What follows belongs to an exercise in optimizing a design on an open flow for small area; a production flow would make more cautious choices. At most, simulation tests tie the RTL to the original design; equivalence was not proved. Some runs may be left out. An edit can pass the tests and still lose a function that they never use. For runs 2, 3 and 15 to 17, only the layout was checked, not whether the RTL still works. No activity file was given, so power comes from the tool's default toggle rates.

==> design/flow/design.v <==
module uart_rx (
    input  wire       clk,
    input  wire       rst,
    input  wire       din,
    output reg  [7:0] data_out,
    output reg        valid
);
reg [3:0] ph;
reg [9:0] etu;
wire [9:0] etu_nx = {etu[8:0], ~(etu[9] ^ etu[6])};
wire etu_half = ~etu[0] & etu[1] & ~etu[2] & ~etu[5] & ~etu[6] & ~etu[7] & ~etu[9];
wire etu_full = ~etu[0] & ~etu[1] & etu[3] & ~etu[4] & ~etu[5] & etu[6] & etu[7] & ~etu[8] & etu[9];
wire start = (ph == 4'b0001);
always @(posedge clk) begin
  if (rst) begin
    ph <= 4'b0001;
    etu <= 10'd0;
    valid <= 1'b0;
  end else begin
    valid <= 1'b0;
    etu <= etu_nx;
    if (start) begin
      if (din)
        etu <= 10'd0;
      else if (etu_half) begin
        ph <= 4'b1000;
        etu <= 10'd0;
      end
    end else if (etu_full) begin
      etu <= 10'd0;
      if (ph[3]) begin
        data_out <= {din, data_out[7:1]};
        ph <= ph + 4'd1;
      end else begin
        ph <= 4'b0001;
        valid <= din;
      end
    end
  end
end
endmodule
module uart_tx (
  input  wire       clk,
  input  wire       rst,
  output reg        dout,
  input  wire [7:0] data_in,
  input  wire       en,
  output wire       rdy
);
reg [3:0] ph;
reg [9:0] etu;
wire [9:0] etu_nx = {etu[8:0], ~(etu[9] ^ etu[6])};
wire etu_full = ~etu[0] & ~etu[1] & etu[3] & ~etu[4] & ~etu[5] & etu[6] & etu[7] & ~etu[8] & etu[9];
assign rdy = (ph == 4'b0010);
always @(posedge clk) begin
  if (rst) begin
    ph <= 4'b0010;
    dout <= 1'b1;
    etu <= 10'd0;
  end else begin
    etu <= etu_nx;
    if (rdy) begin
      etu <= 10'd0;
      if (en) begin
        dout <= 1'b0;
        ph <= 4'b1000;
      end
    end else if (etu_full) begin
      etu <= 10'd0;
      dout <= ph[3] ? data_in[ph[2:0]] : 1'b1;
      ph <= ph + 4'd1;
    end
  end
end
endmodule
module uint32_receiver(
  input             clk,
  input             shift,
  input      [7:0]  uart_data,
  output reg [23:0] data
);
always @(posedge clk)
  if (shift)
    data <= {data[15:0], uart_data};
endmodule
module pwm #(parameter W = 3, parameter [W-1:0] TERM = 4) (
  input  clk,
  input  rst,
  output term
);
reg [W-1:0] counter;
assign term = &(counter | ~TERM);
always @(posedge clk)
  if (rst || term)
    counter <= {W{1'b0}};
  else
    counter <= counter + 1'b1;
endmodule
module glitch(
  input clk,
  input rst,
  input enable,
  input wire [31:0] glitch_delay,
  input wire [31:0] glitch_width,
  input wire [31:0] glitch_count,
  input wire [31:0] glitch_gap,
  input wire [31:0] glitch_max,
  input wire [31:0] reset_target,
  output reg glitched,
  input wire vstart,
  output reg vout,
  output wire finished,
  output wire reset_out
    );
reg [31:0] width_cnt;
reg [31:0] cnt;
reg [31:0] cycles;
reg [31:0] reset_cnt;
reg [1:0] state;    
wire s_delay = !state[0] && !state[1];
wire s_glitch = state[0];
wire s_gap = state[1];
wire [31:0] width_nx = width_cnt + 32'd1;
wire [31:0] cnt_nx = cnt + 32'd1;
wire delay_done = width_cnt == glitch_delay;
wire width_done = width_nx == glitch_width || glitch_width == 32'd0;
wire gap_done = width_nx == glitch_gap || glitch_gap == 32'd0;
wire count_done = cnt_nx == glitch_count;
wire target_nz = reset_target != 32'd0;
wire target_eq = reset_cnt == reset_target;
wire target_lt = reset_cnt < reset_target;
assign finished = glitch_max != 32'd0 && cycles == glitch_max;
assign reset_out = !enable || !target_nz || !s_delay || target_eq;
wire phase_done = s_glitch ? width_done : s_gap ? gap_done : delay_done;
wire pulse_end = enable && s_glitch && width_done;       
wire train_end = pulse_end && count_done;                
wire rst_inc = enable && s_delay && !delay_done && target_lt;
wire rst_clr = (enable && s_delay && delay_done) || (rst && !rst_inc);
wire cnt_clr = !enable || train_end || (rst && !pulse_end);
always @(posedge clk)
  begin
    width_cnt <= (enable && !phase_done) ? width_nx : 32'd0;
    cnt <= cnt_clr ? 32'd0 : pulse_end ? cnt_nx : cnt;
    cycles <= (rst && !train_end) ? 32'd0 : cycles + {31'd0, train_end};
    reset_cnt <= rst_clr ? 32'd0 : reset_cnt + {31'd0, rst_inc};
    glitched <= enable || (glitched && !rst);
    if (enable)
      begin
        if (s_glitch)
          state <= width_done ? (count_done ? 2'd0 : 2'd2) : (rst ? 2'd0 : 2'd1);
        else if (s_gap)
          state <= gap_done ? 2'd1 : (rst ? 2'd0 : 2'd2);
        else
          state <= {1'b0, delay_done};
      end
    else
      state <= 2'd0;
    if (enable)
      begin
        if (s_glitch)
          vout <= width_done ? 1'b1 : rst ? vstart : vout;
        else if (s_gap)
          vout <= gap_done ? 1'b0 : rst ? vstart : vout;
        else
          vout <= !delay_done;
      end
    else if (rst || !glitched)
      vout <= vstart;
  end
endmodule
module cmd(
  input clk,
  input din,
  input trigger_in,
  input rst,
  input finished,
  input glitched,
  input glitch_out,
  input gpio_in1,
  input gpio_in2,
  output reg gpio_out,
  output wire dout,
  output reg [1:0] force_state,
  output reg [31:0] glitch_delay,
  output reg [31:0] glitch_width,
  output reg [31:0] glitch_count,
  output reg [31:0] glitch_gap,
  output reg [31:0] glitch_max,
  output reg armed,
  output reg reset_glitcher,
  output reg vstart,
  output reg invert_trigger,
  output reg [31:0] reset_target
  );
localparam [3:0] N_GPIO = 4'h0, N_RSTG = 4'h1, N_FORCE = 4'h2, N_ACK = 4'h3,
                 N_FLAG = 4'h4, N_DELAY = 4'h5, N_WIDTH = 4'h6, N_COUNT = 4'h7,
                 N_ARM = 4'h8, N_GAP = 4'h9, N_RST = 4'hA, N_VSTART = 4'hB,
                 N_MAX = 4'hC, N_BUILD = 4'hD, N_INVERT = 4'hE, N_RTGT = 4'hF;
reg busy;
reg [3:0] nib;
reg [1:0] count;
reg tx_en;
reg [7:0] tx_data;
reg u32_valid;
wire [7:0] rx_data;
wire rx_valid;
wire tx_rdy;
uart_rx rxi (
  .clk(clk),
  .rst(rst),
  .din(din),
  .data_out(rx_data),
  .valid(rx_valid)
  );
uart_tx txi (
  .clk(clk),
  .rst(rst),
  .dout(dout),
  .data_in(tx_data),
  .en(tx_en),
  .rdy(tx_rdy)
  );
wire is_four = (nib == N_DELAY) || (nib == N_WIDTH) || (nib == N_COUNT) ||
               (nib == N_GAP) || (nib == N_MAX) || (nib == N_RTGT);
wire is_reply = (nib == N_ACK) || (nib == N_BUILD);
wire [23:0] u32_hi;
uint32_receiver u32_rec(
  .clk(clk),
  .shift(busy && is_four && rx_valid && count != 2'd3),
  .uart_data(rx_data),
  .data(u32_hi)
);
wire [31:0] u32_data = {u32_hi, rx_data};
wire is_cmd = (rx_data[7:4] == 4'h4 && rx_data[3:0] != 4'h0 && rx_data[3:0] != 4'h3) ||
              rx_data == 8'h50;
wire [7:0] flags = {gpio_in2, gpio_out, gpio_in1, trigger_in, glitch_out, finished, glitched, armed};
reg [7:0] reply_byte;
always @(*)
  if (nib[3])    
    case (count)
      2'd0: reply_byte = 8'h14;
      2'd1: reply_byte = 8'h09;
      default: reply_byte = 8'h20;
    endcase
  else
    case (count)
      2'd0: reply_byte = u32_data[7:0];
      2'd1: reply_byte = u32_data[15:8];
      2'd2: reply_byte = u32_data[23:16];
      default: reply_byte = u32_data[31:24];
    endcase
wire [31:0] wdata = rst ? 32'd0 : u32_data;
always @(posedge clk) begin
  if (rst || (u32_valid && nib == N_DELAY)) glitch_delay <= wdata;
  if (rst || (u32_valid && nib == N_WIDTH)) glitch_width <= wdata;
  if (rst || (u32_valid && nib == N_COUNT)) glitch_count <= wdata;
  if (rst || (u32_valid && nib == N_GAP))   glitch_gap <= wdata;
  if (rst || (u32_valid && nib == N_MAX))   glitch_max <= wdata;
  if (rst || (u32_valid && nib == N_RTGT))  reset_target <= wdata;
end
wire rx_nz = rx_data != 8'd0;
always @(posedge clk)
  begin
    if (rst)
      begin
        busy <= 1'b0;
        count <= 2'd0;
        tx_en <= 1'b0;
        u32_valid <= 1'b0;
        force_state <= 2'd2;
        armed <= 1'b0;
        reset_glitcher <= 1'b0;
        vstart <= 1'b0;
        invert_trigger <= 1'b0;
        gpio_out <= 1'b0;
      end
    else if (reset_glitcher)
      reset_glitcher <= 1'b0;
    else
      begin
        u32_valid <= 1'b0;
        tx_en <= busy && is_reply;
        if (!busy)
          begin
            if (rx_valid && is_cmd)
              begin
                busy <= 1'b1;
                nib <= rx_data[3:0];
                tx_en <= 1'b1;
                if (rx_data != 8'd68 && rx_data != 8'd77)
                  tx_data <= rx_data;
              end
          end
        else if (is_four)
          begin
            if (rx_valid)
              begin
                count <= count + 2'd1;
                if (count == 2'd3)
                  u32_valid <= 1'b1;
              end
            if (u32_valid)
              nib <= N_ACK;
          end
        else if (is_reply)
          begin
            if (tx_rdy && tx_en)
              begin
                tx_data <= reply_byte;
                count <= count + 2'd1;
                if (count == 2'd3)
                  busy <= 1'b0;
              end
          end
        else if (nib == N_FLAG)
          begin
            if (tx_rdy)
              begin
                tx_data <= flags;
                busy <= 1'b0;
              end
          end
        else if (rx_valid)    
          begin
            tx_data <= rx_data;
            tx_en <= 1'b1;
            if (nib != N_RST)
              busy <= 1'b0;
            case (nib)
              N_FORCE:  force_state <= rx_data[1:0];
              N_RSTG:   reset_glitcher <= rx_nz;
              N_ARM:    armed <= rx_nz;
              N_VSTART: vstart <= rx_nz;
              N_INVERT: invert_trigger <= rx_nz;
              N_GPIO:   gpio_out <= rx_nz;
              default: ;
            endcase
          end
      end
  end
endmodule
module top(
  input clk,
  input rst,
  input ftdi_rx,
  input trigger_in,
  input gpio_in1,
  input gpio_in2,
  output gpio_out,
  output ftdi_tx,
  output led0_g,
  output led0_r,
  output led0_b,
  output led2_g,
  output led2_r,
  output led2_b,
  output led_blink,
  output led5_debug,
  output led6_debug,
  output debug_io0_14_p30,
  output led_glitch_out,
  output wire glitch_out,
  output invert_glitch_out,
  output wire reset_out
    );
wire [31:0] glitch_delay;
wire [31:0] glitch_width;
wire [31:0] glitch_count;
wire [31:0] glitch_gap;
wire [31:0] glitch_max;
wire [31:0] reset_target;
wire armed;
wire glitched;
wire finished;
wire vstart;
wire invert_trigger;
wire [1:0] force_state;
wire reset_glitcher;
wire glitch;
cmd cmd_inst
(
  .clk(clk),
  .rst(rst),
  .din(ftdi_rx),
  .dout(ftdi_tx),
  .trigger_in(trigger_in),
  .glitch_delay(glitch_delay),
  .glitch_width(glitch_width),
  .glitch_count(glitch_count),
  .glitch_gap(glitch_gap),
  .glitch_max(glitch_max),
  .armed(armed),
  .finished(finished),
  .glitched(glitched),
  .glitch_out(glitch_out),
  .force_state(force_state),
  .reset_glitcher(reset_glitcher),
  .vstart(vstart),
  .invert_trigger(invert_trigger),
  .reset_target(reset_target),
  .gpio_in1(gpio_in1),
  .gpio_in2(gpio_in2),
  .gpio_out(gpio_out)
  );
wire automatic_out = force_state == 2'd2;
wire trigger = invert_trigger ^ trigger_in;
assign glitch_out = automatic_out ? glitch : force_state[0];
assign invert_glitch_out = !glitch_out;
wire enable = automatic_out && !finished &&
              ((armed && trigger) || (glitch_max != 32'd0 && glitched));
glitch glitchi
(
  .clk(clk),
  .rst(rst || reset_glitcher),
  .enable(enable),
  .vout(glitch),
  .glitch_delay(glitch_delay),
  .glitch_width(glitch_width),
  .glitch_count(glitch_count),
  .glitch_gap(glitch_gap),
  .glitch_max(glitch_max),
  .glitched(glitched),
  .vstart(vstart),
  .finished(finished),
  .reset_target(reset_target),
  .reset_out(reset_out)
);
wire t5, t13, t17, t33, t49;
pwm #(.W(3), .TERM(3'd4))   p5  (.clk(clk), .rst(rst), .term(t5));
pwm #(.W(4), .TERM(4'd12))  p13 (.clk(clk), .rst(rst), .term(t13));
pwm #(.W(5), .TERM(5'd16))  p17 (.clk(clk), .rst(rst), .term(t17));
pwm #(.W(6), .TERM(6'd32))  p33 (.clk(clk), .rst(rst), .term(t33));
pwm #(.W(6), .TERM(6'd48))  p49 (.clk(clk), .rst(rst), .term(t49));
wire t65 = t5 && t13;
reg r_led0_r, r_led0_g, r_led0_b, r_led2_r, r_led2_g, r_led2_b;
always @(posedge clk) begin
  r_led0_r <= !rst && t65 && finished;
  r_led0_g <= !rst && t17 && glitched && !finished;
  r_led0_b <= !rst && t65 && !glitched && armed;
  r_led2_r <= !rst && t33 && trigger_in;
  r_led2_g <= !rst && t5 && trigger_in;
  r_led2_b <= !rst && t49 && trigger_in;
end
assign led0_r = r_led0_r;
assign led0_g = r_led0_g;
assign led0_b = r_led0_b;
assign led2_r = r_led2_r;
assign led2_g = r_led2_g;
assign led2_b = r_led2_b;
assign debug_io0_14_p30 = glitch_out;
assign led5_debug = reset_out;
assign led6_debug = reset_target[0];
assign led_glitch_out = glitch_out;
reg [21:0] hb;
reg blink;
wire hb_low_zero = hb[20:0] == 21'd0;
wire hb_last = hb[21] && hb_low_zero;
always @(posedge clk) begin
  if (rst) begin
    hb <= 22'd0;
    blink <= 1'b0;
  end else begin
    hb <= {hb[20:0], hb[21] ^ hb[20] ^ hb_low_zero};
    blink <= blink ^ hb_last;
  end
end
assign led_blink = blink;
endmodule
==> design/flow/run.sh <==
#!/bin/bash
# synth_recipe.tcl (not shown) runs the flow's synth.tcl, then flattens the netlist and writes it again
# the make line also repeats each setting of config.mk as NAME=value (left out here)
make -C /OpenROAD-flow-scripts/flow DESIGN_CONFIG=/design/flow/config.mk WORK_HOME=/design/flow/orfs CLKGATE_MAP_FILE= SYNTH_SCRIPT=/design/flow/synth_recipe.tcl finish
==> design/flow/config.mk <==
export PLATFORM = sky130hd
export DESIGN_NAME = top
export DESIGN_NICKNAME = top
export VERILOG_FILES = /design/flow/design.v
export SDC_FILE = /design/flow/constraint.sdc
export NUM_CORES = 4
export LEC_CHECK = 0
export CAP_MARGIN = 20
export CORE_MARGIN = 2
export CORE_UTILIZATION = 40
export SLEW_MARGIN = 20
==> design/flow/constraint.sdc <==
create_clock -name core_clock -period 10.0 [get_ports {clk}]
set_input_delay 2.0000 -clock core_clock [delete_from_list [all_inputs] [get_ports {clk}]]
set_output_delay 2.0000 -clock core_clock [all_outputs]
set_load 0.01 [all_outputs]
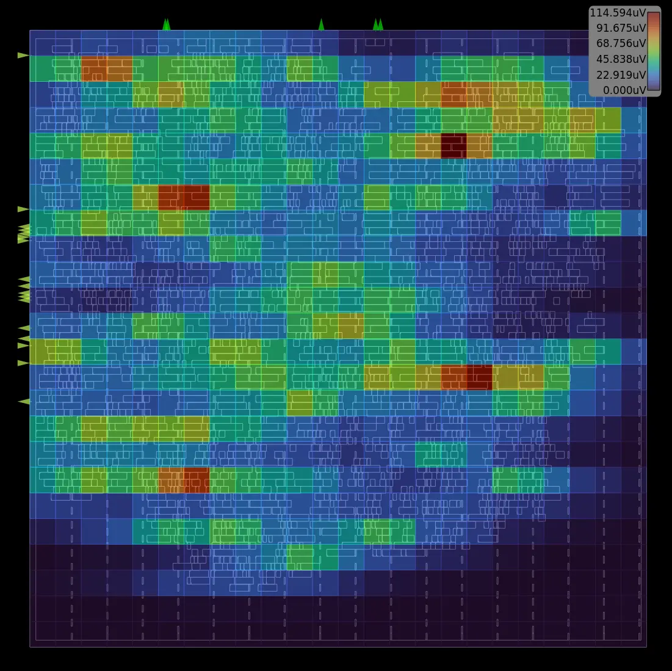
Figure 1: run 1, IR drop map.
Cell Int Power: 3.31 mW
total power: 4.37 mW
PD cells: 175 mW/mm2
NetSw: 1.06 mW

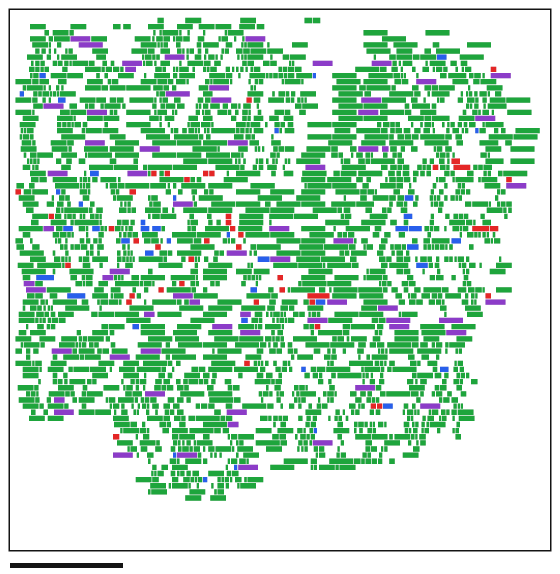
Figure 2: run 1, drive-strength map.
Scale bar: 50 um.
| size | colour | cells |
|---|---|---|
| drive 3 to 4 | red | 42 |
| drive 6 and up | purple | 65 |
| drive 2 | blue | 41 |
| drive 1 or less | green | 2004 |
post-route cell area: 0.0249 mm2
area grow syn2layout: 11.9%
final worst setup slack: 3.28 ns
number of non-clock buffers in the layout: 52

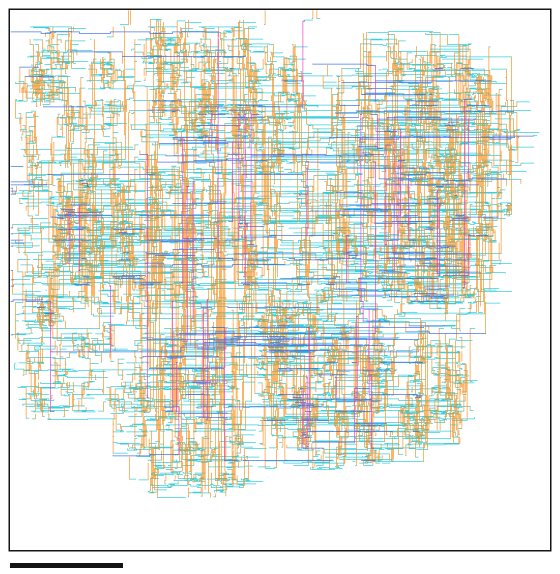
Figure 3: run 1, metal layers overlaid.
Scale bar: 50 um.
| layer | colour | wire length |
|---|---|---|
| met2 | orange | 27.3 mm |
| met3 | blue | 4550 um |
| met1 | cyan | 26.7 mm |
| met4 | magenta | 1960 um |
Routed Wire Length: 60400 um
Routed WL per cell: 20.8 um
Total GRT Usage: 0.210

==> results.cfg, run 1 <==
[grt]
antenna_found_initial = 11
grt_pass1_vias = 15700
overflow = 0
grt_use_met3 = 0.0341
busiest_layer = met2
grt.met2_usage = 0.329

[logic_synthesis]
synth-main-ff-cell = edfxtp_1
synthAdderAreaFrac = 0.0281
synthArstFlopShare = 0
synth_area_mm2 = 0.0223
syn_nets = 2169
syn_inst = 2113
synth-edff-count = 237
synth_top_area_frac = 0.320

[die]
start_util = 0.404
core_mm2 = 0.0551
die_width_um = 240
nWellTaps = 748
row_count = 86

[critical_path]
critPathLaunch = trigger_in
crit_required_ns = 8.00
cp.depth = 8
crit_fanout = 10
cpLargestDelayFamily = simple AND/OR/NAND/NOR gates

[power_and_ir_drop]
seqPwrFrac = 0.494
p_leak_nw = 9.11
power_frac_comb = 0.082
swShare = 0.243
power-top-group = sequential cells
vdd_drop_max_v = 0.000120

[clock_tree]
cts.clk_slew.worst_paths_ns = 0.06
cts_buffer_depth = 3
cts_max_level = 2
cts_buffers = 50

[timing]
relSlewSlack = 0.269
period_share = 0.672
worst_pin_slew_ns = 1.09
max_clock_freq_mhz = 149
tns_ns = 0
fin_skew_ns = 0.0456

[cells_and_area]
clock_buffers = 73
multiInputGateArea_mm2 = 0.00989
seq_share = 0.467
inv_count = 91
fill_cells = 5191

[drt]
first_iter_violations = 1659
drc = 0
detailroute.wirelength.met3_um = 4550
wl_met2_um = 27300

[min_path]
whs_path_depth = 1
hold_path_class = flip-flop to flip-flop
min_from = p5.counter[0]

[placement]
port_buffers = 21
post-place-cells = 2807

[outcome]
status = no timing/DRC/antenna violations
Figure 4. Wires at chosen ports, followed through buffers (run 1).
Scale bar: 50 um.
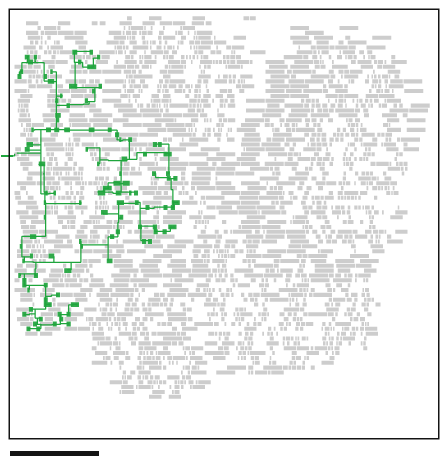

## Run 2: what changed since run 1
--- a/design/flow/design.v
+++ b/design/flow/design.v
@@ -122,4 +122,15 @@
 wire s_gap = state[1];
-wire [31:0] width_nx = width_cnt + 32'd1;
-wire [31:0] cnt_nx = cnt + 32'd1;
+function [31:0] inc32(input [31:0] x, input ci);
+  integer i;
+  reg c;
+  begin
+    c = ci;
+    for (i = 0; i < 32; i = i + 1) begin
+      inc32[i] = x[i] ^ c;
+      c = x[i] & c;
+    end
+  end
+endfunction
+wire [31:0] width_nx = inc32(width_cnt, 1'b1);
+wire [31:0] cnt_nx = inc32(cnt, 1'b1);
 wire delay_done = width_cnt == glitch_delay;
@@ -143,4 +154,4 @@
     cnt <= cnt_clr ? 32'd0 : pulse_end ? cnt_nx : cnt;
-    cycles <= (rst && !train_end) ? 32'd0 : cycles + {31'd0, train_end};
-    reset_cnt <= rst_clr ? 32'd0 : reset_cnt + {31'd0, rst_inc};
+    cycles <= (rst && !train_end) ? 32'd0 : inc32(cycles, train_end);
+    reset_cnt <= rst_clr ? 32'd0 : inc32(reset_cnt, rst_inc);
     glitched <= enable || (glitched && !rst);
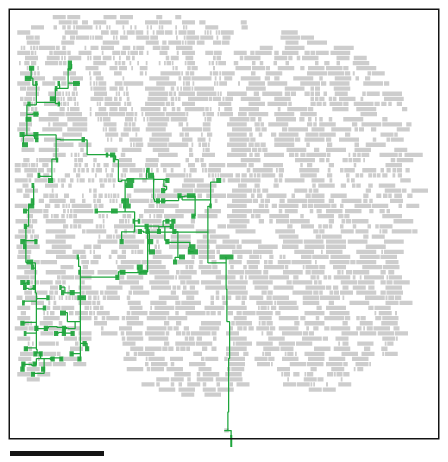
Figure 5: run 2, wires at chosen ports, followed through buffers.
Scale bar: 50 um.
| port | colour | bits | direction | end cells | wire |
|---|---|---|---|---|---|
| rst | green | 1 | input | 115 | 1110 um |
count of input and output buffers: 21
io pins: 22

==> results.cfg, run 2 <==
[cells_and_area]
fin_area_mm2 = 0.0241
clock_buffers = 76
area_growth_pct = 19.7
multiInputGateArea_mm2 = 0.00930
n_all_buffers = 65
seq_share = 0.484
inv_count = 47

[timing]
max_clock_freq_mhz = 91.9
tns_ns = -3.23
relSlewSlack = 0.244
setup_viol = 7
worst_slack_ns = -0.879
worst_pin_slew_ns = 1.13

[die]
core_mm2 = 0.0499
die_width_um = 228
row_count = 82
start_util = 0.403
nWellTaps = 672

[power_and_ir_drop]
vdd_drop_max_v = 0.000104
seqPwrFrac = 0.498
total_power_mw = 4.27
p_int_mw = 3.28
power-top-group = sequential cells
pwr_density_cell_mw_per_mm2 = 178
p_leak_nw = 9.27
switching_power_uw = 993
swShare = 0.232

[grt]
overflow = 0
grt_pass1_vias = 12600
grt_use_met3 = 0.0299
grt.met2_usage = 0.312

[critical_path]
crit_required_ns = 10.47
critPathLaunch = glitchi.width_cnt[0]
cpLargestDelayFamily = adder cells
crit_fanout = 2
cp.depth = 69

[logic_synthesis]
syn_nets = 1816
synth-main-ff-cell = edfxtp_1
synthAdderAreaFrac = 0.103
synth-edff-count = 237
synth_top_area_frac = 0.354
syn_inst = 1644
synthArstFlopShare = 0
yosysWarnings = 11
synth_area_mm2 = 0.0201

[clock_tree]
cts.clk_slew.worst_paths_ns = 0.06
cts_buffers = 49

[placement]
post-place-cells = 2328

[drt]
wirelength_um = 49700
first_iter_violations = 1141
detailroute.wirelength.met3_um = 2830
wl_met2_um = 23200
drc = 0

[outcome]
status = failed layout checks
so_faults = setup timing

[min_path]
min_from = cmd_inst.txi.etu[2]
hold_path_class = flip-flop to flip-flop
whs_path_depth = 1
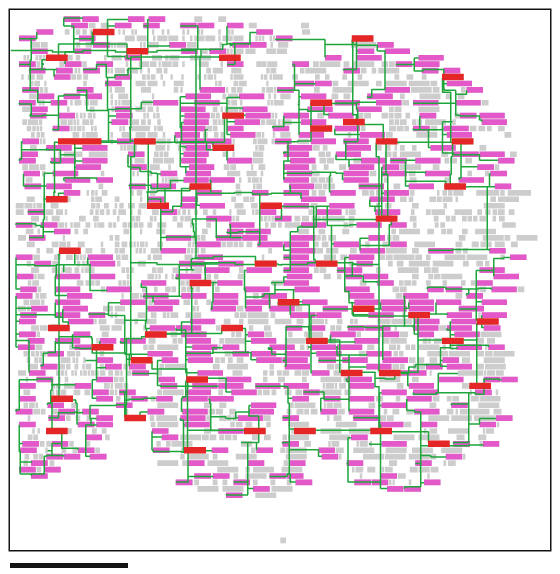
Figure 6: run 2, routed clock nets over the placement.
Scale bar: 50 um.
[flip-flops] magenta | count: 463
[clock wires] green | length: 5720 um
[cells driving clock nets] red | count: 49
routed clock nets: 50
flops lie: spread over the die
Clk pwr share: 0.413
Clock Skew: 0.0152 ns
Skew-Pair Late Insertion Delay: 0.58 ns
clock group power: 1.77 mW

Figure 7. Drive-strength map (run 2).
Scale bar: 50 um.
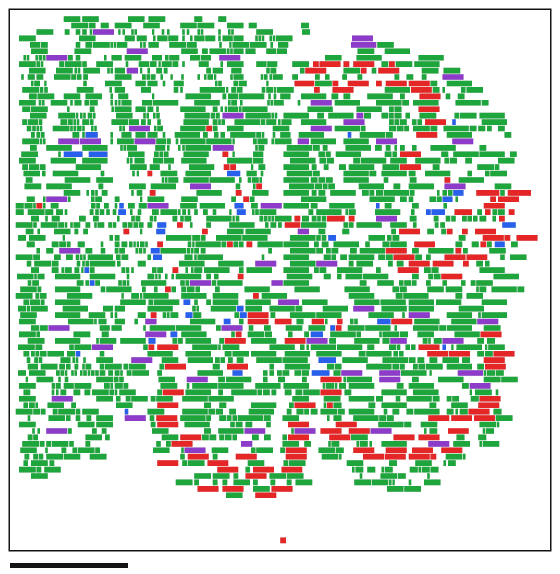

## Run 3: what changed since run 2
--- a/design/flow/config.mk
+++ b/design/flow/config.mk
@@ -7,5 +7,6 @@
 export LEC_CHECK = 0
-export CAP_MARGIN = 20
+export CAP_MARGIN = 0
 export CORE_MARGIN = 2
-export CORE_UTILIZATION = 40
-export SLEW_MARGIN = 20
+export CORE_UTILIZATION = 60
+export CTS_BUF_LIST = sky130_fd_sc_hd__clkbuf_4
+export SLEW_MARGIN = 0
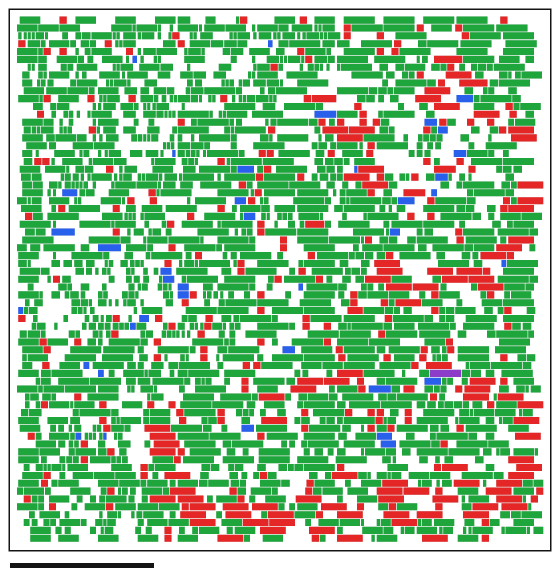
Figure 8: run 3, drive-strength map.
Scale bar: 50 um.
| size | colour | cells |
|---|---|---|
| drive 2 | blue | 38 |
| drive 6 and up | purple | 1 |
| drive 1 or less | green | 1514 |
| drive 3 to 4 | red | 313 |
area grow syn2layout: 17.7%
number of non-clock buffers in the layout: 58

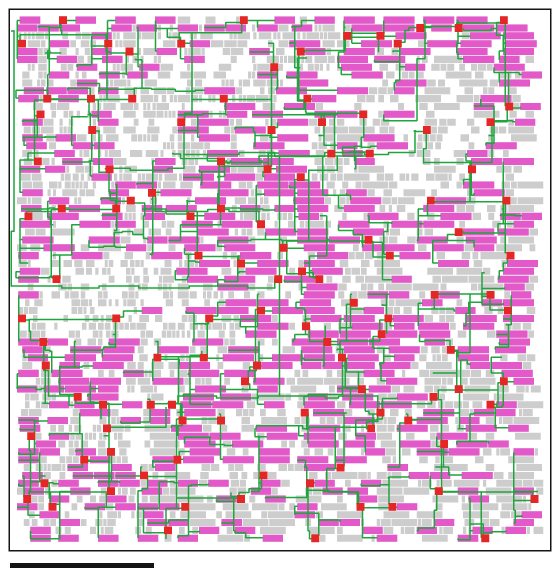
Figure 9: run 3, routed clock nets over the placement.
Scale bar: 50 um.
clock group power: 1.58 mW
Skew-Pair Late Insertion Delay: 0.83 ns

==> results.cfg, run 3 <==
[timing]
max_clock_freq_mhz = 91.6
setup_viol = 7
fin_skew_ns = 0.0670
tns_ns = -3.46
worst_slack_ns = -0.915

[logic_synthesis]
synthArstFlopShare = 0
yosysWarnings = 11
synth_top_area_frac = 0.354
synth-edff-count = 237
syn_nets = 1816
syn_inst = 1644
synth-main-ff-cell = edfxtp_1

[power_and_ir_drop]
p_clk_frac = 0.389
p_leak_nw = 9.36
swShare = 0.246
power-top-group = sequential cells
vdd_drop_max_v = 0.000126
seqPwrFrac = 0.523

[die]
ios = 22
start_util = 0.604
die_width_um = 187
core_mm2 = 0.0333
nWellTaps = 448
row_count = 67

[clock_tree]
cts_buffers = 115
cts.clk_slew.worst_paths_ns = 0.07

[outcome]
so_faults = setup timing
status = failed layout checks

[grt]
grt_use_met3 = 0.0589
overflow = 0
grt.met2_usage = 0.464
grt_pass1_vias = 13300

[min_path]
hold_path_class = flip-flop to flip-flop
whs_path_depth = 1
min_from = p5.counter[0]

[drt]
first_iter_violations = 978
detailroute.wirelength.met3_um = 3320
wl_met2_um = 23300
drc = 0
wirelength_um = 48800

[cells_and_area]
multiInputGateArea_mm2 = 0.00928
fin_area_mm2 = 0.0237
seq_share = 0.492

[critical_path]
critPathLaunch = glitchi.width_cnt[0]
cp.depth = 69
crit_fanout = 2
cpLargestDelayFamily = adder cells

[placement]
post-place-cells = 2095
port_buffers = 21
Figure 10. Metal layers overlaid (run 3).
Scale bar: 50 um.
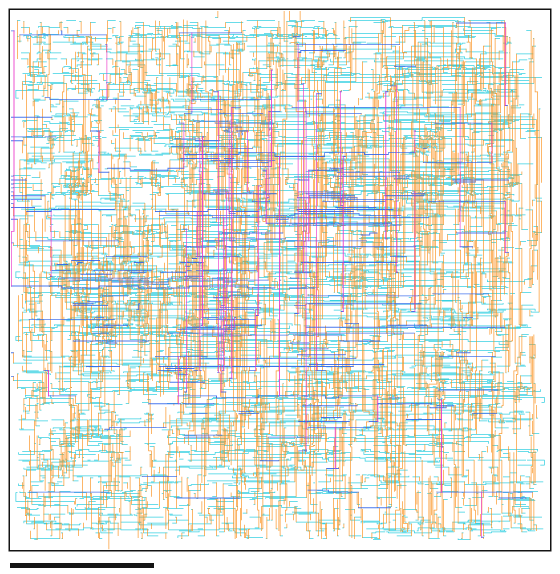

## Run 4: what changed since run 3
--- a/design/flow/design.v
+++ b/design/flow/design.v
@@ -114,4 +114,4 @@
     );
-reg [31:0] width_cnt;
-reg [31:0] cnt;
+reg [31:0] phase_cnt;
+reg [31:0] pulse_no;
 reg [31:0] cycles;
@@ -133,23 +133,33 @@
 endfunction
-wire [31:0] width_nx = inc32(width_cnt, 1'b1);
-wire [31:0] cnt_nx = inc32(cnt, 1'b1);
-wire delay_done = width_cnt == glitch_delay;
-wire width_done = width_nx == glitch_width || glitch_width == 32'd0;
-wire gap_done = width_nx == glitch_gap || glitch_gap == 32'd0;
-wire count_done = cnt_nx == glitch_count;
+wire [31:0] phase_nx = inc32(phase_cnt, !(rst && !s_delay));
+wire [31:0] phase_len = ({32{s_delay}} & glitch_delay) |
+                        ({32{s_glitch}} & glitch_width) |
+                        ({32{s_gap}} & glitch_gap);
+wire phase_hit = phase_cnt == phase_len;
+wire width_zero = glitch_width == 32'd0;
+wire gap_zero = glitch_gap == 32'd0;
+wire phase_done = phase_hit || (s_glitch && width_zero) || (s_gap && gap_zero);
+wire count_done = pulse_no == glitch_count;
 wire target_nz = reset_target != 32'd0;
-wire target_eq = reset_cnt == reset_target;
-wire target_lt = reset_cnt < reset_target;
+wire [31:0] rt_diff = reset_cnt ^ reset_target;
+wire target_eq = rt_diff == 32'd0;
+reg target_lt;
+integer k;
+always @(*) begin
+  target_lt = 1'b0;
+  for (k = 0; k < 32; k = k + 1)
+    target_lt = rt_diff[k] ? reset_target[k] : target_lt;
+end
 assign finished = glitch_max != 32'd0 && cycles == glitch_max;
 assign reset_out = !enable || !target_nz || !s_delay || target_eq;
-wire phase_done = s_glitch ? width_done : s_gap ? gap_done : delay_done;
-wire pulse_end = enable && s_glitch && width_done;       
+wire pulse_end = enable && s_glitch && phase_done;       
 wire train_end = pulse_end && count_done;                
-wire rst_inc = enable && s_delay && !delay_done && target_lt;
-wire rst_clr = (enable && s_delay && delay_done) || (rst && !rst_inc);
-wire cnt_clr = !enable || train_end || (rst && !pulse_end);
+wire rst_inc = enable && s_delay && !phase_done && target_lt;
+wire rst_clr = (enable && s_delay && phase_done) || (rst && !rst_inc);
+wire pulse_clr = !enable || train_end || (rst && !pulse_end);
 always @(posedge clk)
   begin
-    width_cnt <= (enable && !phase_done) ? width_nx : 32'd0;
-    cnt <= cnt_clr ? 32'd0 : pulse_end ? cnt_nx : cnt;
+    phase_cnt[31:1] <= (enable && !phase_done) ? phase_nx[31:1] : 31'd0;
+    phase_cnt[0] <= enable && (phase_done ? !train_end : phase_nx[0]);
+    pulse_no <= pulse_clr ? 32'd1 : inc32(pulse_no, pulse_end);
     cycles <= (rst && !train_end) ? 32'd0 : inc32(cycles, train_end);
@@ -160,7 +170,7 @@
         if (s_glitch)
-          state <= width_done ? (count_done ? 2'd0 : 2'd2) : (rst ? 2'd0 : 2'd1);
+          state <= phase_done ? (count_done ? 2'd0 : 2'd2) : (rst ? 2'd0 : 2'd1);
         else if (s_gap)
-          state <= gap_done ? 2'd1 : (rst ? 2'd0 : 2'd2);
+          state <= phase_done ? 2'd1 : (rst ? 2'd0 : 2'd2);
         else
-          state <= {1'b0, delay_done};
+          state <= {1'b0, phase_done};
       end
@@ -171,7 +181,7 @@
         if (s_glitch)
-          vout <= width_done ? 1'b1 : rst ? vstart : vout;
+          vout <= phase_done ? 1'b1 : rst ? vstart : vout;
         else if (s_gap)
-          vout <= gap_done ? 1'b0 : rst ? vstart : vout;
+          vout <= phase_done ? 1'b0 : rst ? vstart : vout;
         else
-          vout <= !delay_done;
+          vout <= !phase_done;
       end
==> design/flow/config.mk (replaced) <==
export PLATFORM = sky130hd
export DESIGN_NAME = top
export DESIGN_NICKNAME = top
export VERILOG_FILES = /design/flow/design.v
export SDC_FILE = /design/flow/constraint.sdc
export NUM_CORES = 4
export LEC_CHECK = 0
export CAP_MARGIN = 20
export CORE_MARGIN = 2
export CORE_UTILIZATION = 55
export CTS_BUF_LIST = sky130_fd_sc_hd__clkbuf_4 sky130_fd_sc_hd__clkbuf_8
export CTS_CLUSTER_DIAMETER = 60
export CTS_CLUSTER_SIZE = 20
export SLEW_MARGIN = 20
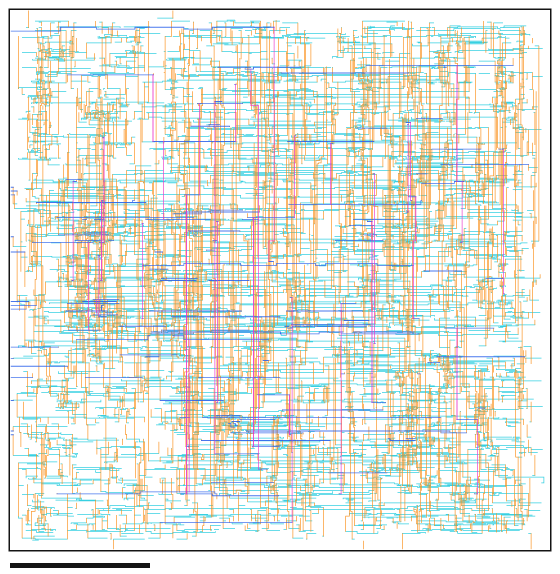
Figure 11: run 4, metal layers overlaid.
Scale bar: 50 um.
| layer | colour | wire length |
|---|---|---|
| met4 | magenta | 1580 um |
| met1 | cyan | 20.5 mm |
| met3 | blue | 2290 um |
| met2 | orange | 20.7 mm |
Routed WL per cell: 21.5 um
Routed Wire Length: 45100 um
Total GRT Usage: 0.248

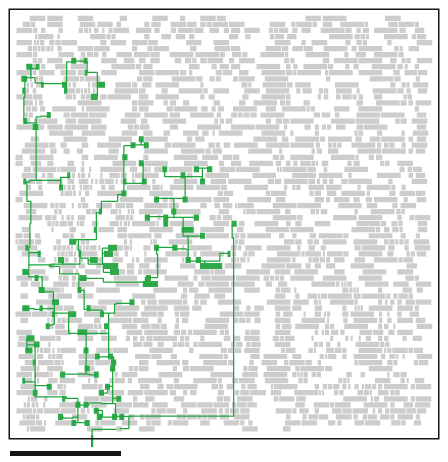
Figure 12: run 4, wires at chosen ports, followed through buffers.
Scale bar: 50 um.

==> results.cfg, run 4 <==
[grt]
grt_pass1_vias = 12000
grt_use_met3 = 0.0369
grt.met2_usage = 0.399
overflow = 0

[critical_path]
cp.depth = 40
critPathLaunch = trigger_in
cpLargestDelayFamily = adder cells
crit_fanout = 9

[logic_synthesis]
synth-edff-count = 237
synth-main-ff-cell = edfxtp_1
syn_nets = 1737
synthArstFlopShare = 0
synth_top_area_frac = 0.363

[cells_and_area]
multi_input_cells = 1023
n_all_buffers = 50
area_growth_pct = 7.77
seq_share = 0.551

[placement]
port_buffers = 21
post-place-cells = 2036

[drt]
drc = 0
detailroute.wirelength.met3_um = 2290
first_iter_violations = 809

[die]
start_util = 0.555
nWellTaps = 461
core_mm2 = 0.0353

[timing]
fin_skew_ns = 0.0264
max_clock_freq_mhz = 107
tns_ns = 0

[power_and_ir_drop]
powerClk_mw = 1.09
vdd_drop_max_v = 0.000137
swShare = 0.245
p_clk_frac = 0.320
p_leak_nw = 8.57

[clock_tree]
clock_latency_ns = 0.58
cts_buffers = 36
cts.clk_slew.worst_paths_ns = 0.11

[min_path]
whs_path_depth = 1
min_from = p5.counter[0]
hold_path_class = flip-flop to flip-flop

[outcome]
status = no timing/DRC/antenna violations
Figure 13. Routed clock nets over the placement (run 4).
Scale bar: 50 um.
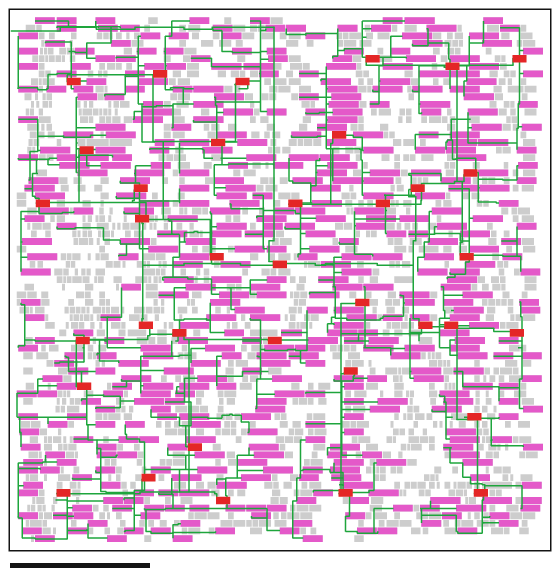

## Run 5: what changed since run 4
==> design/flow/config.mk (replaced) <==
export PLATFORM = sky130hd
export DESIGN_NAME = top
export DESIGN_NICKNAME = top
export VERILOG_FILES = /design/flow/design.v
export SDC_FILE = /design/flow/constraint.sdc
export NUM_CORES = 4
export LEC_CHECK = 0
export CAP_MARGIN = 20
export CORE_MARGIN = 2
export CORE_UTILIZATION = 40
export SLEW_MARGIN = 20
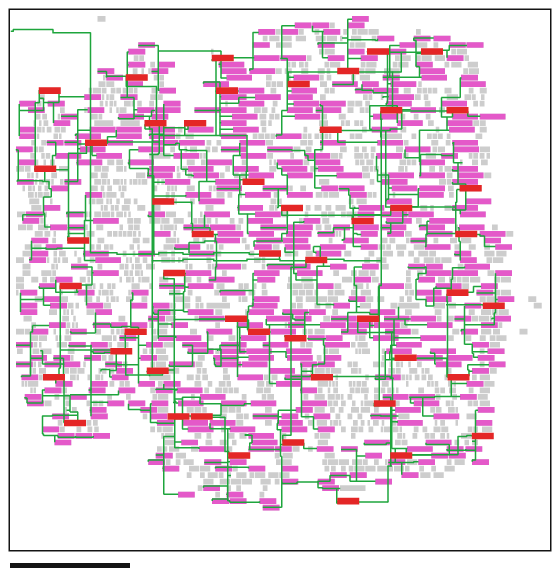
Figure 14: run 5, routed clock nets over the placement.
Scale bar: 50 um.
[cells driving clock nets] red | count: 50
[flip-flops] magenta | count: 463
[clock wires] green | length: 5790 um
routed clock nets: 51
flops lie: spread over the die
Clk pwr share: 0.435
clock group power: 1.80 mW

==> results.cfg, run 5 <==
[critical_path]
crit_fanout = 34
critPathLaunch = glitchi.state[0]

[drt]
wirelength_um = 46100
detailroute.wirelength.met3_um = 2580
first_iter_violations = 1085

[min_path]
whs_path_depth = 1
min_from = p5.counter[0]

[logic_synthesis]
synthArstFlopShare = 0
synth-edff-count = 237
synth-main-ff-cell = edfxtp_1

[cells_and_area]
multi_input_cells = 1023
seq_share = 0.526

[grt]
track_usage = 0.186
grt_use_met3 = 0.0282
overflow = 0
grt.met2_usage = 0.291

[placement]
port_buffers = 21

[die]
core_mm2 = 0.0486
start_util = 0.403
nWellTaps = 622

[timing]
fin_skew_ns = 0.0190
max_clock_freq_mhz = 106

[outcome]
status = no timing/DRC/antenna violations

[power_and_ir_drop]
swShare = 0.218

[clock_tree]
cts.clk_slew.worst_paths_ns = 0.06
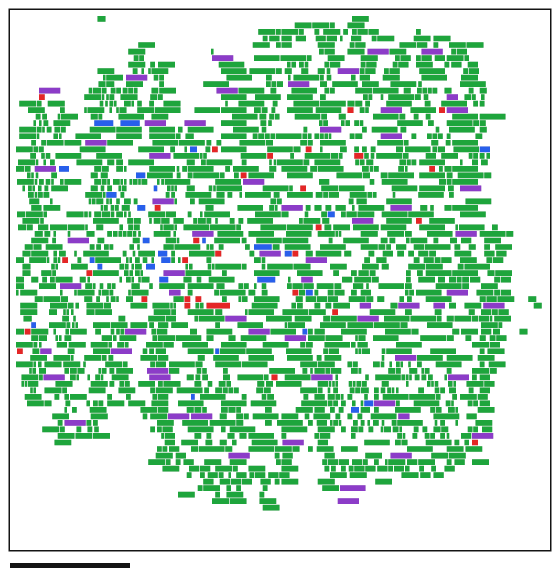
Figure 15: run 5, drive-strength map.
Scale bar: 50 um.
| size | colour | cells |
|---|---|---|
| drive 6 and up | purple | 62 |
| drive 3 to 4 | red | 30 |
| drive 2 | blue | 28 |
| drive 1 or less | green | 1546 |
post-route cell area: 0.0221 mm2
final worst setup slack: 0.583 ns
area grow syn2layout: 12.8%
number of non-clock buffers in the layout: 46

Figure 16. IR drop map (run 5).
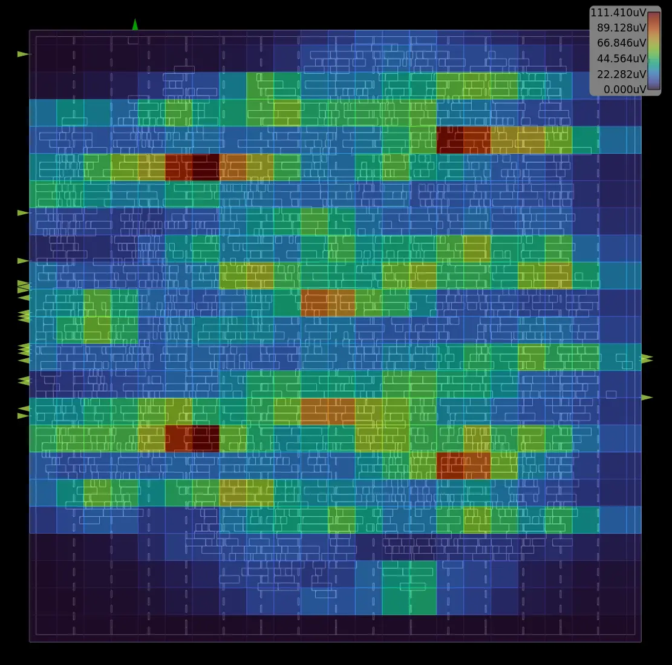

## Run 6: what changed since run 5
--- a/design/flow/config.mk
+++ b/design/flow/config.mk
@@ -7,5 +7,8 @@
 export LEC_CHECK = 0
-export CAP_MARGIN = 20
+export CAP_MARGIN = 10
 export CORE_MARGIN = 2
-export CORE_UTILIZATION = 40
-export SLEW_MARGIN = 20
+export CORE_UTILIZATION = 65
+export CTS_BUF_LIST = sky130_fd_sc_hd__clkbuf_8
+export CTS_CLUSTER_DIAMETER = 50
+export CTS_CLUSTER_SIZE = 16
+export SLEW_MARGIN = 10
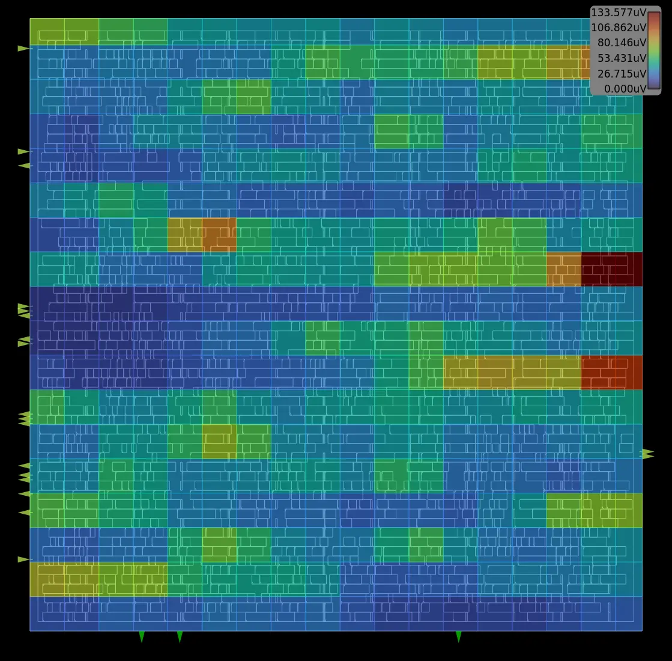
Figure 17: run 6, IR drop map.
PD cells: 163 mW/mm2
Cell Int Power: 2.62 mW

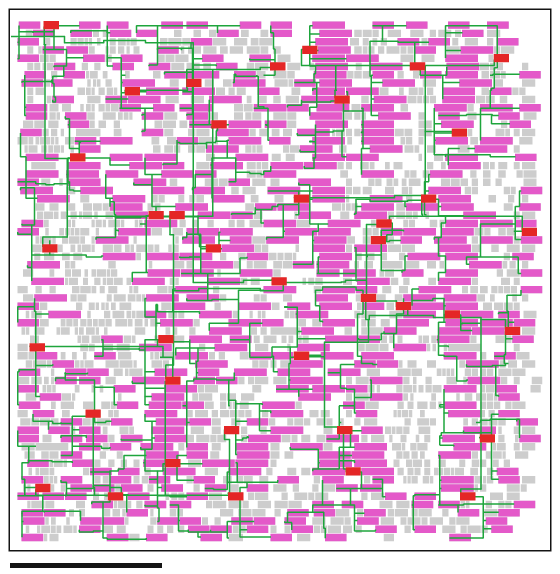
Figure 18: run 6, routed clock nets over the placement.
Scale bar: 50 um.
Clk pwr share: 0.320
clock group power: 1.09 mW
Clock Skew: 0.0337 ns
Skew-Pair Late Insertion Delay: 0.58 ns

==> results.cfg, run 6 <==
[clock_tree]
cts.clk_slew.worst_paths_ns = 0.10
numClockSinks = 463
cts_buffers = 39

[die]
nWellTaps = 390
core_mm2 = 0.0296
start_util = 0.662

[timing]
worst_slack_ns = 0.566
period_share = 0.943
drv_slew = 0
max_clock_freq_mhz = 106

[drt]
first_iter_violations = 1194
wirelength_um = 43100
drc = 0

[power_and_ir_drop]
p_leak_nw = 8.60
swShare = 0.232

[min_path]
whs_path_depth = 1
min_from = p5.counter[0]

[grt]
track_usage = 0.279
grt.met2_usage = 0.463
grt_use_met3 = 0.0377
overflow = 0

[cells_and_area]
n_all_buffers = 44
seq_share = 0.554
fin_area_mm2 = 0.0210
final_nets = 1754
area_growth_pct = 7.09
multi_input_cells = 1023
multiInputGateArea_mm2 = 0.00753

[logic_synthesis]
synthXorXnorAreaFrac = 0.0424
synth-main-ff-cell = edfxtp_1
syn_inst = 1594

[critical_path]
crit_path_start_kind = flip-flop
crit_fanout = 30
critPathMaxStageDelay_ns = 0.51
critPathLaunch = glitchi.state[1]

[outcome]
status = no timing/DRC/antenna violations
Figure 19. Metal layers overlaid (run 6).
Scale bar: 50 um.
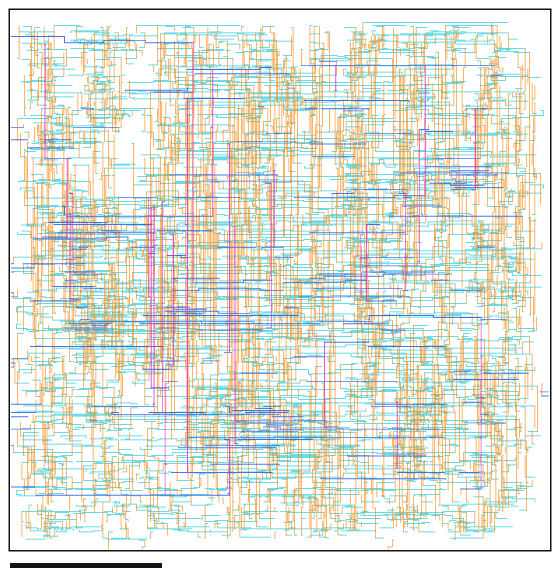

## Run 7: what changed since run 6
--- a/design/flow/design.v
+++ b/design/flow/design.v
@@ -108,2 +108,6 @@
   input wire [31:0] reset_target,
+  input wire width_zero,
+  input wire gap_zero,
+  input wire max_zero,
+  input wire target_zero,
   output reg glitched,
@@ -138,7 +142,4 @@
 wire phase_hit = phase_cnt == phase_len;
-wire width_zero = glitch_width == 32'd0;
-wire gap_zero = glitch_gap == 32'd0;
 wire phase_done = phase_hit || (s_glitch && width_zero) || (s_gap && gap_zero);
 wire count_done = pulse_no == glitch_count;
-wire target_nz = reset_target != 32'd0;
 wire [31:0] rt_diff = reset_cnt ^ reset_target;
@@ -152,4 +153,4 @@
 end
-assign finished = glitch_max != 32'd0 && cycles == glitch_max;
-assign reset_out = !enable || !target_nz || !s_delay || target_eq;
+assign finished = !max_zero && cycles == glitch_max;
+assign reset_out = !enable || target_zero || !s_delay || target_eq;
 wire pulse_end = enable && s_glitch && phase_done;       
@@ -213,3 +214,7 @@
   output reg invert_trigger,
-  output reg [31:0] reset_target
+  output reg [31:0] reset_target,
+  output reg width_zero,
+  output reg gap_zero,
+  output reg max_zero,
+  output reg target_zero
   );
@@ -273,2 +278,3 @@
 wire [31:0] wdata = rst ? 32'd0 : u32_data;
+wire wzero = rst || u32_data == 32'd0;
 always @(posedge clk) begin
@@ -280,2 +286,6 @@
   if (rst || (u32_valid && nib == N_RTGT))  reset_target <= wdata;
+  if (rst || (u32_valid && nib == N_WIDTH)) width_zero <= wzero;
+  if (rst || (u32_valid && nib == N_GAP))   gap_zero <= wzero;
+  if (rst || (u32_valid && nib == N_MAX))   max_zero <= wzero;
+  if (rst || (u32_valid && nib == N_RTGT))  target_zero <= wzero;
 end
@@ -400,2 +410,3 @@
 wire glitch;
+wire width_zero, gap_zero, max_zero, target_zero;
 cmd cmd_inst
@@ -423,3 +434,7 @@
   .gpio_in2(gpio_in2),
-  .gpio_out(gpio_out)
+  .gpio_out(gpio_out),
+  .width_zero(width_zero),
+  .gap_zero(gap_zero),
+  .max_zero(max_zero),
+  .target_zero(target_zero)
   );
@@ -430,3 +445,3 @@
 wire enable = automatic_out && !finished &&
-              ((armed && trigger) || (glitch_max != 32'd0 && glitched));
+              ((armed && trigger) || (!max_zero && glitched));
 glitch glitchi
@@ -446,3 +461,7 @@
   .reset_target(reset_target),
-  .reset_out(reset_out)
+  .reset_out(reset_out),
+  .width_zero(width_zero),
+  .gap_zero(gap_zero),
+  .max_zero(max_zero),
+  .target_zero(target_zero)
 );
--- a/design/flow/config.mk
+++ b/design/flow/config.mk
@@ -10,5 +10,5 @@
 export CORE_UTILIZATION = 65
-export CTS_BUF_LIST = sky130_fd_sc_hd__clkbuf_8
-export CTS_CLUSTER_DIAMETER = 50
-export CTS_CLUSTER_SIZE = 16
+export CTS_BUF_LIST = sky130_fd_sc_hd__clkbuf_16
+export CTS_CLUSTER_DIAMETER = 60
+export CTS_CLUSTER_SIZE = 30
 export SLEW_MARGIN = 10
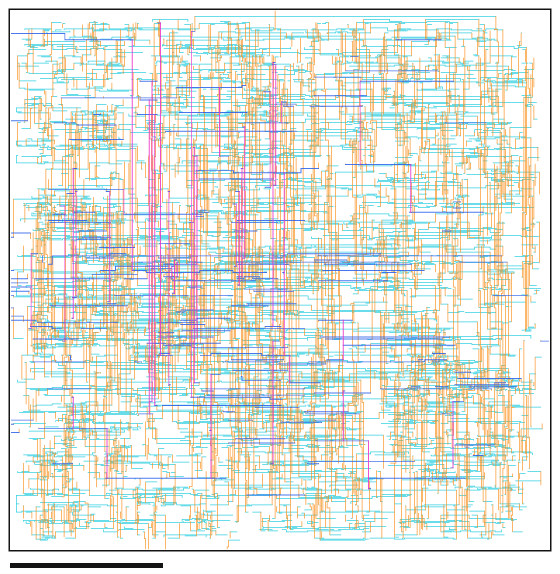
Figure 20: run 7, metal layers overlaid.
Scale bar: 50 um.
| layer | colour | wire length |
|---|---|---|
| met2 | orange | 19500 um |
| met4 | magenta | 1620 um |
| met1 | cyan | 18200 um |
| met3 | blue | 2700 um |
DR vias: 12000
Routed Wire Length: 42000 um
Total GRT Usage: 0.279
Routed WL per cell: 21.1 um

==> results.cfg, run 7 <==
[power_and_ir_drop]
p_leak_nw = 8.72
p_clk_frac = 0.384
powerClk_mw = 1.38
swShare = 0.225

[cells_and_area]
area_growth_pct = 8.83
nFlopsAndLatches = 467
n_all_buffers = 43
final_nets = 1715
multi_input_cells = 985

[drt]
first_iter_violations = 1176
drc = 0

[timing]
worst_slack_ns = 0.624
fin_skew_ns = 0.0165
max_clock_freq_mhz = 107
period_share = 0.938

[grt]
grt_use_met3 = 0.0374
grt.met2_usage = 0.451
overflow = 0

[logic_synthesis]
synth-main-ff-cell = edfxtp_1
synthXorXnorAreaFrac = 0.0547

[clock_tree]
cts.clk_slew.worst_paths_ns = 0.08
clock_latency_ns = 0.53
cts_buffers = 34

[critical_path]
critPathLaunch = trigger_in
reg2reg_from = glitchi.state[1]
crit_fanout = 2
crit_path_start_kind = input port
critPathMaxStageDelay_ns = 0.46

[outcome]
status = no timing/DRC/antenna violations

[min_path]
min_from = p5.counter[0]
whs_path_depth = 1

[die]
start_util = 0.657
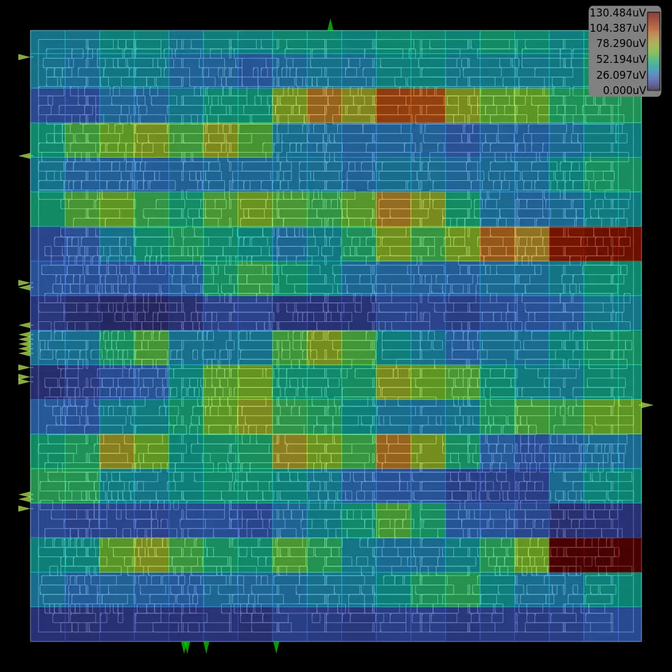
Figure 21: run 7, IR drop map.
total power: 3.60 mW
NetSw: 811 uW
PD cells: 171 mW/mm2
Cell Int Power: 2.79 mW

Figure 22. Wires at chosen ports, followed through buffers (run 7).
Scale bar: 50 um.
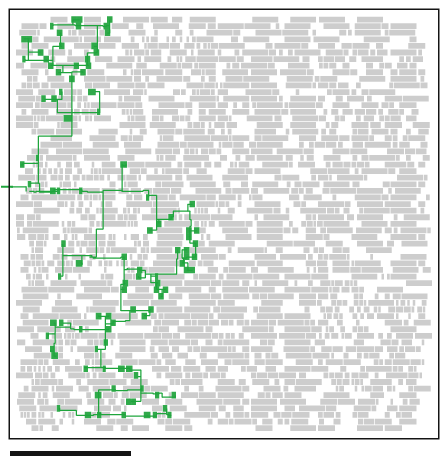

## Run 8: what changed since run 7
--- a/design/flow/config.mk
+++ b/design/flow/config.mk
@@ -10,5 +10,5 @@
 export CORE_UTILIZATION = 65
-export CTS_BUF_LIST = sky130_fd_sc_hd__clkbuf_16
-export CTS_CLUSTER_DIAMETER = 60
-export CTS_CLUSTER_SIZE = 30
+export CTS_BUF_LIST = sky130_fd_sc_hd__clkbuf_8
+export CTS_CLUSTER_DIAMETER = 50
+export CTS_CLUSTER_SIZE = 16
 export SLEW_MARGIN = 10
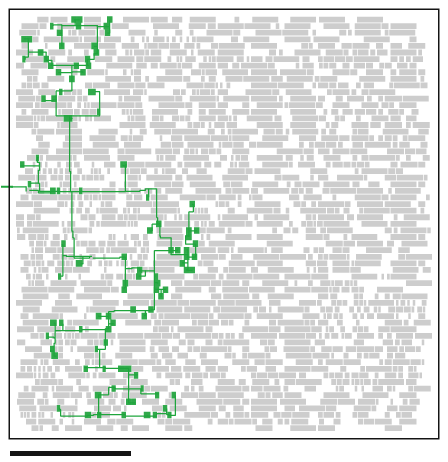
Figure 23: run 8, wires at chosen ports, followed through buffers.
Scale bar: 50 um.

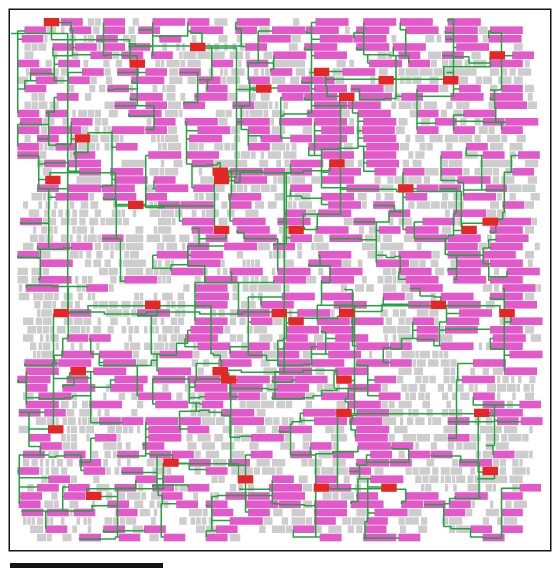
Figure 24: run 8, routed clock nets over the placement.
Scale bar: 50 um.
[cells driving clock nets] red | count: 40
[flip-flops] magenta | count: 467
[clock wires] green | length: 4700 um
flops lie: spread over the die
routed clock nets: 41
clock group power: 1.15 mW
Skew-Pair Late Insertion Delay: 0.57 ns
Clk pwr share: 0.341
Clock Skew: 0.0319 ns

==> results.cfg, run 8 <==
[cells_and_area]
final_nets = 1721
register_area_mm2 = 0.0118
nFlopsAndLatches = 467
area_growth_pct = 7.39
fin_area_mm2 = 0.0208
multi_input_cells = 985
fill_cells = 2171
n_all_buffers = 43

[critical_path]
critPathLaunch = trigger_in
end_kind = flip-flop
critPathMaxStageDelay_ns = 0.46
slowest_stage = clkdlybuf4s50_1
reg2reg_from = glitchi.state[1]
crit_path_start_kind = input port
crit_fanout = 2

[power_and_ir_drop]
p_int_mw = 2.63
p_leak_nw = 8.61
swShare = 0.219
seqPwrFrac = 0.619
switching_power_uw = 736
total_power_mw = 3.36

[clock_tree]
cts_buffer_depth = 3
hold_buffers = 0
cts_buffers = 40
cts.clk_slew.worst_paths_ns = 0.09
cts_max_level = 2

[logic_synthesis]
synth.yosys.seq_area_share = 0.607
synth-main-ff-cell = edfxtp_1
synth-simple-area-share = 0.145
netlist_top_cells_count = 241 x edfxtp_1, 226 x dfxtp_1, 137 x ha_1
synthXorXnorAreaFrac = 0.0547

[timing]
period_share = 0.933
max_clock_freq_mhz = 107
worst_slack_ns = 0.670

[min_path]
whs_path_depth = 1
min_from = p5.counter[0]

[drt]
first_iter_violations = 1151
vias = 12000
drc = 0
wirelength_um = 41900
wl_per_cell_um = 21.0

[grt]
track_usage = 0.278
grt_use_met3 = 0.0363
overflow = 0
antenna_found_initial = 0

[die]
die_h_um = 177
ios = 22
dieArea_mm2 = 0.0312
start_util = 0.657
nWellTaps = 390

[placement]
post-place-cells = 1926
routabilityCongestion = 0.912

[outcome]
status = no timing/DRC/antenna violations
Figure 25. Drive-strength map (run 8).
Scale bar: 50 um.
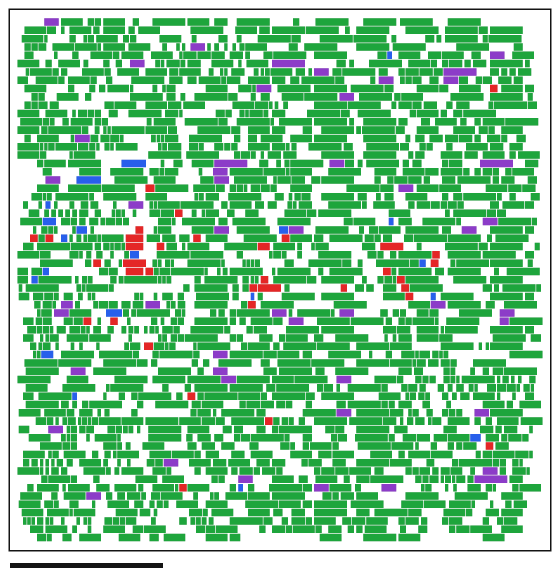

## Run 9: what changed since run 8
--- a/design/flow/config.mk
+++ b/design/flow/config.mk
@@ -9,3 +9,3 @@
 export CORE_MARGIN = 2
-export CORE_UTILIZATION = 65
+export CORE_UTILIZATION = 86
 export CTS_BUF_LIST = sky130_fd_sc_hd__clkbuf_8
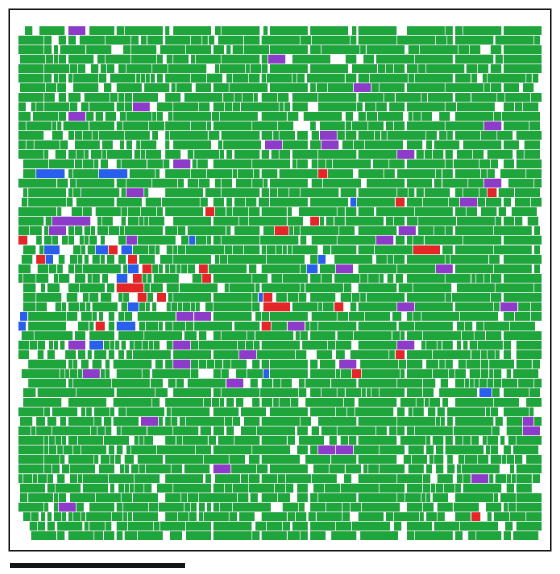
Figure 26: run 9, drive-strength map.
Scale bar: 50 um.
| size | colour | cells |
|---|---|---|
| drive 6 and up | purple | 42 |
| drive 2 | blue | 20 |
| drive 1 or less | green | 1511 |
| drive 3 to 4 | red | 26 |
post-route cell area: 0.0205 mm2
area grow syn2layout: 5.66%
final worst setup slack: 0.348 ns
number of non-clock buffers in the layout: 39

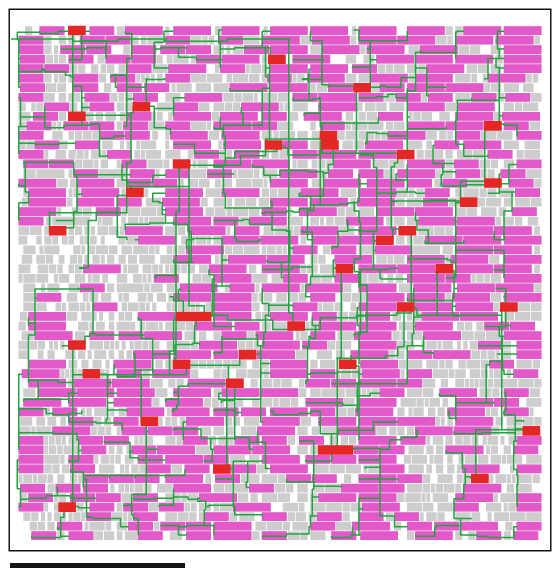
Figure 27: run 9, routed clock nets over the placement.
Scale bar: 50 um.
[clock wires] green | length: 4510 um
[cells driving clock nets] red | count: 37
[flip-flops] magenta | count: 467
flops lie: spread over the die
clock group power: 1.01 mW
Skew-Pair Late Insertion Delay: 0.60 ns
Clk pwr share: 0.313
Clock Skew: 0.0552 ns

==> results.cfg, run 9 <==
[grt]
overflow = 0
grt_use_met3 = 0.0910

[cells_and_area]
multi_input_cells = 985
nFlopsAndLatches = 467

[die]
nWellTaps = 280
dieArea_mm2 = 0.0237
die_h_um = 154
ios = 22

[logic_synthesis]
netlist_top_cells_count = 241 x edfxtp_1, 226 x dfxtp_1, 137 x ha_1
synthXorXnorAreaFrac = 0.0547
synth-simple-area-share = 0.145

[drt]
wl_per_cell_um = 26.4
drc = 0
first_iter_violations = 1797

[power_and_ir_drop]
seqPwrFrac = 0.644
p_int_mw = 2.50
total_power_mw = 3.24
p_leak_nw = 8.55
swShare = 0.229

[critical_path]
end_kind = flip-flop
crit_fanout = 3
critPathMaxStageDelay_ns = 0.46

[timing]
period_share = 0.965

[outcome]
status = no timing/DRC/antenna violations

[placement]
post-place-cells = 1812
routabilityCongestion = 0.931

[clock_tree]
cts.clk_slew.worst_paths_ns = 0.10
Figure 28. Metal layers overlaid (run 9).
Scale bar: 50 um.
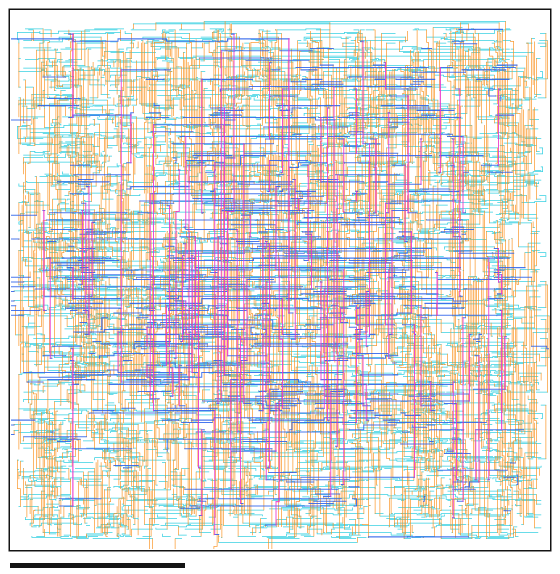

## Run 10: what changed since run 9
--- a/design/flow/config.mk
+++ b/design/flow/config.mk
@@ -9,3 +9,3 @@
 export CORE_MARGIN = 2
-export CORE_UTILIZATION = 86
+export CORE_UTILIZATION = 78
 export CTS_BUF_LIST = sky130_fd_sc_hd__clkbuf_8
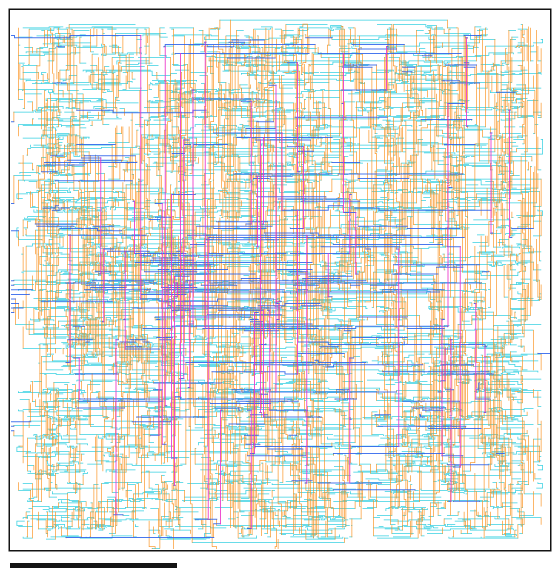
Figure 29: run 10, metal layers overlaid.
Scale bar: 50 um.
| layer | colour | wire length |
|---|---|---|
| met4 | magenta | 2300 um |
| met3 | blue | 3590 um |
| met2 | orange | 20.1 mm |
| met1 | cyan | 16700 um |
Total GRT Usage: 0.330
DR vias: 12300
Routed WL per cell: 22.2 um
Routed Wire Length: 42700 um

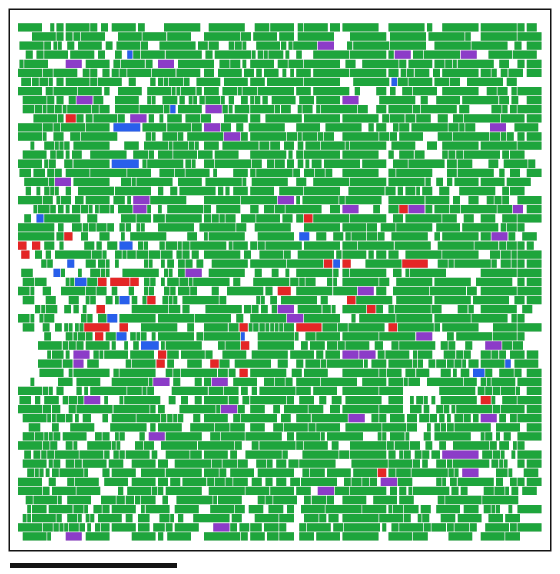
Figure 30: run 10, drive-strength map.
Scale bar: 50 um.
| size | colour | cells |
|---|---|---|
| drive 6 and up | purple | 43 |
| drive 1 or less | green | 1509 |
| drive 2 | blue | 19 |
| drive 3 to 4 | red | 31 |
area grow syn2layout: 6.11%
number of non-clock buffers in the layout: 42
final worst setup slack: 0.530 ns
post-route cell area: 0.0206 mm2

==> results.cfg, run 10 <==
[outcome]
status = no timing/DRC/antenna violations

[power_and_ir_drop]
p_int_mw = 2.50
vdd_drop_max_v = 0.000136
powerClk_mw = 1.01
swShare = 0.224
seqPwrFrac = 0.646
p_leak_nw = 8.56
p_clk_frac = 0.312
total_power_mw = 3.23

[timing]
period_share = 0.947
fin_skew_ns = 0.0344
rsz0062_at_grt = false

[die]
dieArea_mm2 = 0.0261
ios = 22
die_width_um = 162
die_h_um = 162
nWellTaps = 324

[min_path]
hold_path_class = flip-flop to flip-flop

[clock_tree]
cts.clk_slew.worst_paths_ns = 0.10
clock_latency_ns = 0.57
cts_max_level = 2
post_cts_buffers = 0

[logic_synthesis]
synth-simple-area-share = 0.145
synth.distinct_cells = 64
synthAdderAreaFrac = 0.0900
yosys.area.top_type = edfxtp_1
synthXorXnorAreaFrac = 0.0547
netlist_top_cells_count = 241 x edfxtp_1, 226 x dfxtp_1, 137 x ha_1

[placement]
placed_area_mm2 = 0.0199
dpl_worst_slack_ns = 0.109
place_hpwl_um = 28900
post-place-cells = 1859
routabilityCongestion = 0.911

[critical_path]
end_kind = flip-flop
critPathLaunch = trigger_in
reg2reg_from = glitchi.state[1]
critPathKind = input port to flip-flop
crit_fanout = 3
crit_buf_inv = 3
critPathMaxStageDelay_ns = 0.46

[grt]
overflow = 0
grt_use_met3 = 0.0501

[cells_and_area]
nFlopsAndLatches = 467
register_area_mm2 = 0.0118
multi_input_cells = 985
n_antenna_cell = 0

[drt]
first_iter_violations = 1336
drc = 0
Figure 31. Wires at chosen ports, followed through buffers (run 10).
Scale bar: 50 um.
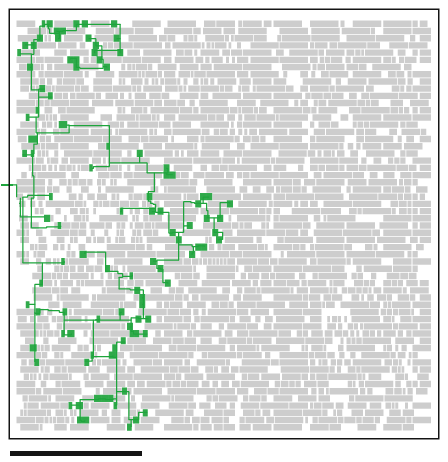

## Run 11: what changed since run 10
--- a/design/flow/config.mk
+++ b/design/flow/config.mk
@@ -13,2 +13,3 @@
 export CTS_CLUSTER_SIZE = 16
+export GPL_TIMING_DRIVEN = 0
 export SLEW_MARGIN = 10
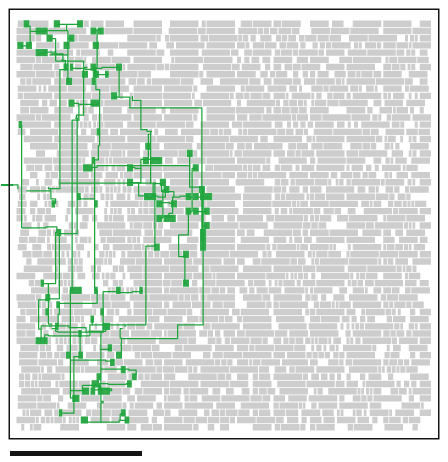
Figure 32: run 11, wires at chosen ports, followed through buffers.
Scale bar: 50 um.
| port | colour | bits | direction | end cells | wire |
|---|---|---|---|---|---|
| rst | green | 1 | input | 101 | 1570 um |

==> results.cfg, run 11 <==
[cells_and_area]
n_antenna_cell = 2
nFlopsAndLatches = 467
multi_input_cells = 985
register_area_mm2 = 0.0118
final_common_cell = edfxtp_1
area_growth_pct = 8.78
fin_area_mm2 = 0.0211
n_all_buffers = 100

[clock_tree]
clock_latency_ns = 0.59
post_cts_buffers = 0
cts.clk_slew.worst_paths_ns = 0.10
cts_max_level = 2

[critical_path]
critPathLaunch = rst
end_kind = flip-flop
crit_buf_inv = 2
crit_fanout = 10
reg2reg_from = glitchi.state[0]
critPathKind = input port to flip-flop
critPathMaxStageDelay_ns = 0.63

[power_and_ir_drop]
powerClk_mw = 1.12
vdd_drop_max_v = 0.000164
p_leak_nw = 8.77
swShare = 0.224
seqPwrFrac = 0.621
p_clk_frac = 0.334
p_int_mw = 2.60

[die]
die_width_um = 162
ios = 22
core_mm2 = 0.0243
die_h_um = 162
dieArea_mm2 = 0.0261
nWellTaps = 324

[timing]
rsz0062_at_grt = false
period_share = 0.973
worst_slack_ns = 0.268
setup_viol = 0
finalHoldViolCount = 0
fin_skew_ns = 0.0344

[grt]
overflow = 0
track_usage = 0.360
grt_use_met3 = 0.0601

[drt]
drc = 0
first_iter_violations = 1688
vias = 12800
wirelength_um = 46100

[logic_synthesis]
netlist_top_cells_count = 241 x edfxtp_1, 226 x dfxtp_1, 137 x ha_1
synth_area_mm2 = 0.0194
synthAdderAreaFrac = 0.0900
synthXorXnorAreaFrac = 0.0547
synth.distinct_cells = 64
yosys.area.top_type = edfxtp_1
synth-simple-area-share = 0.145

[placement]
place_hpwl_um = 31500
post-place-cells = 1916
routabilityCongestion = 0.930
dpl_worst_slack_ns = -0.168

[outcome]
status = no timing/DRC/antenna violations
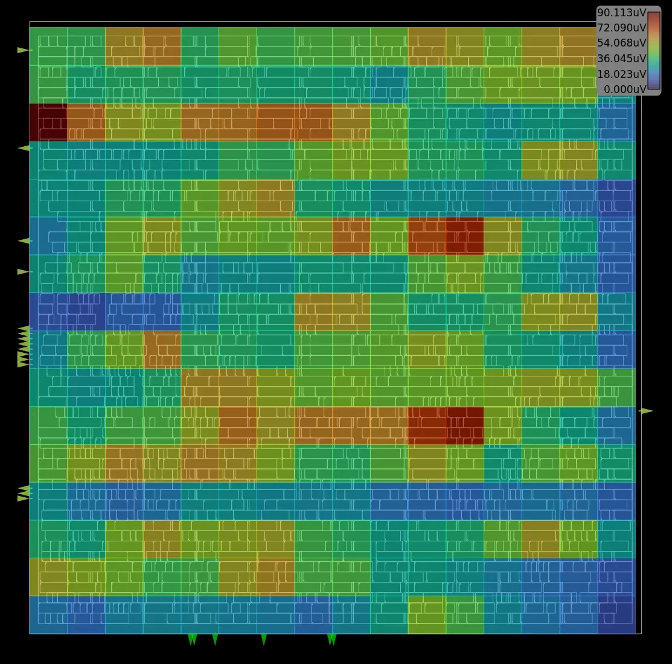
Figure 33: run 11, IR drop map.
total power: 3.36 mW
PD cells: 159 mW/mm2

Figure 34. Drive-strength map (run 11).
Scale bar: 50 um.
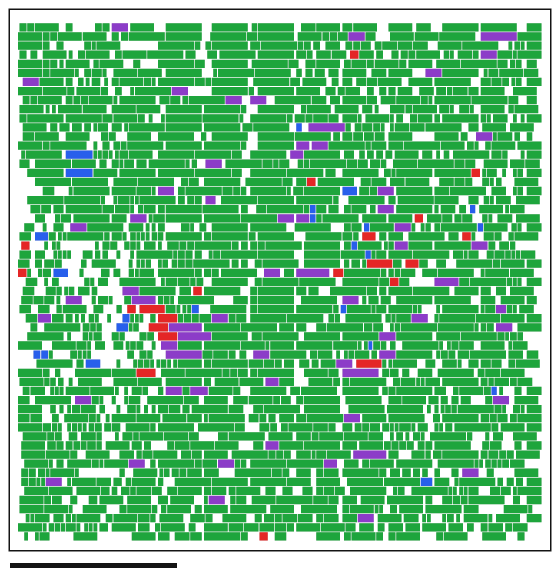

## Run 12: what changed since run 11
==> design/flow/config.mk (replaced) <==
export PLATFORM = sky130hd
export DESIGN_NAME = top
export DESIGN_NICKNAME = top
export VERILOG_FILES = /design/flow/design.v
export SDC_FILE = /design/flow/constraint.sdc
export NUM_CORES = 4
export LEC_CHECK = 0
export CAP_MARGIN = 10
export CORE_MARGIN = 2
export CORE_UTILIZATION = 65
export CTS_BUF_LIST = sky130_fd_sc_hd__clkbuf_4
export CTS_CLUSTER_DIAMETER = 30
export CTS_CLUSTER_SIZE = 8
export SLEW_MARGIN = 10
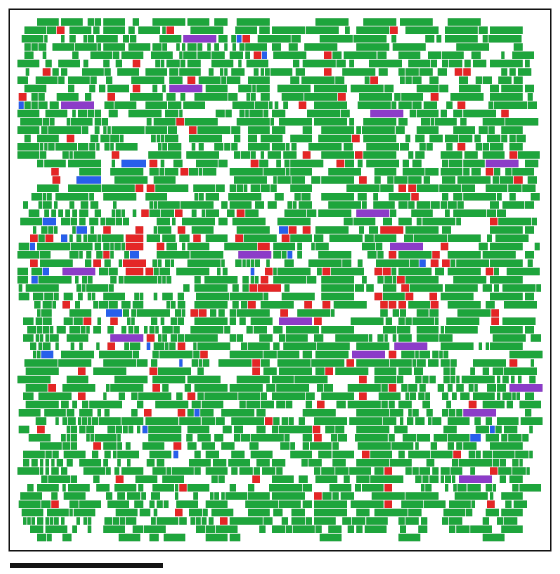
Figure 35: run 12, drive-strength map.
Scale bar: 50 um.
| size | colour | cells |
|---|---|---|
| drive 2 | blue | 25 |
| drive 6 and up | purple | 16 |
| drive 1 or less | green | 1505 |
| drive 3 to 4 | red | 146 |
number of non-clock buffers in the layout: 43
post-route cell area: 0.0214 mm2

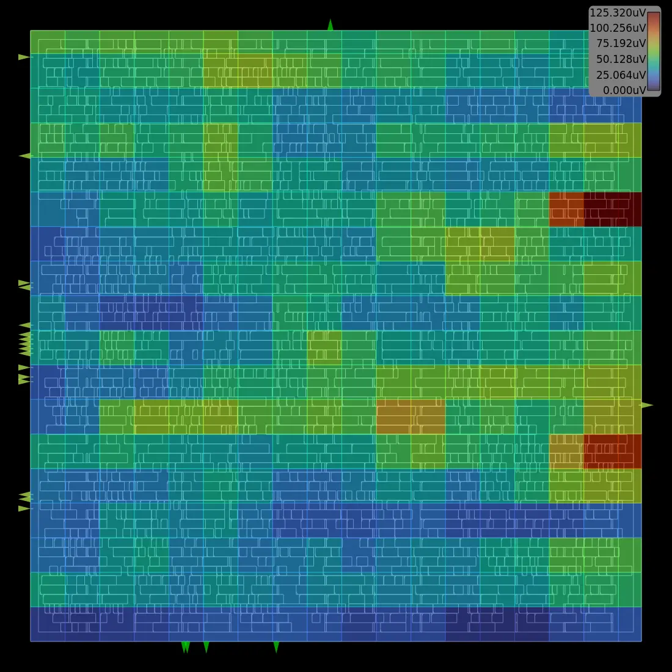
Figure 36: run 12, IR drop map.
NetSw: 822 uW
PD cells: 181 mW/mm2
Cell Int Power: 3.05 mW
total power: 3.87 mW

==> results.cfg, run 12 <==
[outcome]
status = no timing/DRC/antenna violations

[placement]
dpl_worst_slack_ns = 0.0989
post-place-cells = 1926
routabilityCongestion = 0.912
place_hpwl_um = 28300

[critical_path]
reg2reg_from = glitchi.state[1]
crit_end = glitchi.reset_cnt[31]
critPathMaxStageDelay_ns = 0.45
crit_fanout = 2
critPathLaunch = trigger_in
crit_buf_inv = 1

[logic_synthesis]
synth_mux_area_frac = 0.00497
synthXorXnorAreaFrac = 0.0547
synth.distinct_cells = 64
synth_top_area_frac = 0.373
synthAdderAreaFrac = 0.0900
synth_area_mm2 = 0.0194
yosys.area.top_type = edfxtp_1
netlist_top_cells_count = 241 x edfxtp_1, 226 x dfxtp_1, 137 x ha_1

[timing]
setup_viol = 0
fin_skew_ns = 0.0631
worst_slack_ns = 0.831
finalHoldViolCount = 0
period_share = 0.917
rsz0062_at_grt = false

[cells_and_area]
area_growth_pct = 10.6
multi_input_cells = 985
final_common_cell = edfxtp_1
n_antenna_cell = 2
nFlopsAndLatches = 467
register_area_mm2 = 0.0118

[power_and_ir_drop]
seqPwrFrac = 0.538
powerClk_mw = 1.65
p_leak_nw = 8.96
p_clk_frac = 0.427
vdd_drop_max_v = 0.000140

[clock_tree]
cts_tree = built
cts_max_level = 3
post_cts_buffers = 0
clock_latency_ns = 0.74
cts.clk_slew.worst_paths_ns = 0.08

[drt]
vias = 12300
drc = 0

[die]
die_h_um = 177
ios = 22
nWellTaps = 390
core_mm2 = 0.0295
dieArea_mm2 = 0.0312

[grt]
track_usage = 0.283
overflow = 0
Figure 37. Wires at chosen ports, followed through buffers (run 12).
Scale bar: 50 um.
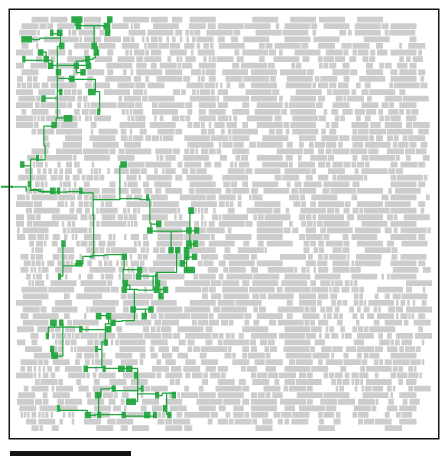

## Run 13: what changed since run 12
--- a/design/flow/config.mk
+++ b/design/flow/config.mk
@@ -9,6 +9,6 @@
 export CORE_MARGIN = 2
-export CORE_UTILIZATION = 65
-export CTS_BUF_LIST = sky130_fd_sc_hd__clkbuf_4
-export CTS_CLUSTER_DIAMETER = 30
-export CTS_CLUSTER_SIZE = 8
+export CORE_UTILIZATION = 78
+export CTS_BUF_LIST = sky130_fd_sc_hd__clkbuf_4 sky130_fd_sc_hd__clkbuf_8
+export CTS_CLUSTER_DIAMETER = 40
+export CTS_CLUSTER_SIZE = 14
 export SLEW_MARGIN = 10
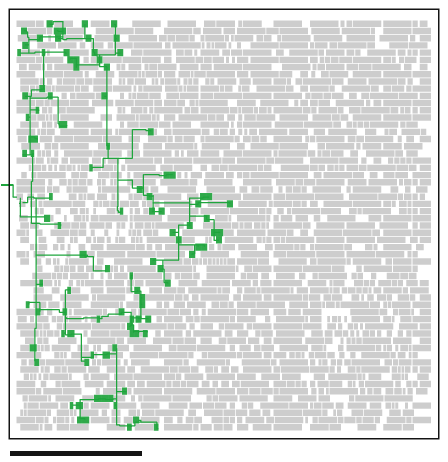
Figure 38: run 13, wires at chosen ports, followed through buffers.
Scale bar: 50 um.
| port | colour | bits | direction | end cells | wire |
|---|---|---|---|---|---|
| rst | green | 1 | input | 101 | 886 um |

==> results.cfg, run 13 <==
[clock_tree]
cts.clk_slew.worst_paths_ns = 0.08
cts_max_level = 2
cts_tree = built
clock_latency_ns = 0.61
post_cts_buffers = 0

[power_and_ir_drop]
vdd_drop_max_v = 0.000149
seqPwrFrac = 0.579
switching_power_uw = 807
p_leak_nw = 8.73
p_clk_frac = 0.383
powerClk_mw = 1.38
pwr_density_cell_mw_per_mm2 = 171

[die]
die_h_um = 162
nWellTaps = 324
dieArea_mm2 = 0.0261
core_mm2 = 0.0243

[logic_synthesis]
synth_area_mm2 = 0.0194
yosys.area.top_type = edfxtp_1
synth_mux_area_frac = 0.00497
synthAdderAreaFrac = 0.0900
synth.distinct_cells = 64
synth_top_area_frac = 0.373
synthXorXnorAreaFrac = 0.0547

[placement]
routabilityCongestion = 0.911
post-place-cells = 1859
dpl_worst_slack_ns = 0.109
place_hpwl_um = 28900

[cells_and_area]
nFlopsAndLatches = 467
n_antenna_cell = 0
register_area_mm2 = 0.0118
final_common_cell = edfxtp_1

[timing]
worst_slack_ns = 0.501
rsz0062_at_grt = false
fin_skew_ns = 0.0398

[grt]
track_usage = 0.341

[critical_path]
reg2reg_from = glitchi.state[1]
critPathMaxStageDelay_ns = 0.78
crit_fanout = 37
crit_end = glitchi.cycles[31]

[outcome]
status = no timing/DRC/antenna violations

[drt]
vias = 12500
drc = 0
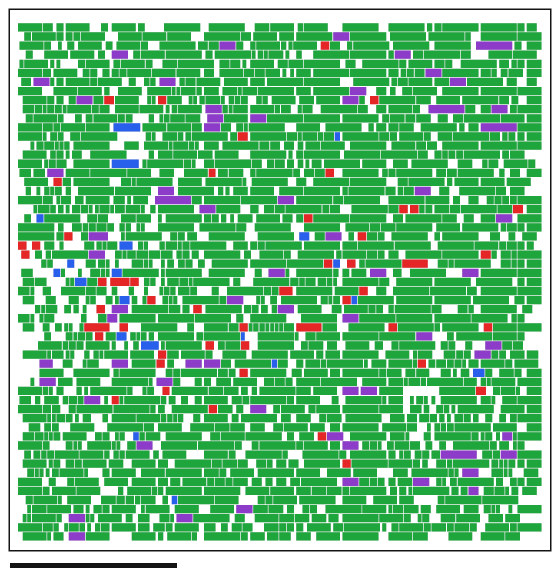
Figure 39: run 13, drive-strength map.
Scale bar: 50 um.
| size | colour | cells |
|---|---|---|
| drive 6 and up | purple | 64 |
| drive 3 to 4 | red | 49 |
| drive 2 | blue | 20 |
| drive 1 or less | green | 1493 |
number of non-clock buffers in the layout: 42
post-route cell area: 0.0210 mm2
area grow syn2layout: 8.34%

Figure 40. Routed clock nets over the placement (run 13).
Scale bar: 50 um.
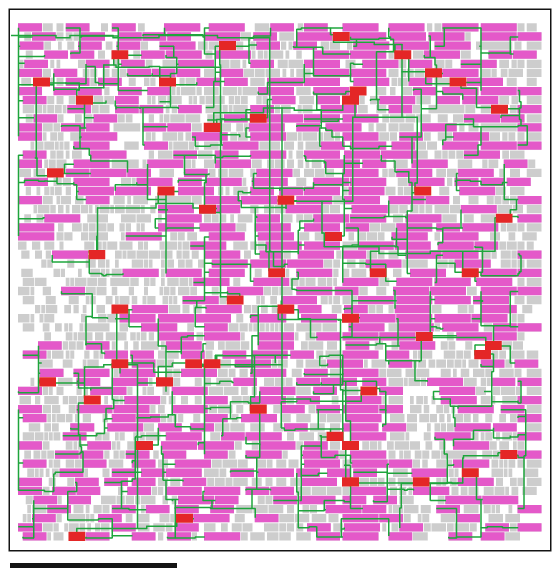

## Run 14: what changed since run 13
==> design/flow/flow/run.sh (new file) <==
#!/bin/bash
# The standard layout, except that synthesis maps the logic with the ABC
# script in flow/abc_map.script (an area-leaning mapping) in place of
# ORFS's abc_speed.script. Everything else, registers included, is as the
# standard synthesis makes it. Logs: synth.log and layout.log here, and
# ORFS's own logs under orfs/logs.
set -euo pipefail
WORK=$PWD
rm -rf "$WORK/alt_scripts"
cp -r "$FLOW_HOME/scripts" "$WORK/alt_scripts"
cp "$WORK/flow/abc_map.script" "$WORK/alt_scripts/abc_speed.script"
bash "$WORK/standard.sh" SCRIPTS_DIR="$WORK/alt_scripts" synth > "$WORK/synth.log" 2>&1
bash "$WORK/standard.sh" > "$WORK/layout.log" 2>&1
==> design/flow/flow/abc_map.script (new file) <==
strash
ifraig
scorr
dc2
dretime
strash
&get -n
&dch -f
&nf
&put
strash
&get -n
&dch -f
&nf
&put
==> design/flow/standard.sh (new file) <==
#!/bin/bash
# synth_recipe.tcl (not shown) runs the flow's synth.tcl, then flattens the netlist and writes it again
# the make line also repeats each setting of config.mk as NAME=value (left out here)
make -C /OpenROAD-flow-scripts/flow DESIGN_CONFIG=/design/flow/config.mk WORK_HOME=/design/flow/orfs CLKGATE_MAP_FILE= SYNTH_SCRIPT=/design/flow/synth_recipe.tcl "${@:-finish}"
==> design/flow/config.mk (replaced) <==
export PLATFORM = sky130hd
export DESIGN_NAME = top
export DESIGN_NICKNAME = top
export VERILOG_FILES = /design/flow/design.v
export SDC_FILE = /design/flow/constraint.sdc
export NUM_CORES = 4
export LEC_CHECK = 0
export CAP_MARGIN = 10
export CORE_MARGIN = 2
export CORE_UTILIZATION = 65
export CTS_BUF_LIST = sky130_fd_sc_hd__clkbuf_8
export CTS_CLUSTER_DIAMETER = 50
export CTS_CLUSTER_SIZE = 16
export SLEW_MARGIN = 10
removed: design/flow/run.sh
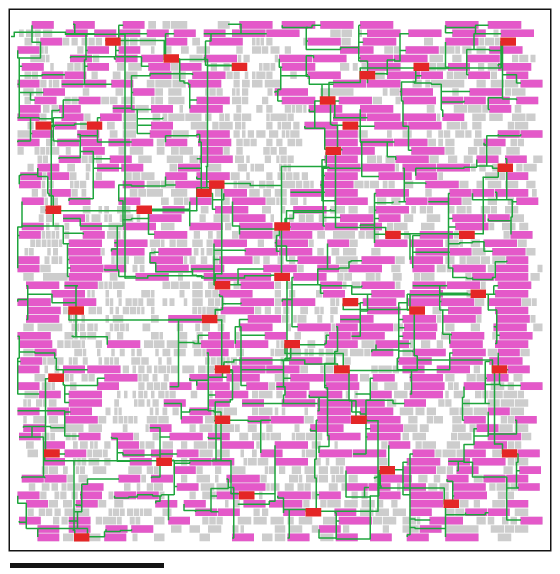
Figure 41: run 14, routed clock nets over the placement.
Scale bar: 50 um.
[flip-flops] magenta | count: 467
[cells driving clock nets] red | count: 41
[clock wires] green | length: 4750 um
flops lie: spread over the die
Clk pwr share: 0.349
clock group power: 1.18 mW
Clock Skew: 0.0308 ns
Skew-Pair Late Insertion Delay: 0.59 ns

==> results.cfg, run 14 <==
[power_and_ir_drop]
pwr_density_cell_mw_per_mm2 = 162
seqPwrFrac = 0.613

[timing]
worst_slack_ns = 0.434

[logic_synthesis]
synth_area_mm2 = 0.0190
synthAdderAreaFrac = 0.0904
synth_mux_area_frac = 0.00343
synth.distinct_cells = 57
synth_top_area_frac = 0.382
yosys.area.top_type = edfxtp_1

[cells_and_area]
n_antenna_cell = 0
nFlopsAndLatches = 467
area_growth_pct = 9.96
register_area_mm2 = 0.0118
n_all_buffers = 48

[placement]
post-place-cells = 1915
dpl_worst_slack_ns = -0.168

[die]
die_h_um = 175

[clock_tree]
cts_max_level = 2
cts.clk_slew.worst_paths_ns = 0.10
cts_tree = built
post_cts_buffers = 0

[critical_path]
critPathMaxStageDelay_ns = 0.41
crit_fanout = 2
reg2reg_from = cmd_inst.reset_target[1]
crit_end = glitchi.reset_cnt[30]

[drt]
drc = 0

[outcome]
status = no timing/DRC/antenna violations
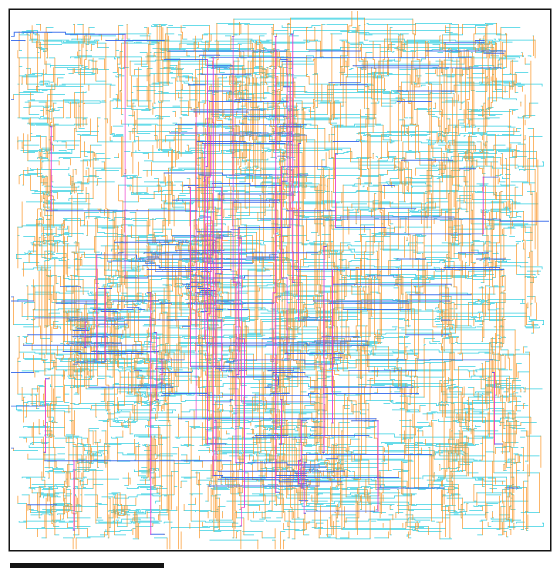
Figure 42: run 14, metal layers overlaid.
Scale bar: 50 um.
| layer | colour | wire length |
|---|---|---|
| met1 | cyan | 17800 um |
| met2 | orange | 19000 um |
| met3 | blue | 3480 um |
| met4 | magenta | 1970 um |
Routed WL per cell: 21.2 um
Routed Wire Length: 42200 um
DR vias: 12000
Total GRT Usage: 0.282

Figure 43. Drive-strength map (run 14).
Scale bar: 50 um.
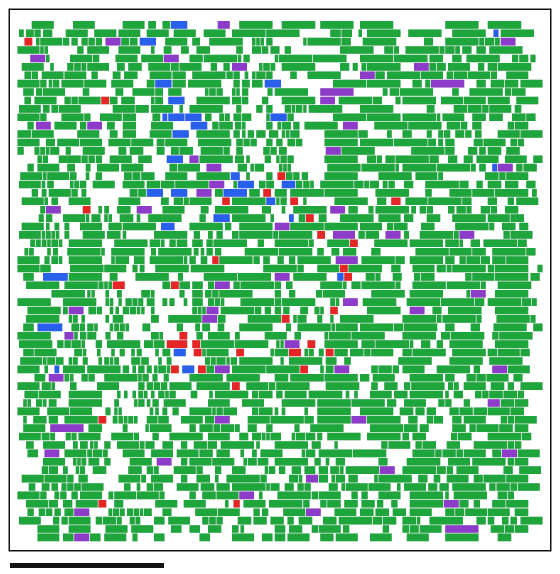

## Run 15: what changed since run 14
--- a/design/flow/design.v
+++ b/design/flow/design.v
@@ -85,3 +85,4 @@
 endmodule
-module pwm #(parameter W = 3, parameter [W-1:0] TERM = 4) (
+module pwm #(parameter W = 3, parameter TA = 0, parameter TB = 2,
+             parameter [W-1:0] MASK = 3'b011, parameter [W-1:0] VALUE = 3'b011) (
   input  clk,
@@ -91,3 +92,3 @@
 reg [W-1:0] counter;
-assign term = &(counter | ~TERM);
+assign term = (counter & MASK) == VALUE;
 always @(posedge clk)
@@ -96,3 +97,3 @@
   else
-    counter <= counter + 1'b1;
+    counter <= {counter[W-2:0], ~(counter[TA] ^ counter[TB])};
 endmodule
@@ -468,7 +469,7 @@
 wire t5, t13, t17, t33, t49;
-pwm #(.W(3), .TERM(3'd4))   p5  (.clk(clk), .rst(rst), .term(t5));
-pwm #(.W(4), .TERM(4'd12))  p13 (.clk(clk), .rst(rst), .term(t13));
-pwm #(.W(5), .TERM(5'd16))  p17 (.clk(clk), .rst(rst), .term(t17));
-pwm #(.W(6), .TERM(6'd32))  p33 (.clk(clk), .rst(rst), .term(t33));
-pwm #(.W(6), .TERM(6'd48))  p49 (.clk(clk), .rst(rst), .term(t49));
+pwm #(.W(3), .TA(0), .TB(2), .MASK(3'b011), .VALUE(3'd3))      p5  (.clk(clk), .rst(rst), .term(t5));
+pwm #(.W(4), .TA(0), .TB(3), .MASK(4'b1101), .VALUE(4'd14 & 4'b1101))  p13 (.clk(clk), .rst(rst), .term(t13));
+pwm #(.W(5), .TA(1), .TB(4), .MASK(5'b01101), .VALUE(5'd26 & 5'b01101)) p17 (.clk(clk), .rst(rst), .term(t17));
+pwm #(.W(6), .TA(0), .TB(5), .MASK(6'b001110), .VALUE(6'd14 & 6'b001110)) p33 (.clk(clk), .rst(rst), .term(t33));
+pwm #(.W(6), .TA(0), .TB(5), .MASK(6'b111001), .VALUE(6'd57 & 6'b111001)) p49 (.clk(clk), .rst(rst), .term(t49));
 wire t65 = t5 && t13;
==> design/flow/run.sh (new file) <==
#!/bin/bash
# synth_recipe.tcl (not shown) runs the flow's synth.tcl, then flattens the netlist and writes it again
# the make line also repeats each setting of config.mk as NAME=value (left out here)
make -C /OpenROAD-flow-scripts/flow DESIGN_CONFIG=/design/flow/config.mk WORK_HOME=/design/flow/orfs CLKGATE_MAP_FILE= SYNTH_SCRIPT=/design/flow/synth_recipe.tcl finish
--- a/design/flow/config.mk
+++ b/design/flow/config.mk
@@ -9,3 +9,3 @@
 export CORE_MARGIN = 2
-export CORE_UTILIZATION = 65
+export CORE_UTILIZATION = 78
 export CTS_BUF_LIST = sky130_fd_sc_hd__clkbuf_8
removed: design/flow/flow/run.sh
removed: design/flow/flow/abc_map.script
removed: design/flow/standard.sh
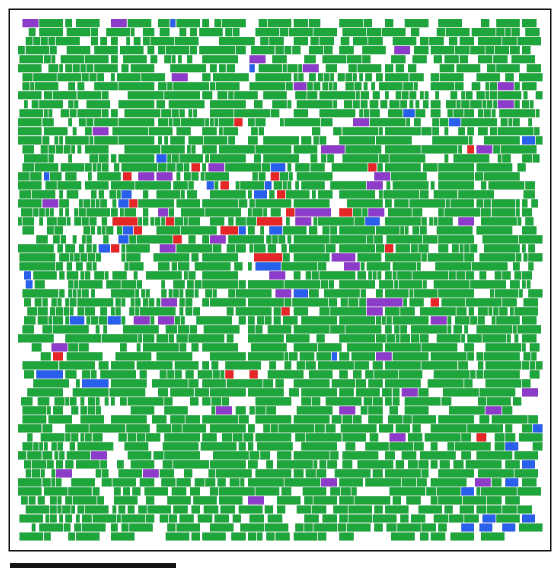
Figure 44: run 15, drive-strength map.
Scale bar: 50 um.
area grow syn2layout: 6.49%
final worst setup slack: 0.525 ns
post-route cell area: 0.0210 mm2
number of non-clock buffers in the layout: 41

==> results.cfg, run 15 <==
[drt]
vias = 12800
wl_per_cell_um = 21.4
ant_nets = 0
drc = 0
wirelength_um = 42400

[min_path]
min_from = cmd_inst.txi.etu[2]
hold_path_class = flip-flop to flip-flop
whs_path_depth = 1

[logic_synthesis]
synth.distinct_cells = 69
yosys.area.top_type = edfxtp_1
synthAdderAreaFrac = 0.0857
synth_area_mm2 = 0.0197
synth_top_area_frac = 0.366

[outcome]
status = no timing/DRC/antenna violations

[clock_tree]
cts_tree = built
cts.clk_slew.worst_paths_ns = 0.09
cts_max_level = 2
clock_latency_ns = 0.58

[grt]
track_usage = 0.326
grt_pass1_vias = 12400
grt_use_met3 = 0.0521

[timing]
whs_ns = 0.454
fin_skew_ns = 0.0359
period_share = 0.948

[critical_path]
critPathMaxStageDelay_ns = 0.47
reg2reg_from = glitchi.state[0]
crit_path_start_kind = input port
crit_end = glitchi.pulse_no[30]

[power_and_ir_drop]
powerClk_mw = 1.07
seqPwrFrac = 0.633
power_frac_comb = 0.040
p_clk_frac = 0.327

[placement]
place_hpwl_um = 29100
dpl_worst_slack_ns = -0.0109
post-place-cells = 1913
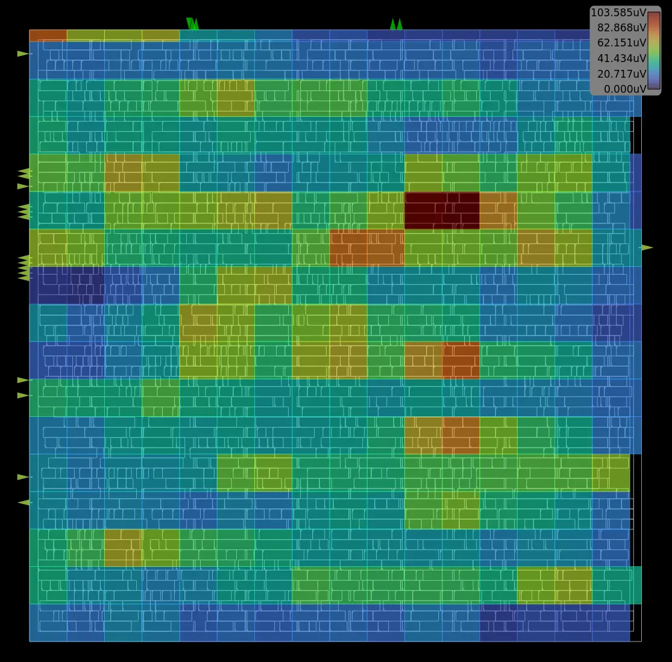
Figure 45: run 15, IR drop map.
PD cells: 156 mW/mm2
Cell Int Power: 2.56 mW
NetSw: 716 uW
total power: 3.27 mW

Figure 46. Wires at chosen ports, followed through buffers (run 15).
Scale bar: 50 um.
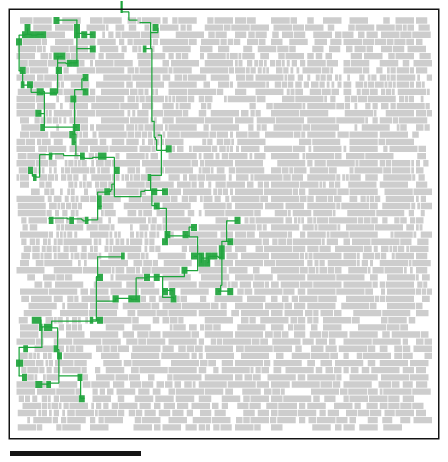

==> run 16: too many edits to list; what changed since run 15 <==
design/flow/design.v: 509 -> 910 lines; modules unchanged: 0
  uart_rx: edited, 41 -> 76 lines
  uart_tx: edited, 34 -> 77 lines
  uint32_receiver: edited, 10 -> 55 lines
  pwm: edited, 14 -> 26 lines
  glitch: edited, 94 -> 112 lines
  cmd: edited, 180 -> 413 lines
  top: edited, 136 -> 145 lines
==> module uint32_receiver as of run 16 <==
module uint32_receiver(
    input clk,
   input reset,
   input enable,
   input [7:0] uart_data,
   input uart_valid,
   output reg [31:0] data,
   output reg data_valid
   );
parameter STATE_IDLE = 4'd0;
parameter STATE_RECEIVING = 4'd1;
reg [3:0] state;
reg [3:0] received_bytes;
always @(posedge clk)
begin
   if(reset)
   begin
       received_bytes <= 4'd0;
       state <= STATE_IDLE;
       data <= 32'd0;
       data_valid <= 1'b0;
   end
   else
   begin
      received_bytes <= received_bytes;
      state <= state;
      data_valid <= 1'b0;
      data <= data;
       case(state)
           STATE_IDLE:
           begin
               if(enable)
               begin
                   received_bytes <= 4'd0;
                   data_valid <= 4'd0;
                   state <= STATE_RECEIVING;
               end
           end
           STATE_RECEIVING:
           begin
               if(uart_valid)
               begin
                   data <= {data[23:0], uart_data};
                   received_bytes <= received_bytes + 1;
                   if(received_bytes == 3)
                   begin
                       state <= STATE_IDLE;
                       data_valid <= 1'b1;
                   end
               end
           end
       endcase        
   end
end
endmodule
==> module glitch as of run 16 <==
module glitch(
  input clk,
  input rst,
  input enable,
  input wire [31:0] glitch_delay,
  input wire [31:0] glitch_width,
  input wire [31:0] glitch_count,
  input wire [31:0] glitch_gap,
  input wire [31:0] glitch_max,
  input wire [31:0] reset_target,
  output reg glitched,
  input wire vstart,
  output reg vout,
  output wire finished,
  output wire reset_out
    );
parameter DELAY = 3'b000;
parameter GLITCH = 3'b001;
parameter GAP = 3'b010;
  reg [31:0] width_cnt;
  reg [31:0] cnt;
  reg [31:0] cycles;
  reg [31:0] reset_cnt;
  reg [2:0] state;
  assign finished = (glitch_max && cycles == glitch_max);
  assign reset_out = !enable || !reset_target || state != DELAY || (enable && reset_target && state == DELAY && reset_cnt == reset_target);
  always @(posedge clk)
  begin
    if(!enable)
      begin
         state <= DELAY;
         if(!glitched)
           begin
             vout <= vstart;
           end
         width_cnt <= 32'd0;
         cnt <= 32'd0;
      end
    if(rst)
      begin
        state <= DELAY;
        vout <= vstart;
        width_cnt <= 32'd0;
        cnt <= 32'd0;
        glitched <= 1'b0;
        cycles <= 32'b0;
        reset_cnt <= 32'b0;
      end
    if(enable)
    begin
      glitched <= 1'b1;
      case(state)
        DELAY:
          begin
            vout <= 1'b1;
            if(reset_target && reset_cnt < reset_target)
              begin
                reset_cnt <= reset_cnt + 32'b1;
              end
            if(width_cnt == glitch_delay)
              begin
                state <= GLITCH;
                vout <= 1'b0;
                width_cnt <= 32'd0;
                reset_cnt <= 32'd0;
              end
            else
              begin
                width_cnt <= width_cnt + 32'b1;
              end
          end
        GLITCH:
          begin
              if(width_cnt == glitch_width - 1 || glitch_width == 0)
                begin
                  width_cnt <= 32'd0;             
                  state <= GAP;
                  vout <= 1'b1;
                  cnt <= cnt + 32'b1;
                  if(cnt == glitch_count - 1)
                    begin
                      cnt <= 32'd0;
                      state <= DELAY;
                      vout <= 1'b1;
                      cycles <= cycles + 32'b1;
                    end
              end
            else
              begin
                width_cnt <= width_cnt + 32'b1;
              end
          end
        GAP:
          begin
            if(width_cnt == glitch_gap - 1 || glitch_gap == 0)
              begin
                width_cnt <= 32'd0;
                state <= GLITCH;
                vout <= 1'b0;
            end
          else
            begin
              width_cnt <= width_cnt + 32'b1;
            end
          end
        default:
          begin
          end
      endcase
    end
  end
endmodule
==> module uart_tx as of run 16 <==
module  uart_tx (
  input wire       clk,
  input wire       rst,
  output reg       dout,
  input wire [7:0] data_in,
  input wire       en,
  output reg       rdy
);
parameter UART_START  = 3'b000;
parameter UART_DATA   = 3'b001;
parameter UART_STOP   = 3'b010;
parameter UART_IDLE   = 3'b011;
reg [2:0] state;
reg [9:0] etu_cnt;
reg [2:0] bit_index;
wire etu_full;
assign etu_full = (etu_cnt == (100_000_000/115200));
always  @ (posedge clk)
  if (rst)
    begin
      state <= UART_START;
      dout <= 1'b1;
      rdy <= 1'b1;
      etu_cnt <= 10'd0;
      bit_index <= 3'd0;
    end
  else
    begin
      etu_cnt <= (etu_cnt + 1'b1);
      dout <= dout;
      rdy <= rdy;
      state <= state;
      case(state)
        UART_START:
          begin
            if(en)
              begin
                dout <= 1'b0;
                state <= UART_DATA;
                etu_cnt <= 9'd0;
                rdy <= 1'b0;
              end
            end
        UART_DATA:
          if(etu_full)
            begin
              dout  <= data_in[bit_index];
              etu_cnt <= 0;    
              if (bit_index < 7)
                begin
                  bit_index <= bit_index + 1;
                  state <= UART_DATA;
                end
              else
                begin
                  bit_index <= 0;
                  state <= UART_STOP;
                end
            end
       UART_STOP:
        if(etu_full)
          begin
            etu_cnt <= 9'd0;
            dout <= 1'b1;
            state <= UART_IDLE;
          end
       UART_IDLE:
        if(etu_full)
          begin
            rdy <= 1'b1;
            state <= UART_START;
          end
       default:
        $display ("UART TX: Invalid state 0x%X", state);
     endcase
   end
endmodule
==> module top as of run 16 <==
module top(
  input clk,
  input rst,
  input ftdi_rx,
  input trigger_in,
  input gpio_in1,
  input gpio_in2,
  output gpio_out,
  output ftdi_tx,
  output led0_g,
  output led0_r,
  output led0_b,
  output led2_g,
  output led2_r,
  output led2_b,
  output led_blink,
  output led5_debug,
  output led6_debug,
  output debug_io0_14_p30,
  output led_glitch_out,
  output wire glitch_out,
  output invert_glitch_out,
  output wire reset_out
    );
parameter AUTO = 2'd2;
wire bit_out;
wire active;
wire [31:0] glitch_delay;
wire [31:0] glitch_width;
wire [31:0] glitch_count;
wire [31:0] glitch_gap;
wire [31:0] glitch_max;
wire [31:0] reset_target;
wire armed;
wire glitched;
wire finished;
wire vstart;  
wire invert_trigger;
wire [1:0] force_state;
wire reset_glitcher;
reg [31:0] counter;
cmd cmd_inst
(
  .clk(clk),
  .rst(rst),
  .din(ftdi_rx),
  .dout(bit_out),
  .trigger_in(trigger_in),
  .glitch_delay(glitch_delay),
  .glitch_width(glitch_width),
  .glitch_count(glitch_count),
  .glitch_gap(glitch_gap),
  .glitch_max(glitch_max),
  .armed(armed),
  .finished(finished),
  .glitched(glitched),
  .glitch_out(glitch_out),
  .force_state(force_state),
  .reset_glitcher(reset_glitcher),
  .vstart(vstart),
  .invert_trigger(invert_trigger),
  .reset_target(reset_target),
  .gpio_in1(gpio_in1),
  .gpio_in2(gpio_in2),
  .gpio_out(gpio_out)
  );   
  assign ftdi_tx =  bit_out;
wire glitch;
wire trigger;
assign trigger = invert_trigger ^ trigger_in;
assign glitch_out = force_state != AUTO ? force_state : glitch;
assign invert_glitch_out = !glitch_out;
wire enable =  (force_state == AUTO && (((armed && !finished) && trigger) || (glitch_max && glitched && !finished)));
 glitch glitchi
 (
  .clk(clk),
  .rst(rst || reset_glitcher),
  .enable(enable),
  .vout(glitch),
  .glitch_delay(glitch_delay),
  .glitch_width(glitch_width),
  .glitch_count(glitch_count),
  .glitch_gap(glitch_gap),
  .glitch_max(glitch_max),
  .glitched(glitched),
  .vstart(vstart),
  .finished(finished),
  .reset_target(reset_target),
  .reset_out(reset_out)
 );
   pwm pwm_led0_r (
    .clk(clk),
    .rst(rst),
    .duty(64),
    .signal(finished),
    .state(led0_r)
   );
   pwm pwm_led0_g (
    .clk(clk),
    .rst(rst),
    .duty(16),
    .signal(glitched && !finished),
    .state(led0_g)
   );
   pwm pwm_led0_b (
    .clk(clk),
    .rst(rst),
    .duty(64),
    .signal(!glitched && armed),
    .state(led0_b)
   );
   pwm pwm_led2_r (
    .clk(clk),
    .rst(rst),
    .duty(32),
    .signal(trigger_in),
    .state(led2_r)
   );
   pwm pwm_led2_g (
    .clk(clk),
    .rst(rst),
    .duty(4),
    .signal(trigger_in),
    .state(led2_g)
   );
   pwm pwm_led2_b (
    .clk(clk),
    .rst(rst),
    .duty(48),
    .signal(trigger_in),
    .state(led2_b)
   );
  assign debug_io0_14_p30 = glitch_out;
  assign led5_debug = reset_out;
  assign led6_debug = reset_target;
  assign led_blink = counter[22];
  assign led_glitch_out = glitch_out;
  always @(posedge clk)
  begin
    if(rst)
      counter <= 32'd0;
    else
      counter <= counter + 1;
  end
endmodule
==> design/flow/config.mk (replaced) <==
export PLATFORM = sky130hd
export DESIGN_NAME = top
export DESIGN_NICKNAME = top
export VERILOG_FILES = /design/flow/design.v
export SDC_FILE = /design/flow/constraint.sdc
export NUM_CORES = 4
export LEC_CHECK = 0
export CAP_MARGIN = 20
export CORE_MARGIN = 2
export CORE_UTILIZATION = 40
export SLEW_MARGIN = 20
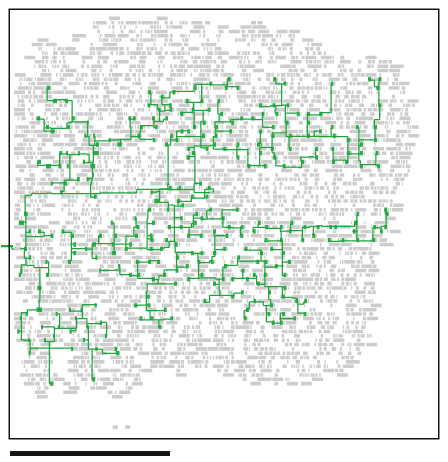
Figure 47: run 16, wires at chosen ports, followed through buffers.
Scale bar: 100 um.
| port | colour | bits | direction | end cells | wire |
|---|---|---|---|---|---|
| rst | green | 1 | input | 313 | 3040 um |

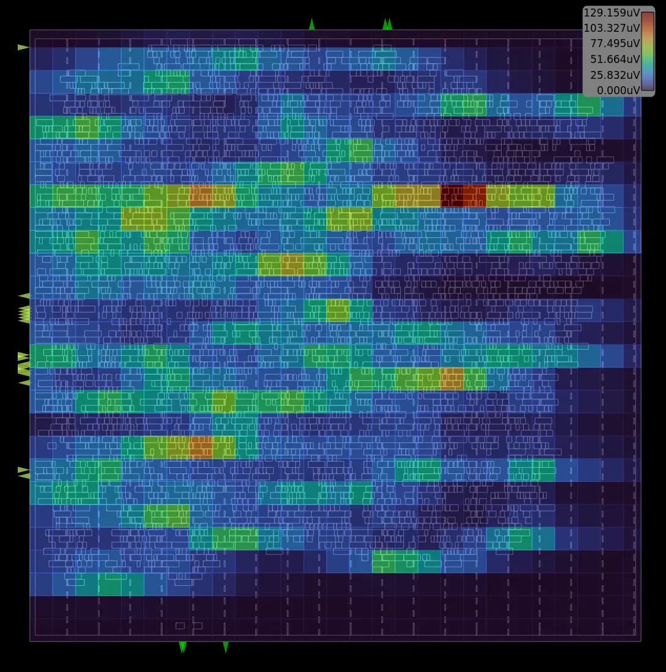
Figure 48: run 16, IR drop map.
total power: 4.39 mW
NetSw: 1.06 mW

==> results.cfg, run 16 <==
[outcome]
status = no timing/DRC/antenna violations

[cells_and_area]
area_growth_pct = 8.89
fin_area_mm2 = 0.0303
n_all_buffers = 55

[placement]
dpl_worst_slack_ns = 3.12
post-place-cells = 4346

[power_and_ir_drop]
seqPwrFrac = 0.478
p_clk_frac = 0.468
power_frac_comb = 0.054
powerClk_mw = 2.05

[drt]
wl_per_cell_um = 17.8
drc = 0
wirelength_um = 79000
ant_nets = 0
vias = 24800

[clock_tree]
clock_latency_ns = 0.64
cts.clk_slew.worst_paths_ns = 0.06
cts_tree = built

[grt]
track_usage = 0.218
grt_use_met3 = 0.0335

[logic_synthesis]
synthAdderAreaFrac = 0.0337
synth_top_area_frac = 0.364

[critical_path]
crit_path_start_kind = input port
crit_end = led5_debug

[timing]
whs_ns = 0.444
period_share = 0.690

[min_path]
whs_path_depth = 1
Figure 49. Routed clock nets over the placement (run 16).
Scale bar: 100 um.
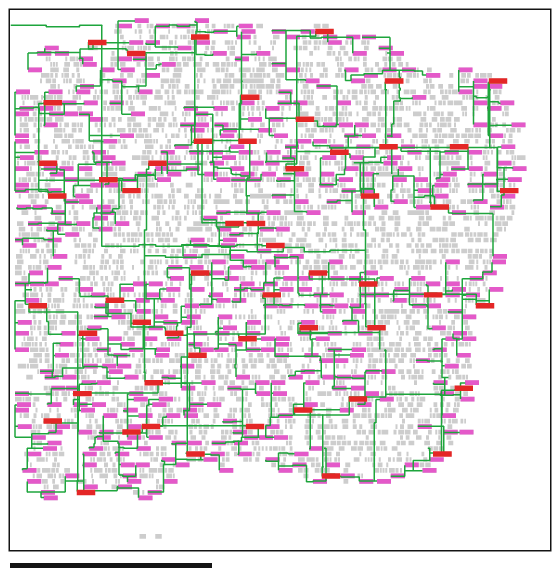

## Run 17: what changed since run 16
--- a/design/flow/config.mk
+++ b/design/flow/config.mk
@@ -7,2 +7,3 @@
 export LEC_CHECK = 0
+export ABC_AREA = 1
 export CAP_MARGIN = 20
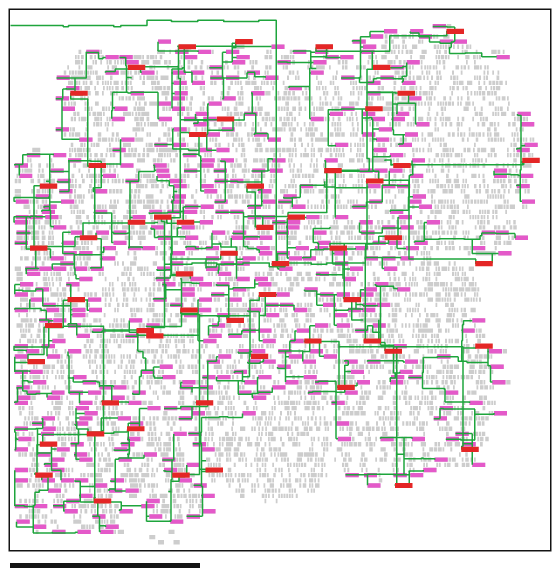
Figure 50: run 17, routed clock nets over the placement.
Scale bar: 100 um.
[clock wires] green | length: 7400 um
[cells driving clock nets] red | count: 57
[flip-flops] magenta | count: 506
routed clock nets: 58
flops lie: spread over the die
clock group power: 2.17 mW
Skew-Pair Late Insertion Delay: 0.65 ns
Clock Skew: 0.0489 ns

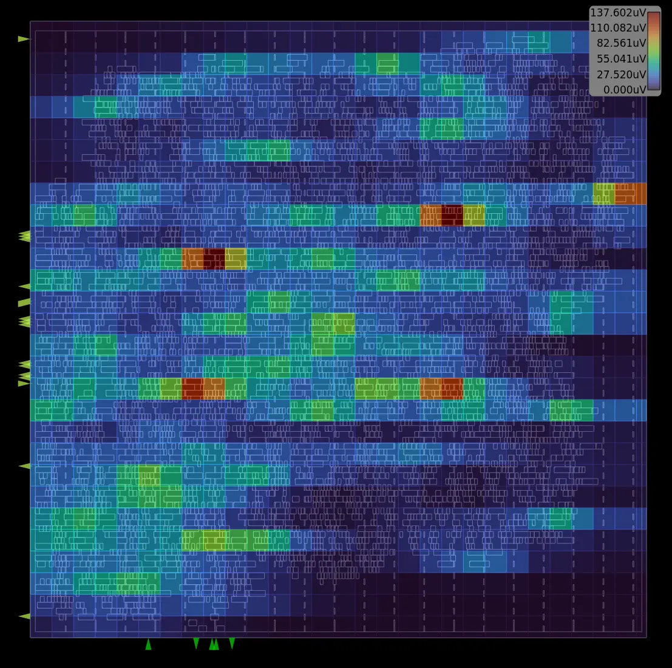
Figure 51: run 17, IR drop map.
Cell Int Power: 3.41 mW
total power: 4.60 mW

==> results.cfg, run 17 <==
[grt]
grt_use_met3 = 0.0361
track_usage = 0.247

[timing]
period_share = 0.644
whs_ns = 0.440

[cells_and_area]
final_common_cell = nand2_1
area_growth_pct = 9.17
largest_class = multi-input gates
fill_cells = 8179
fin_area_mm2 = 0.0344

[logic_synthesis]
syn_inst = 4921
synthAdderAreaFrac = 0.0298
synth_top_area_frac = 0.322

[min_path]
whs_path_depth = 1

[clock_tree]
cts_tree = built
cts.clk_slew.worst_paths_ns = 0.06
numClockSinks = 506

[critical_path]
crit_end = reset_out
crit_path_start_kind = input port

[power_and_ir_drop]
p_clk_frac = 0.472
power_frac_comb = 0.071
switching_power_mw = 1.19
p_leak_nw = 15.2
seqPwrFrac = 0.456

[drt]
drc = 0
wl_per_cell_um = 17.5
wirelength_um = 103000
ant_nets = 0
vias = 31400

[placement]
post-place-cells = 5803
dpl_worst_slack_ns = 3.58

[die]
die_width_um = 285

[outcome]
status = no timing/DRC/antenna violations

separate check: timing with driven ports:
Ports are ideal in the flow. The routed layouts listed here were re-timed in OpenROAD.
Step 1 (the two cells are an assumption about what drives the block):
set clk [get_ports {clk}]
set_driving_cell -lib_cell sky130_fd_sc_hd__clkbuf_16 $clk
set_driving_cell -lib_cell sky130_fd_sc_hd__buf_2 [delete_from_list [all_inputs] $clk]
Step 2 also shifts input and output timing later by t, the mid clock arrival at the registers, as if the neighbouring blocks saw the same clock.
Slacks: ideal ports / drivers / drivers and shift; pairs: ideal ports / drivers.
run | t, ns | setup WS [ns] | latest minus earliest clock arrival (ns) | worst register clock-pin slew, ns
run 1 | 0.649 | 3.283 / 3.261 / 3.261 | 0.046 / 0.047 | 0.07 / 0.07
run 2 | 0.621 | -0.879 / -0.879 / -0.879 | 0.015 / 0.015 | 0.06 / 0.06
run 3 | 0.846 | -0.915 / -0.915 / -0.915 | 0.073 / 0.073 | 0.08 / 0.08
run 4 | 0.621 | 0.696 / 0.715 / 0.094 | 0.028 / 0.029 | 0.12 / 0.12
run 5 | 0.637 | 0.583 / 0.583 / 0.140 | 0.019 / 0.020 | 0.06 / 0.06
run 6 | 0.618 | 0.566 / 0.566 / 0.047 | 0.034 / 0.034 | 0.10 / 0.10
run 7 | 0.570 | 0.624 / 0.650 / 0.081 | 0.017 / 0.017 | 0.09 / 0.09
run 8 | 0.609 | 0.670 / 0.697 / 0.088 | 0.032 / 0.031 | 0.10 / 0.10
run 9 | 0.620 | 0.348 / 0.373 / -0.247 | 0.055 / 0.056 | 0.11 / 0.11
run 10 | 0.605 | 0.530 / 0.539 / -0.048 | 0.036 / 0.036 | 0.10 / 0.10
run 11 | 0.616 | 0.268 / 0.292 / -0.324 | 0.036 / 0.036 | 0.11 / 0.11
run 12 | 0.751 | 0.831 / 0.853 / 0.102 | 0.064 / 0.064 | 0.10 / 0.10
run 13 | 0.635 | 0.501 / 0.501 / -0.068 | 0.040 / 0.041 | 0.10 / 0.10
run 14 | 0.623 | 0.434 / 0.434 / 0.080 | 0.031 / 0.031 | 0.10 / 0.10
run 15 | 0.603 | 0.525 / 0.547 / -0.054 | 0.036 / 0.036 | 0.11 / 0.11
run 16 | 0.686 | 3.103 / 3.080 / 3.080 | 0.028 / 0.029 | 0.07 / 0.07
run 17 | 0.691 | 3.560 / 3.540 / 3.540 | 0.050 / 0.050 | 0.07 / 0.07
With both steps, setup timing fails in 5 of these runs, where it was met with ideal ports. The setup slack of run 12, which loses most, moves by +0.022 ns with the drivers and by -0.729 ns with both steps.
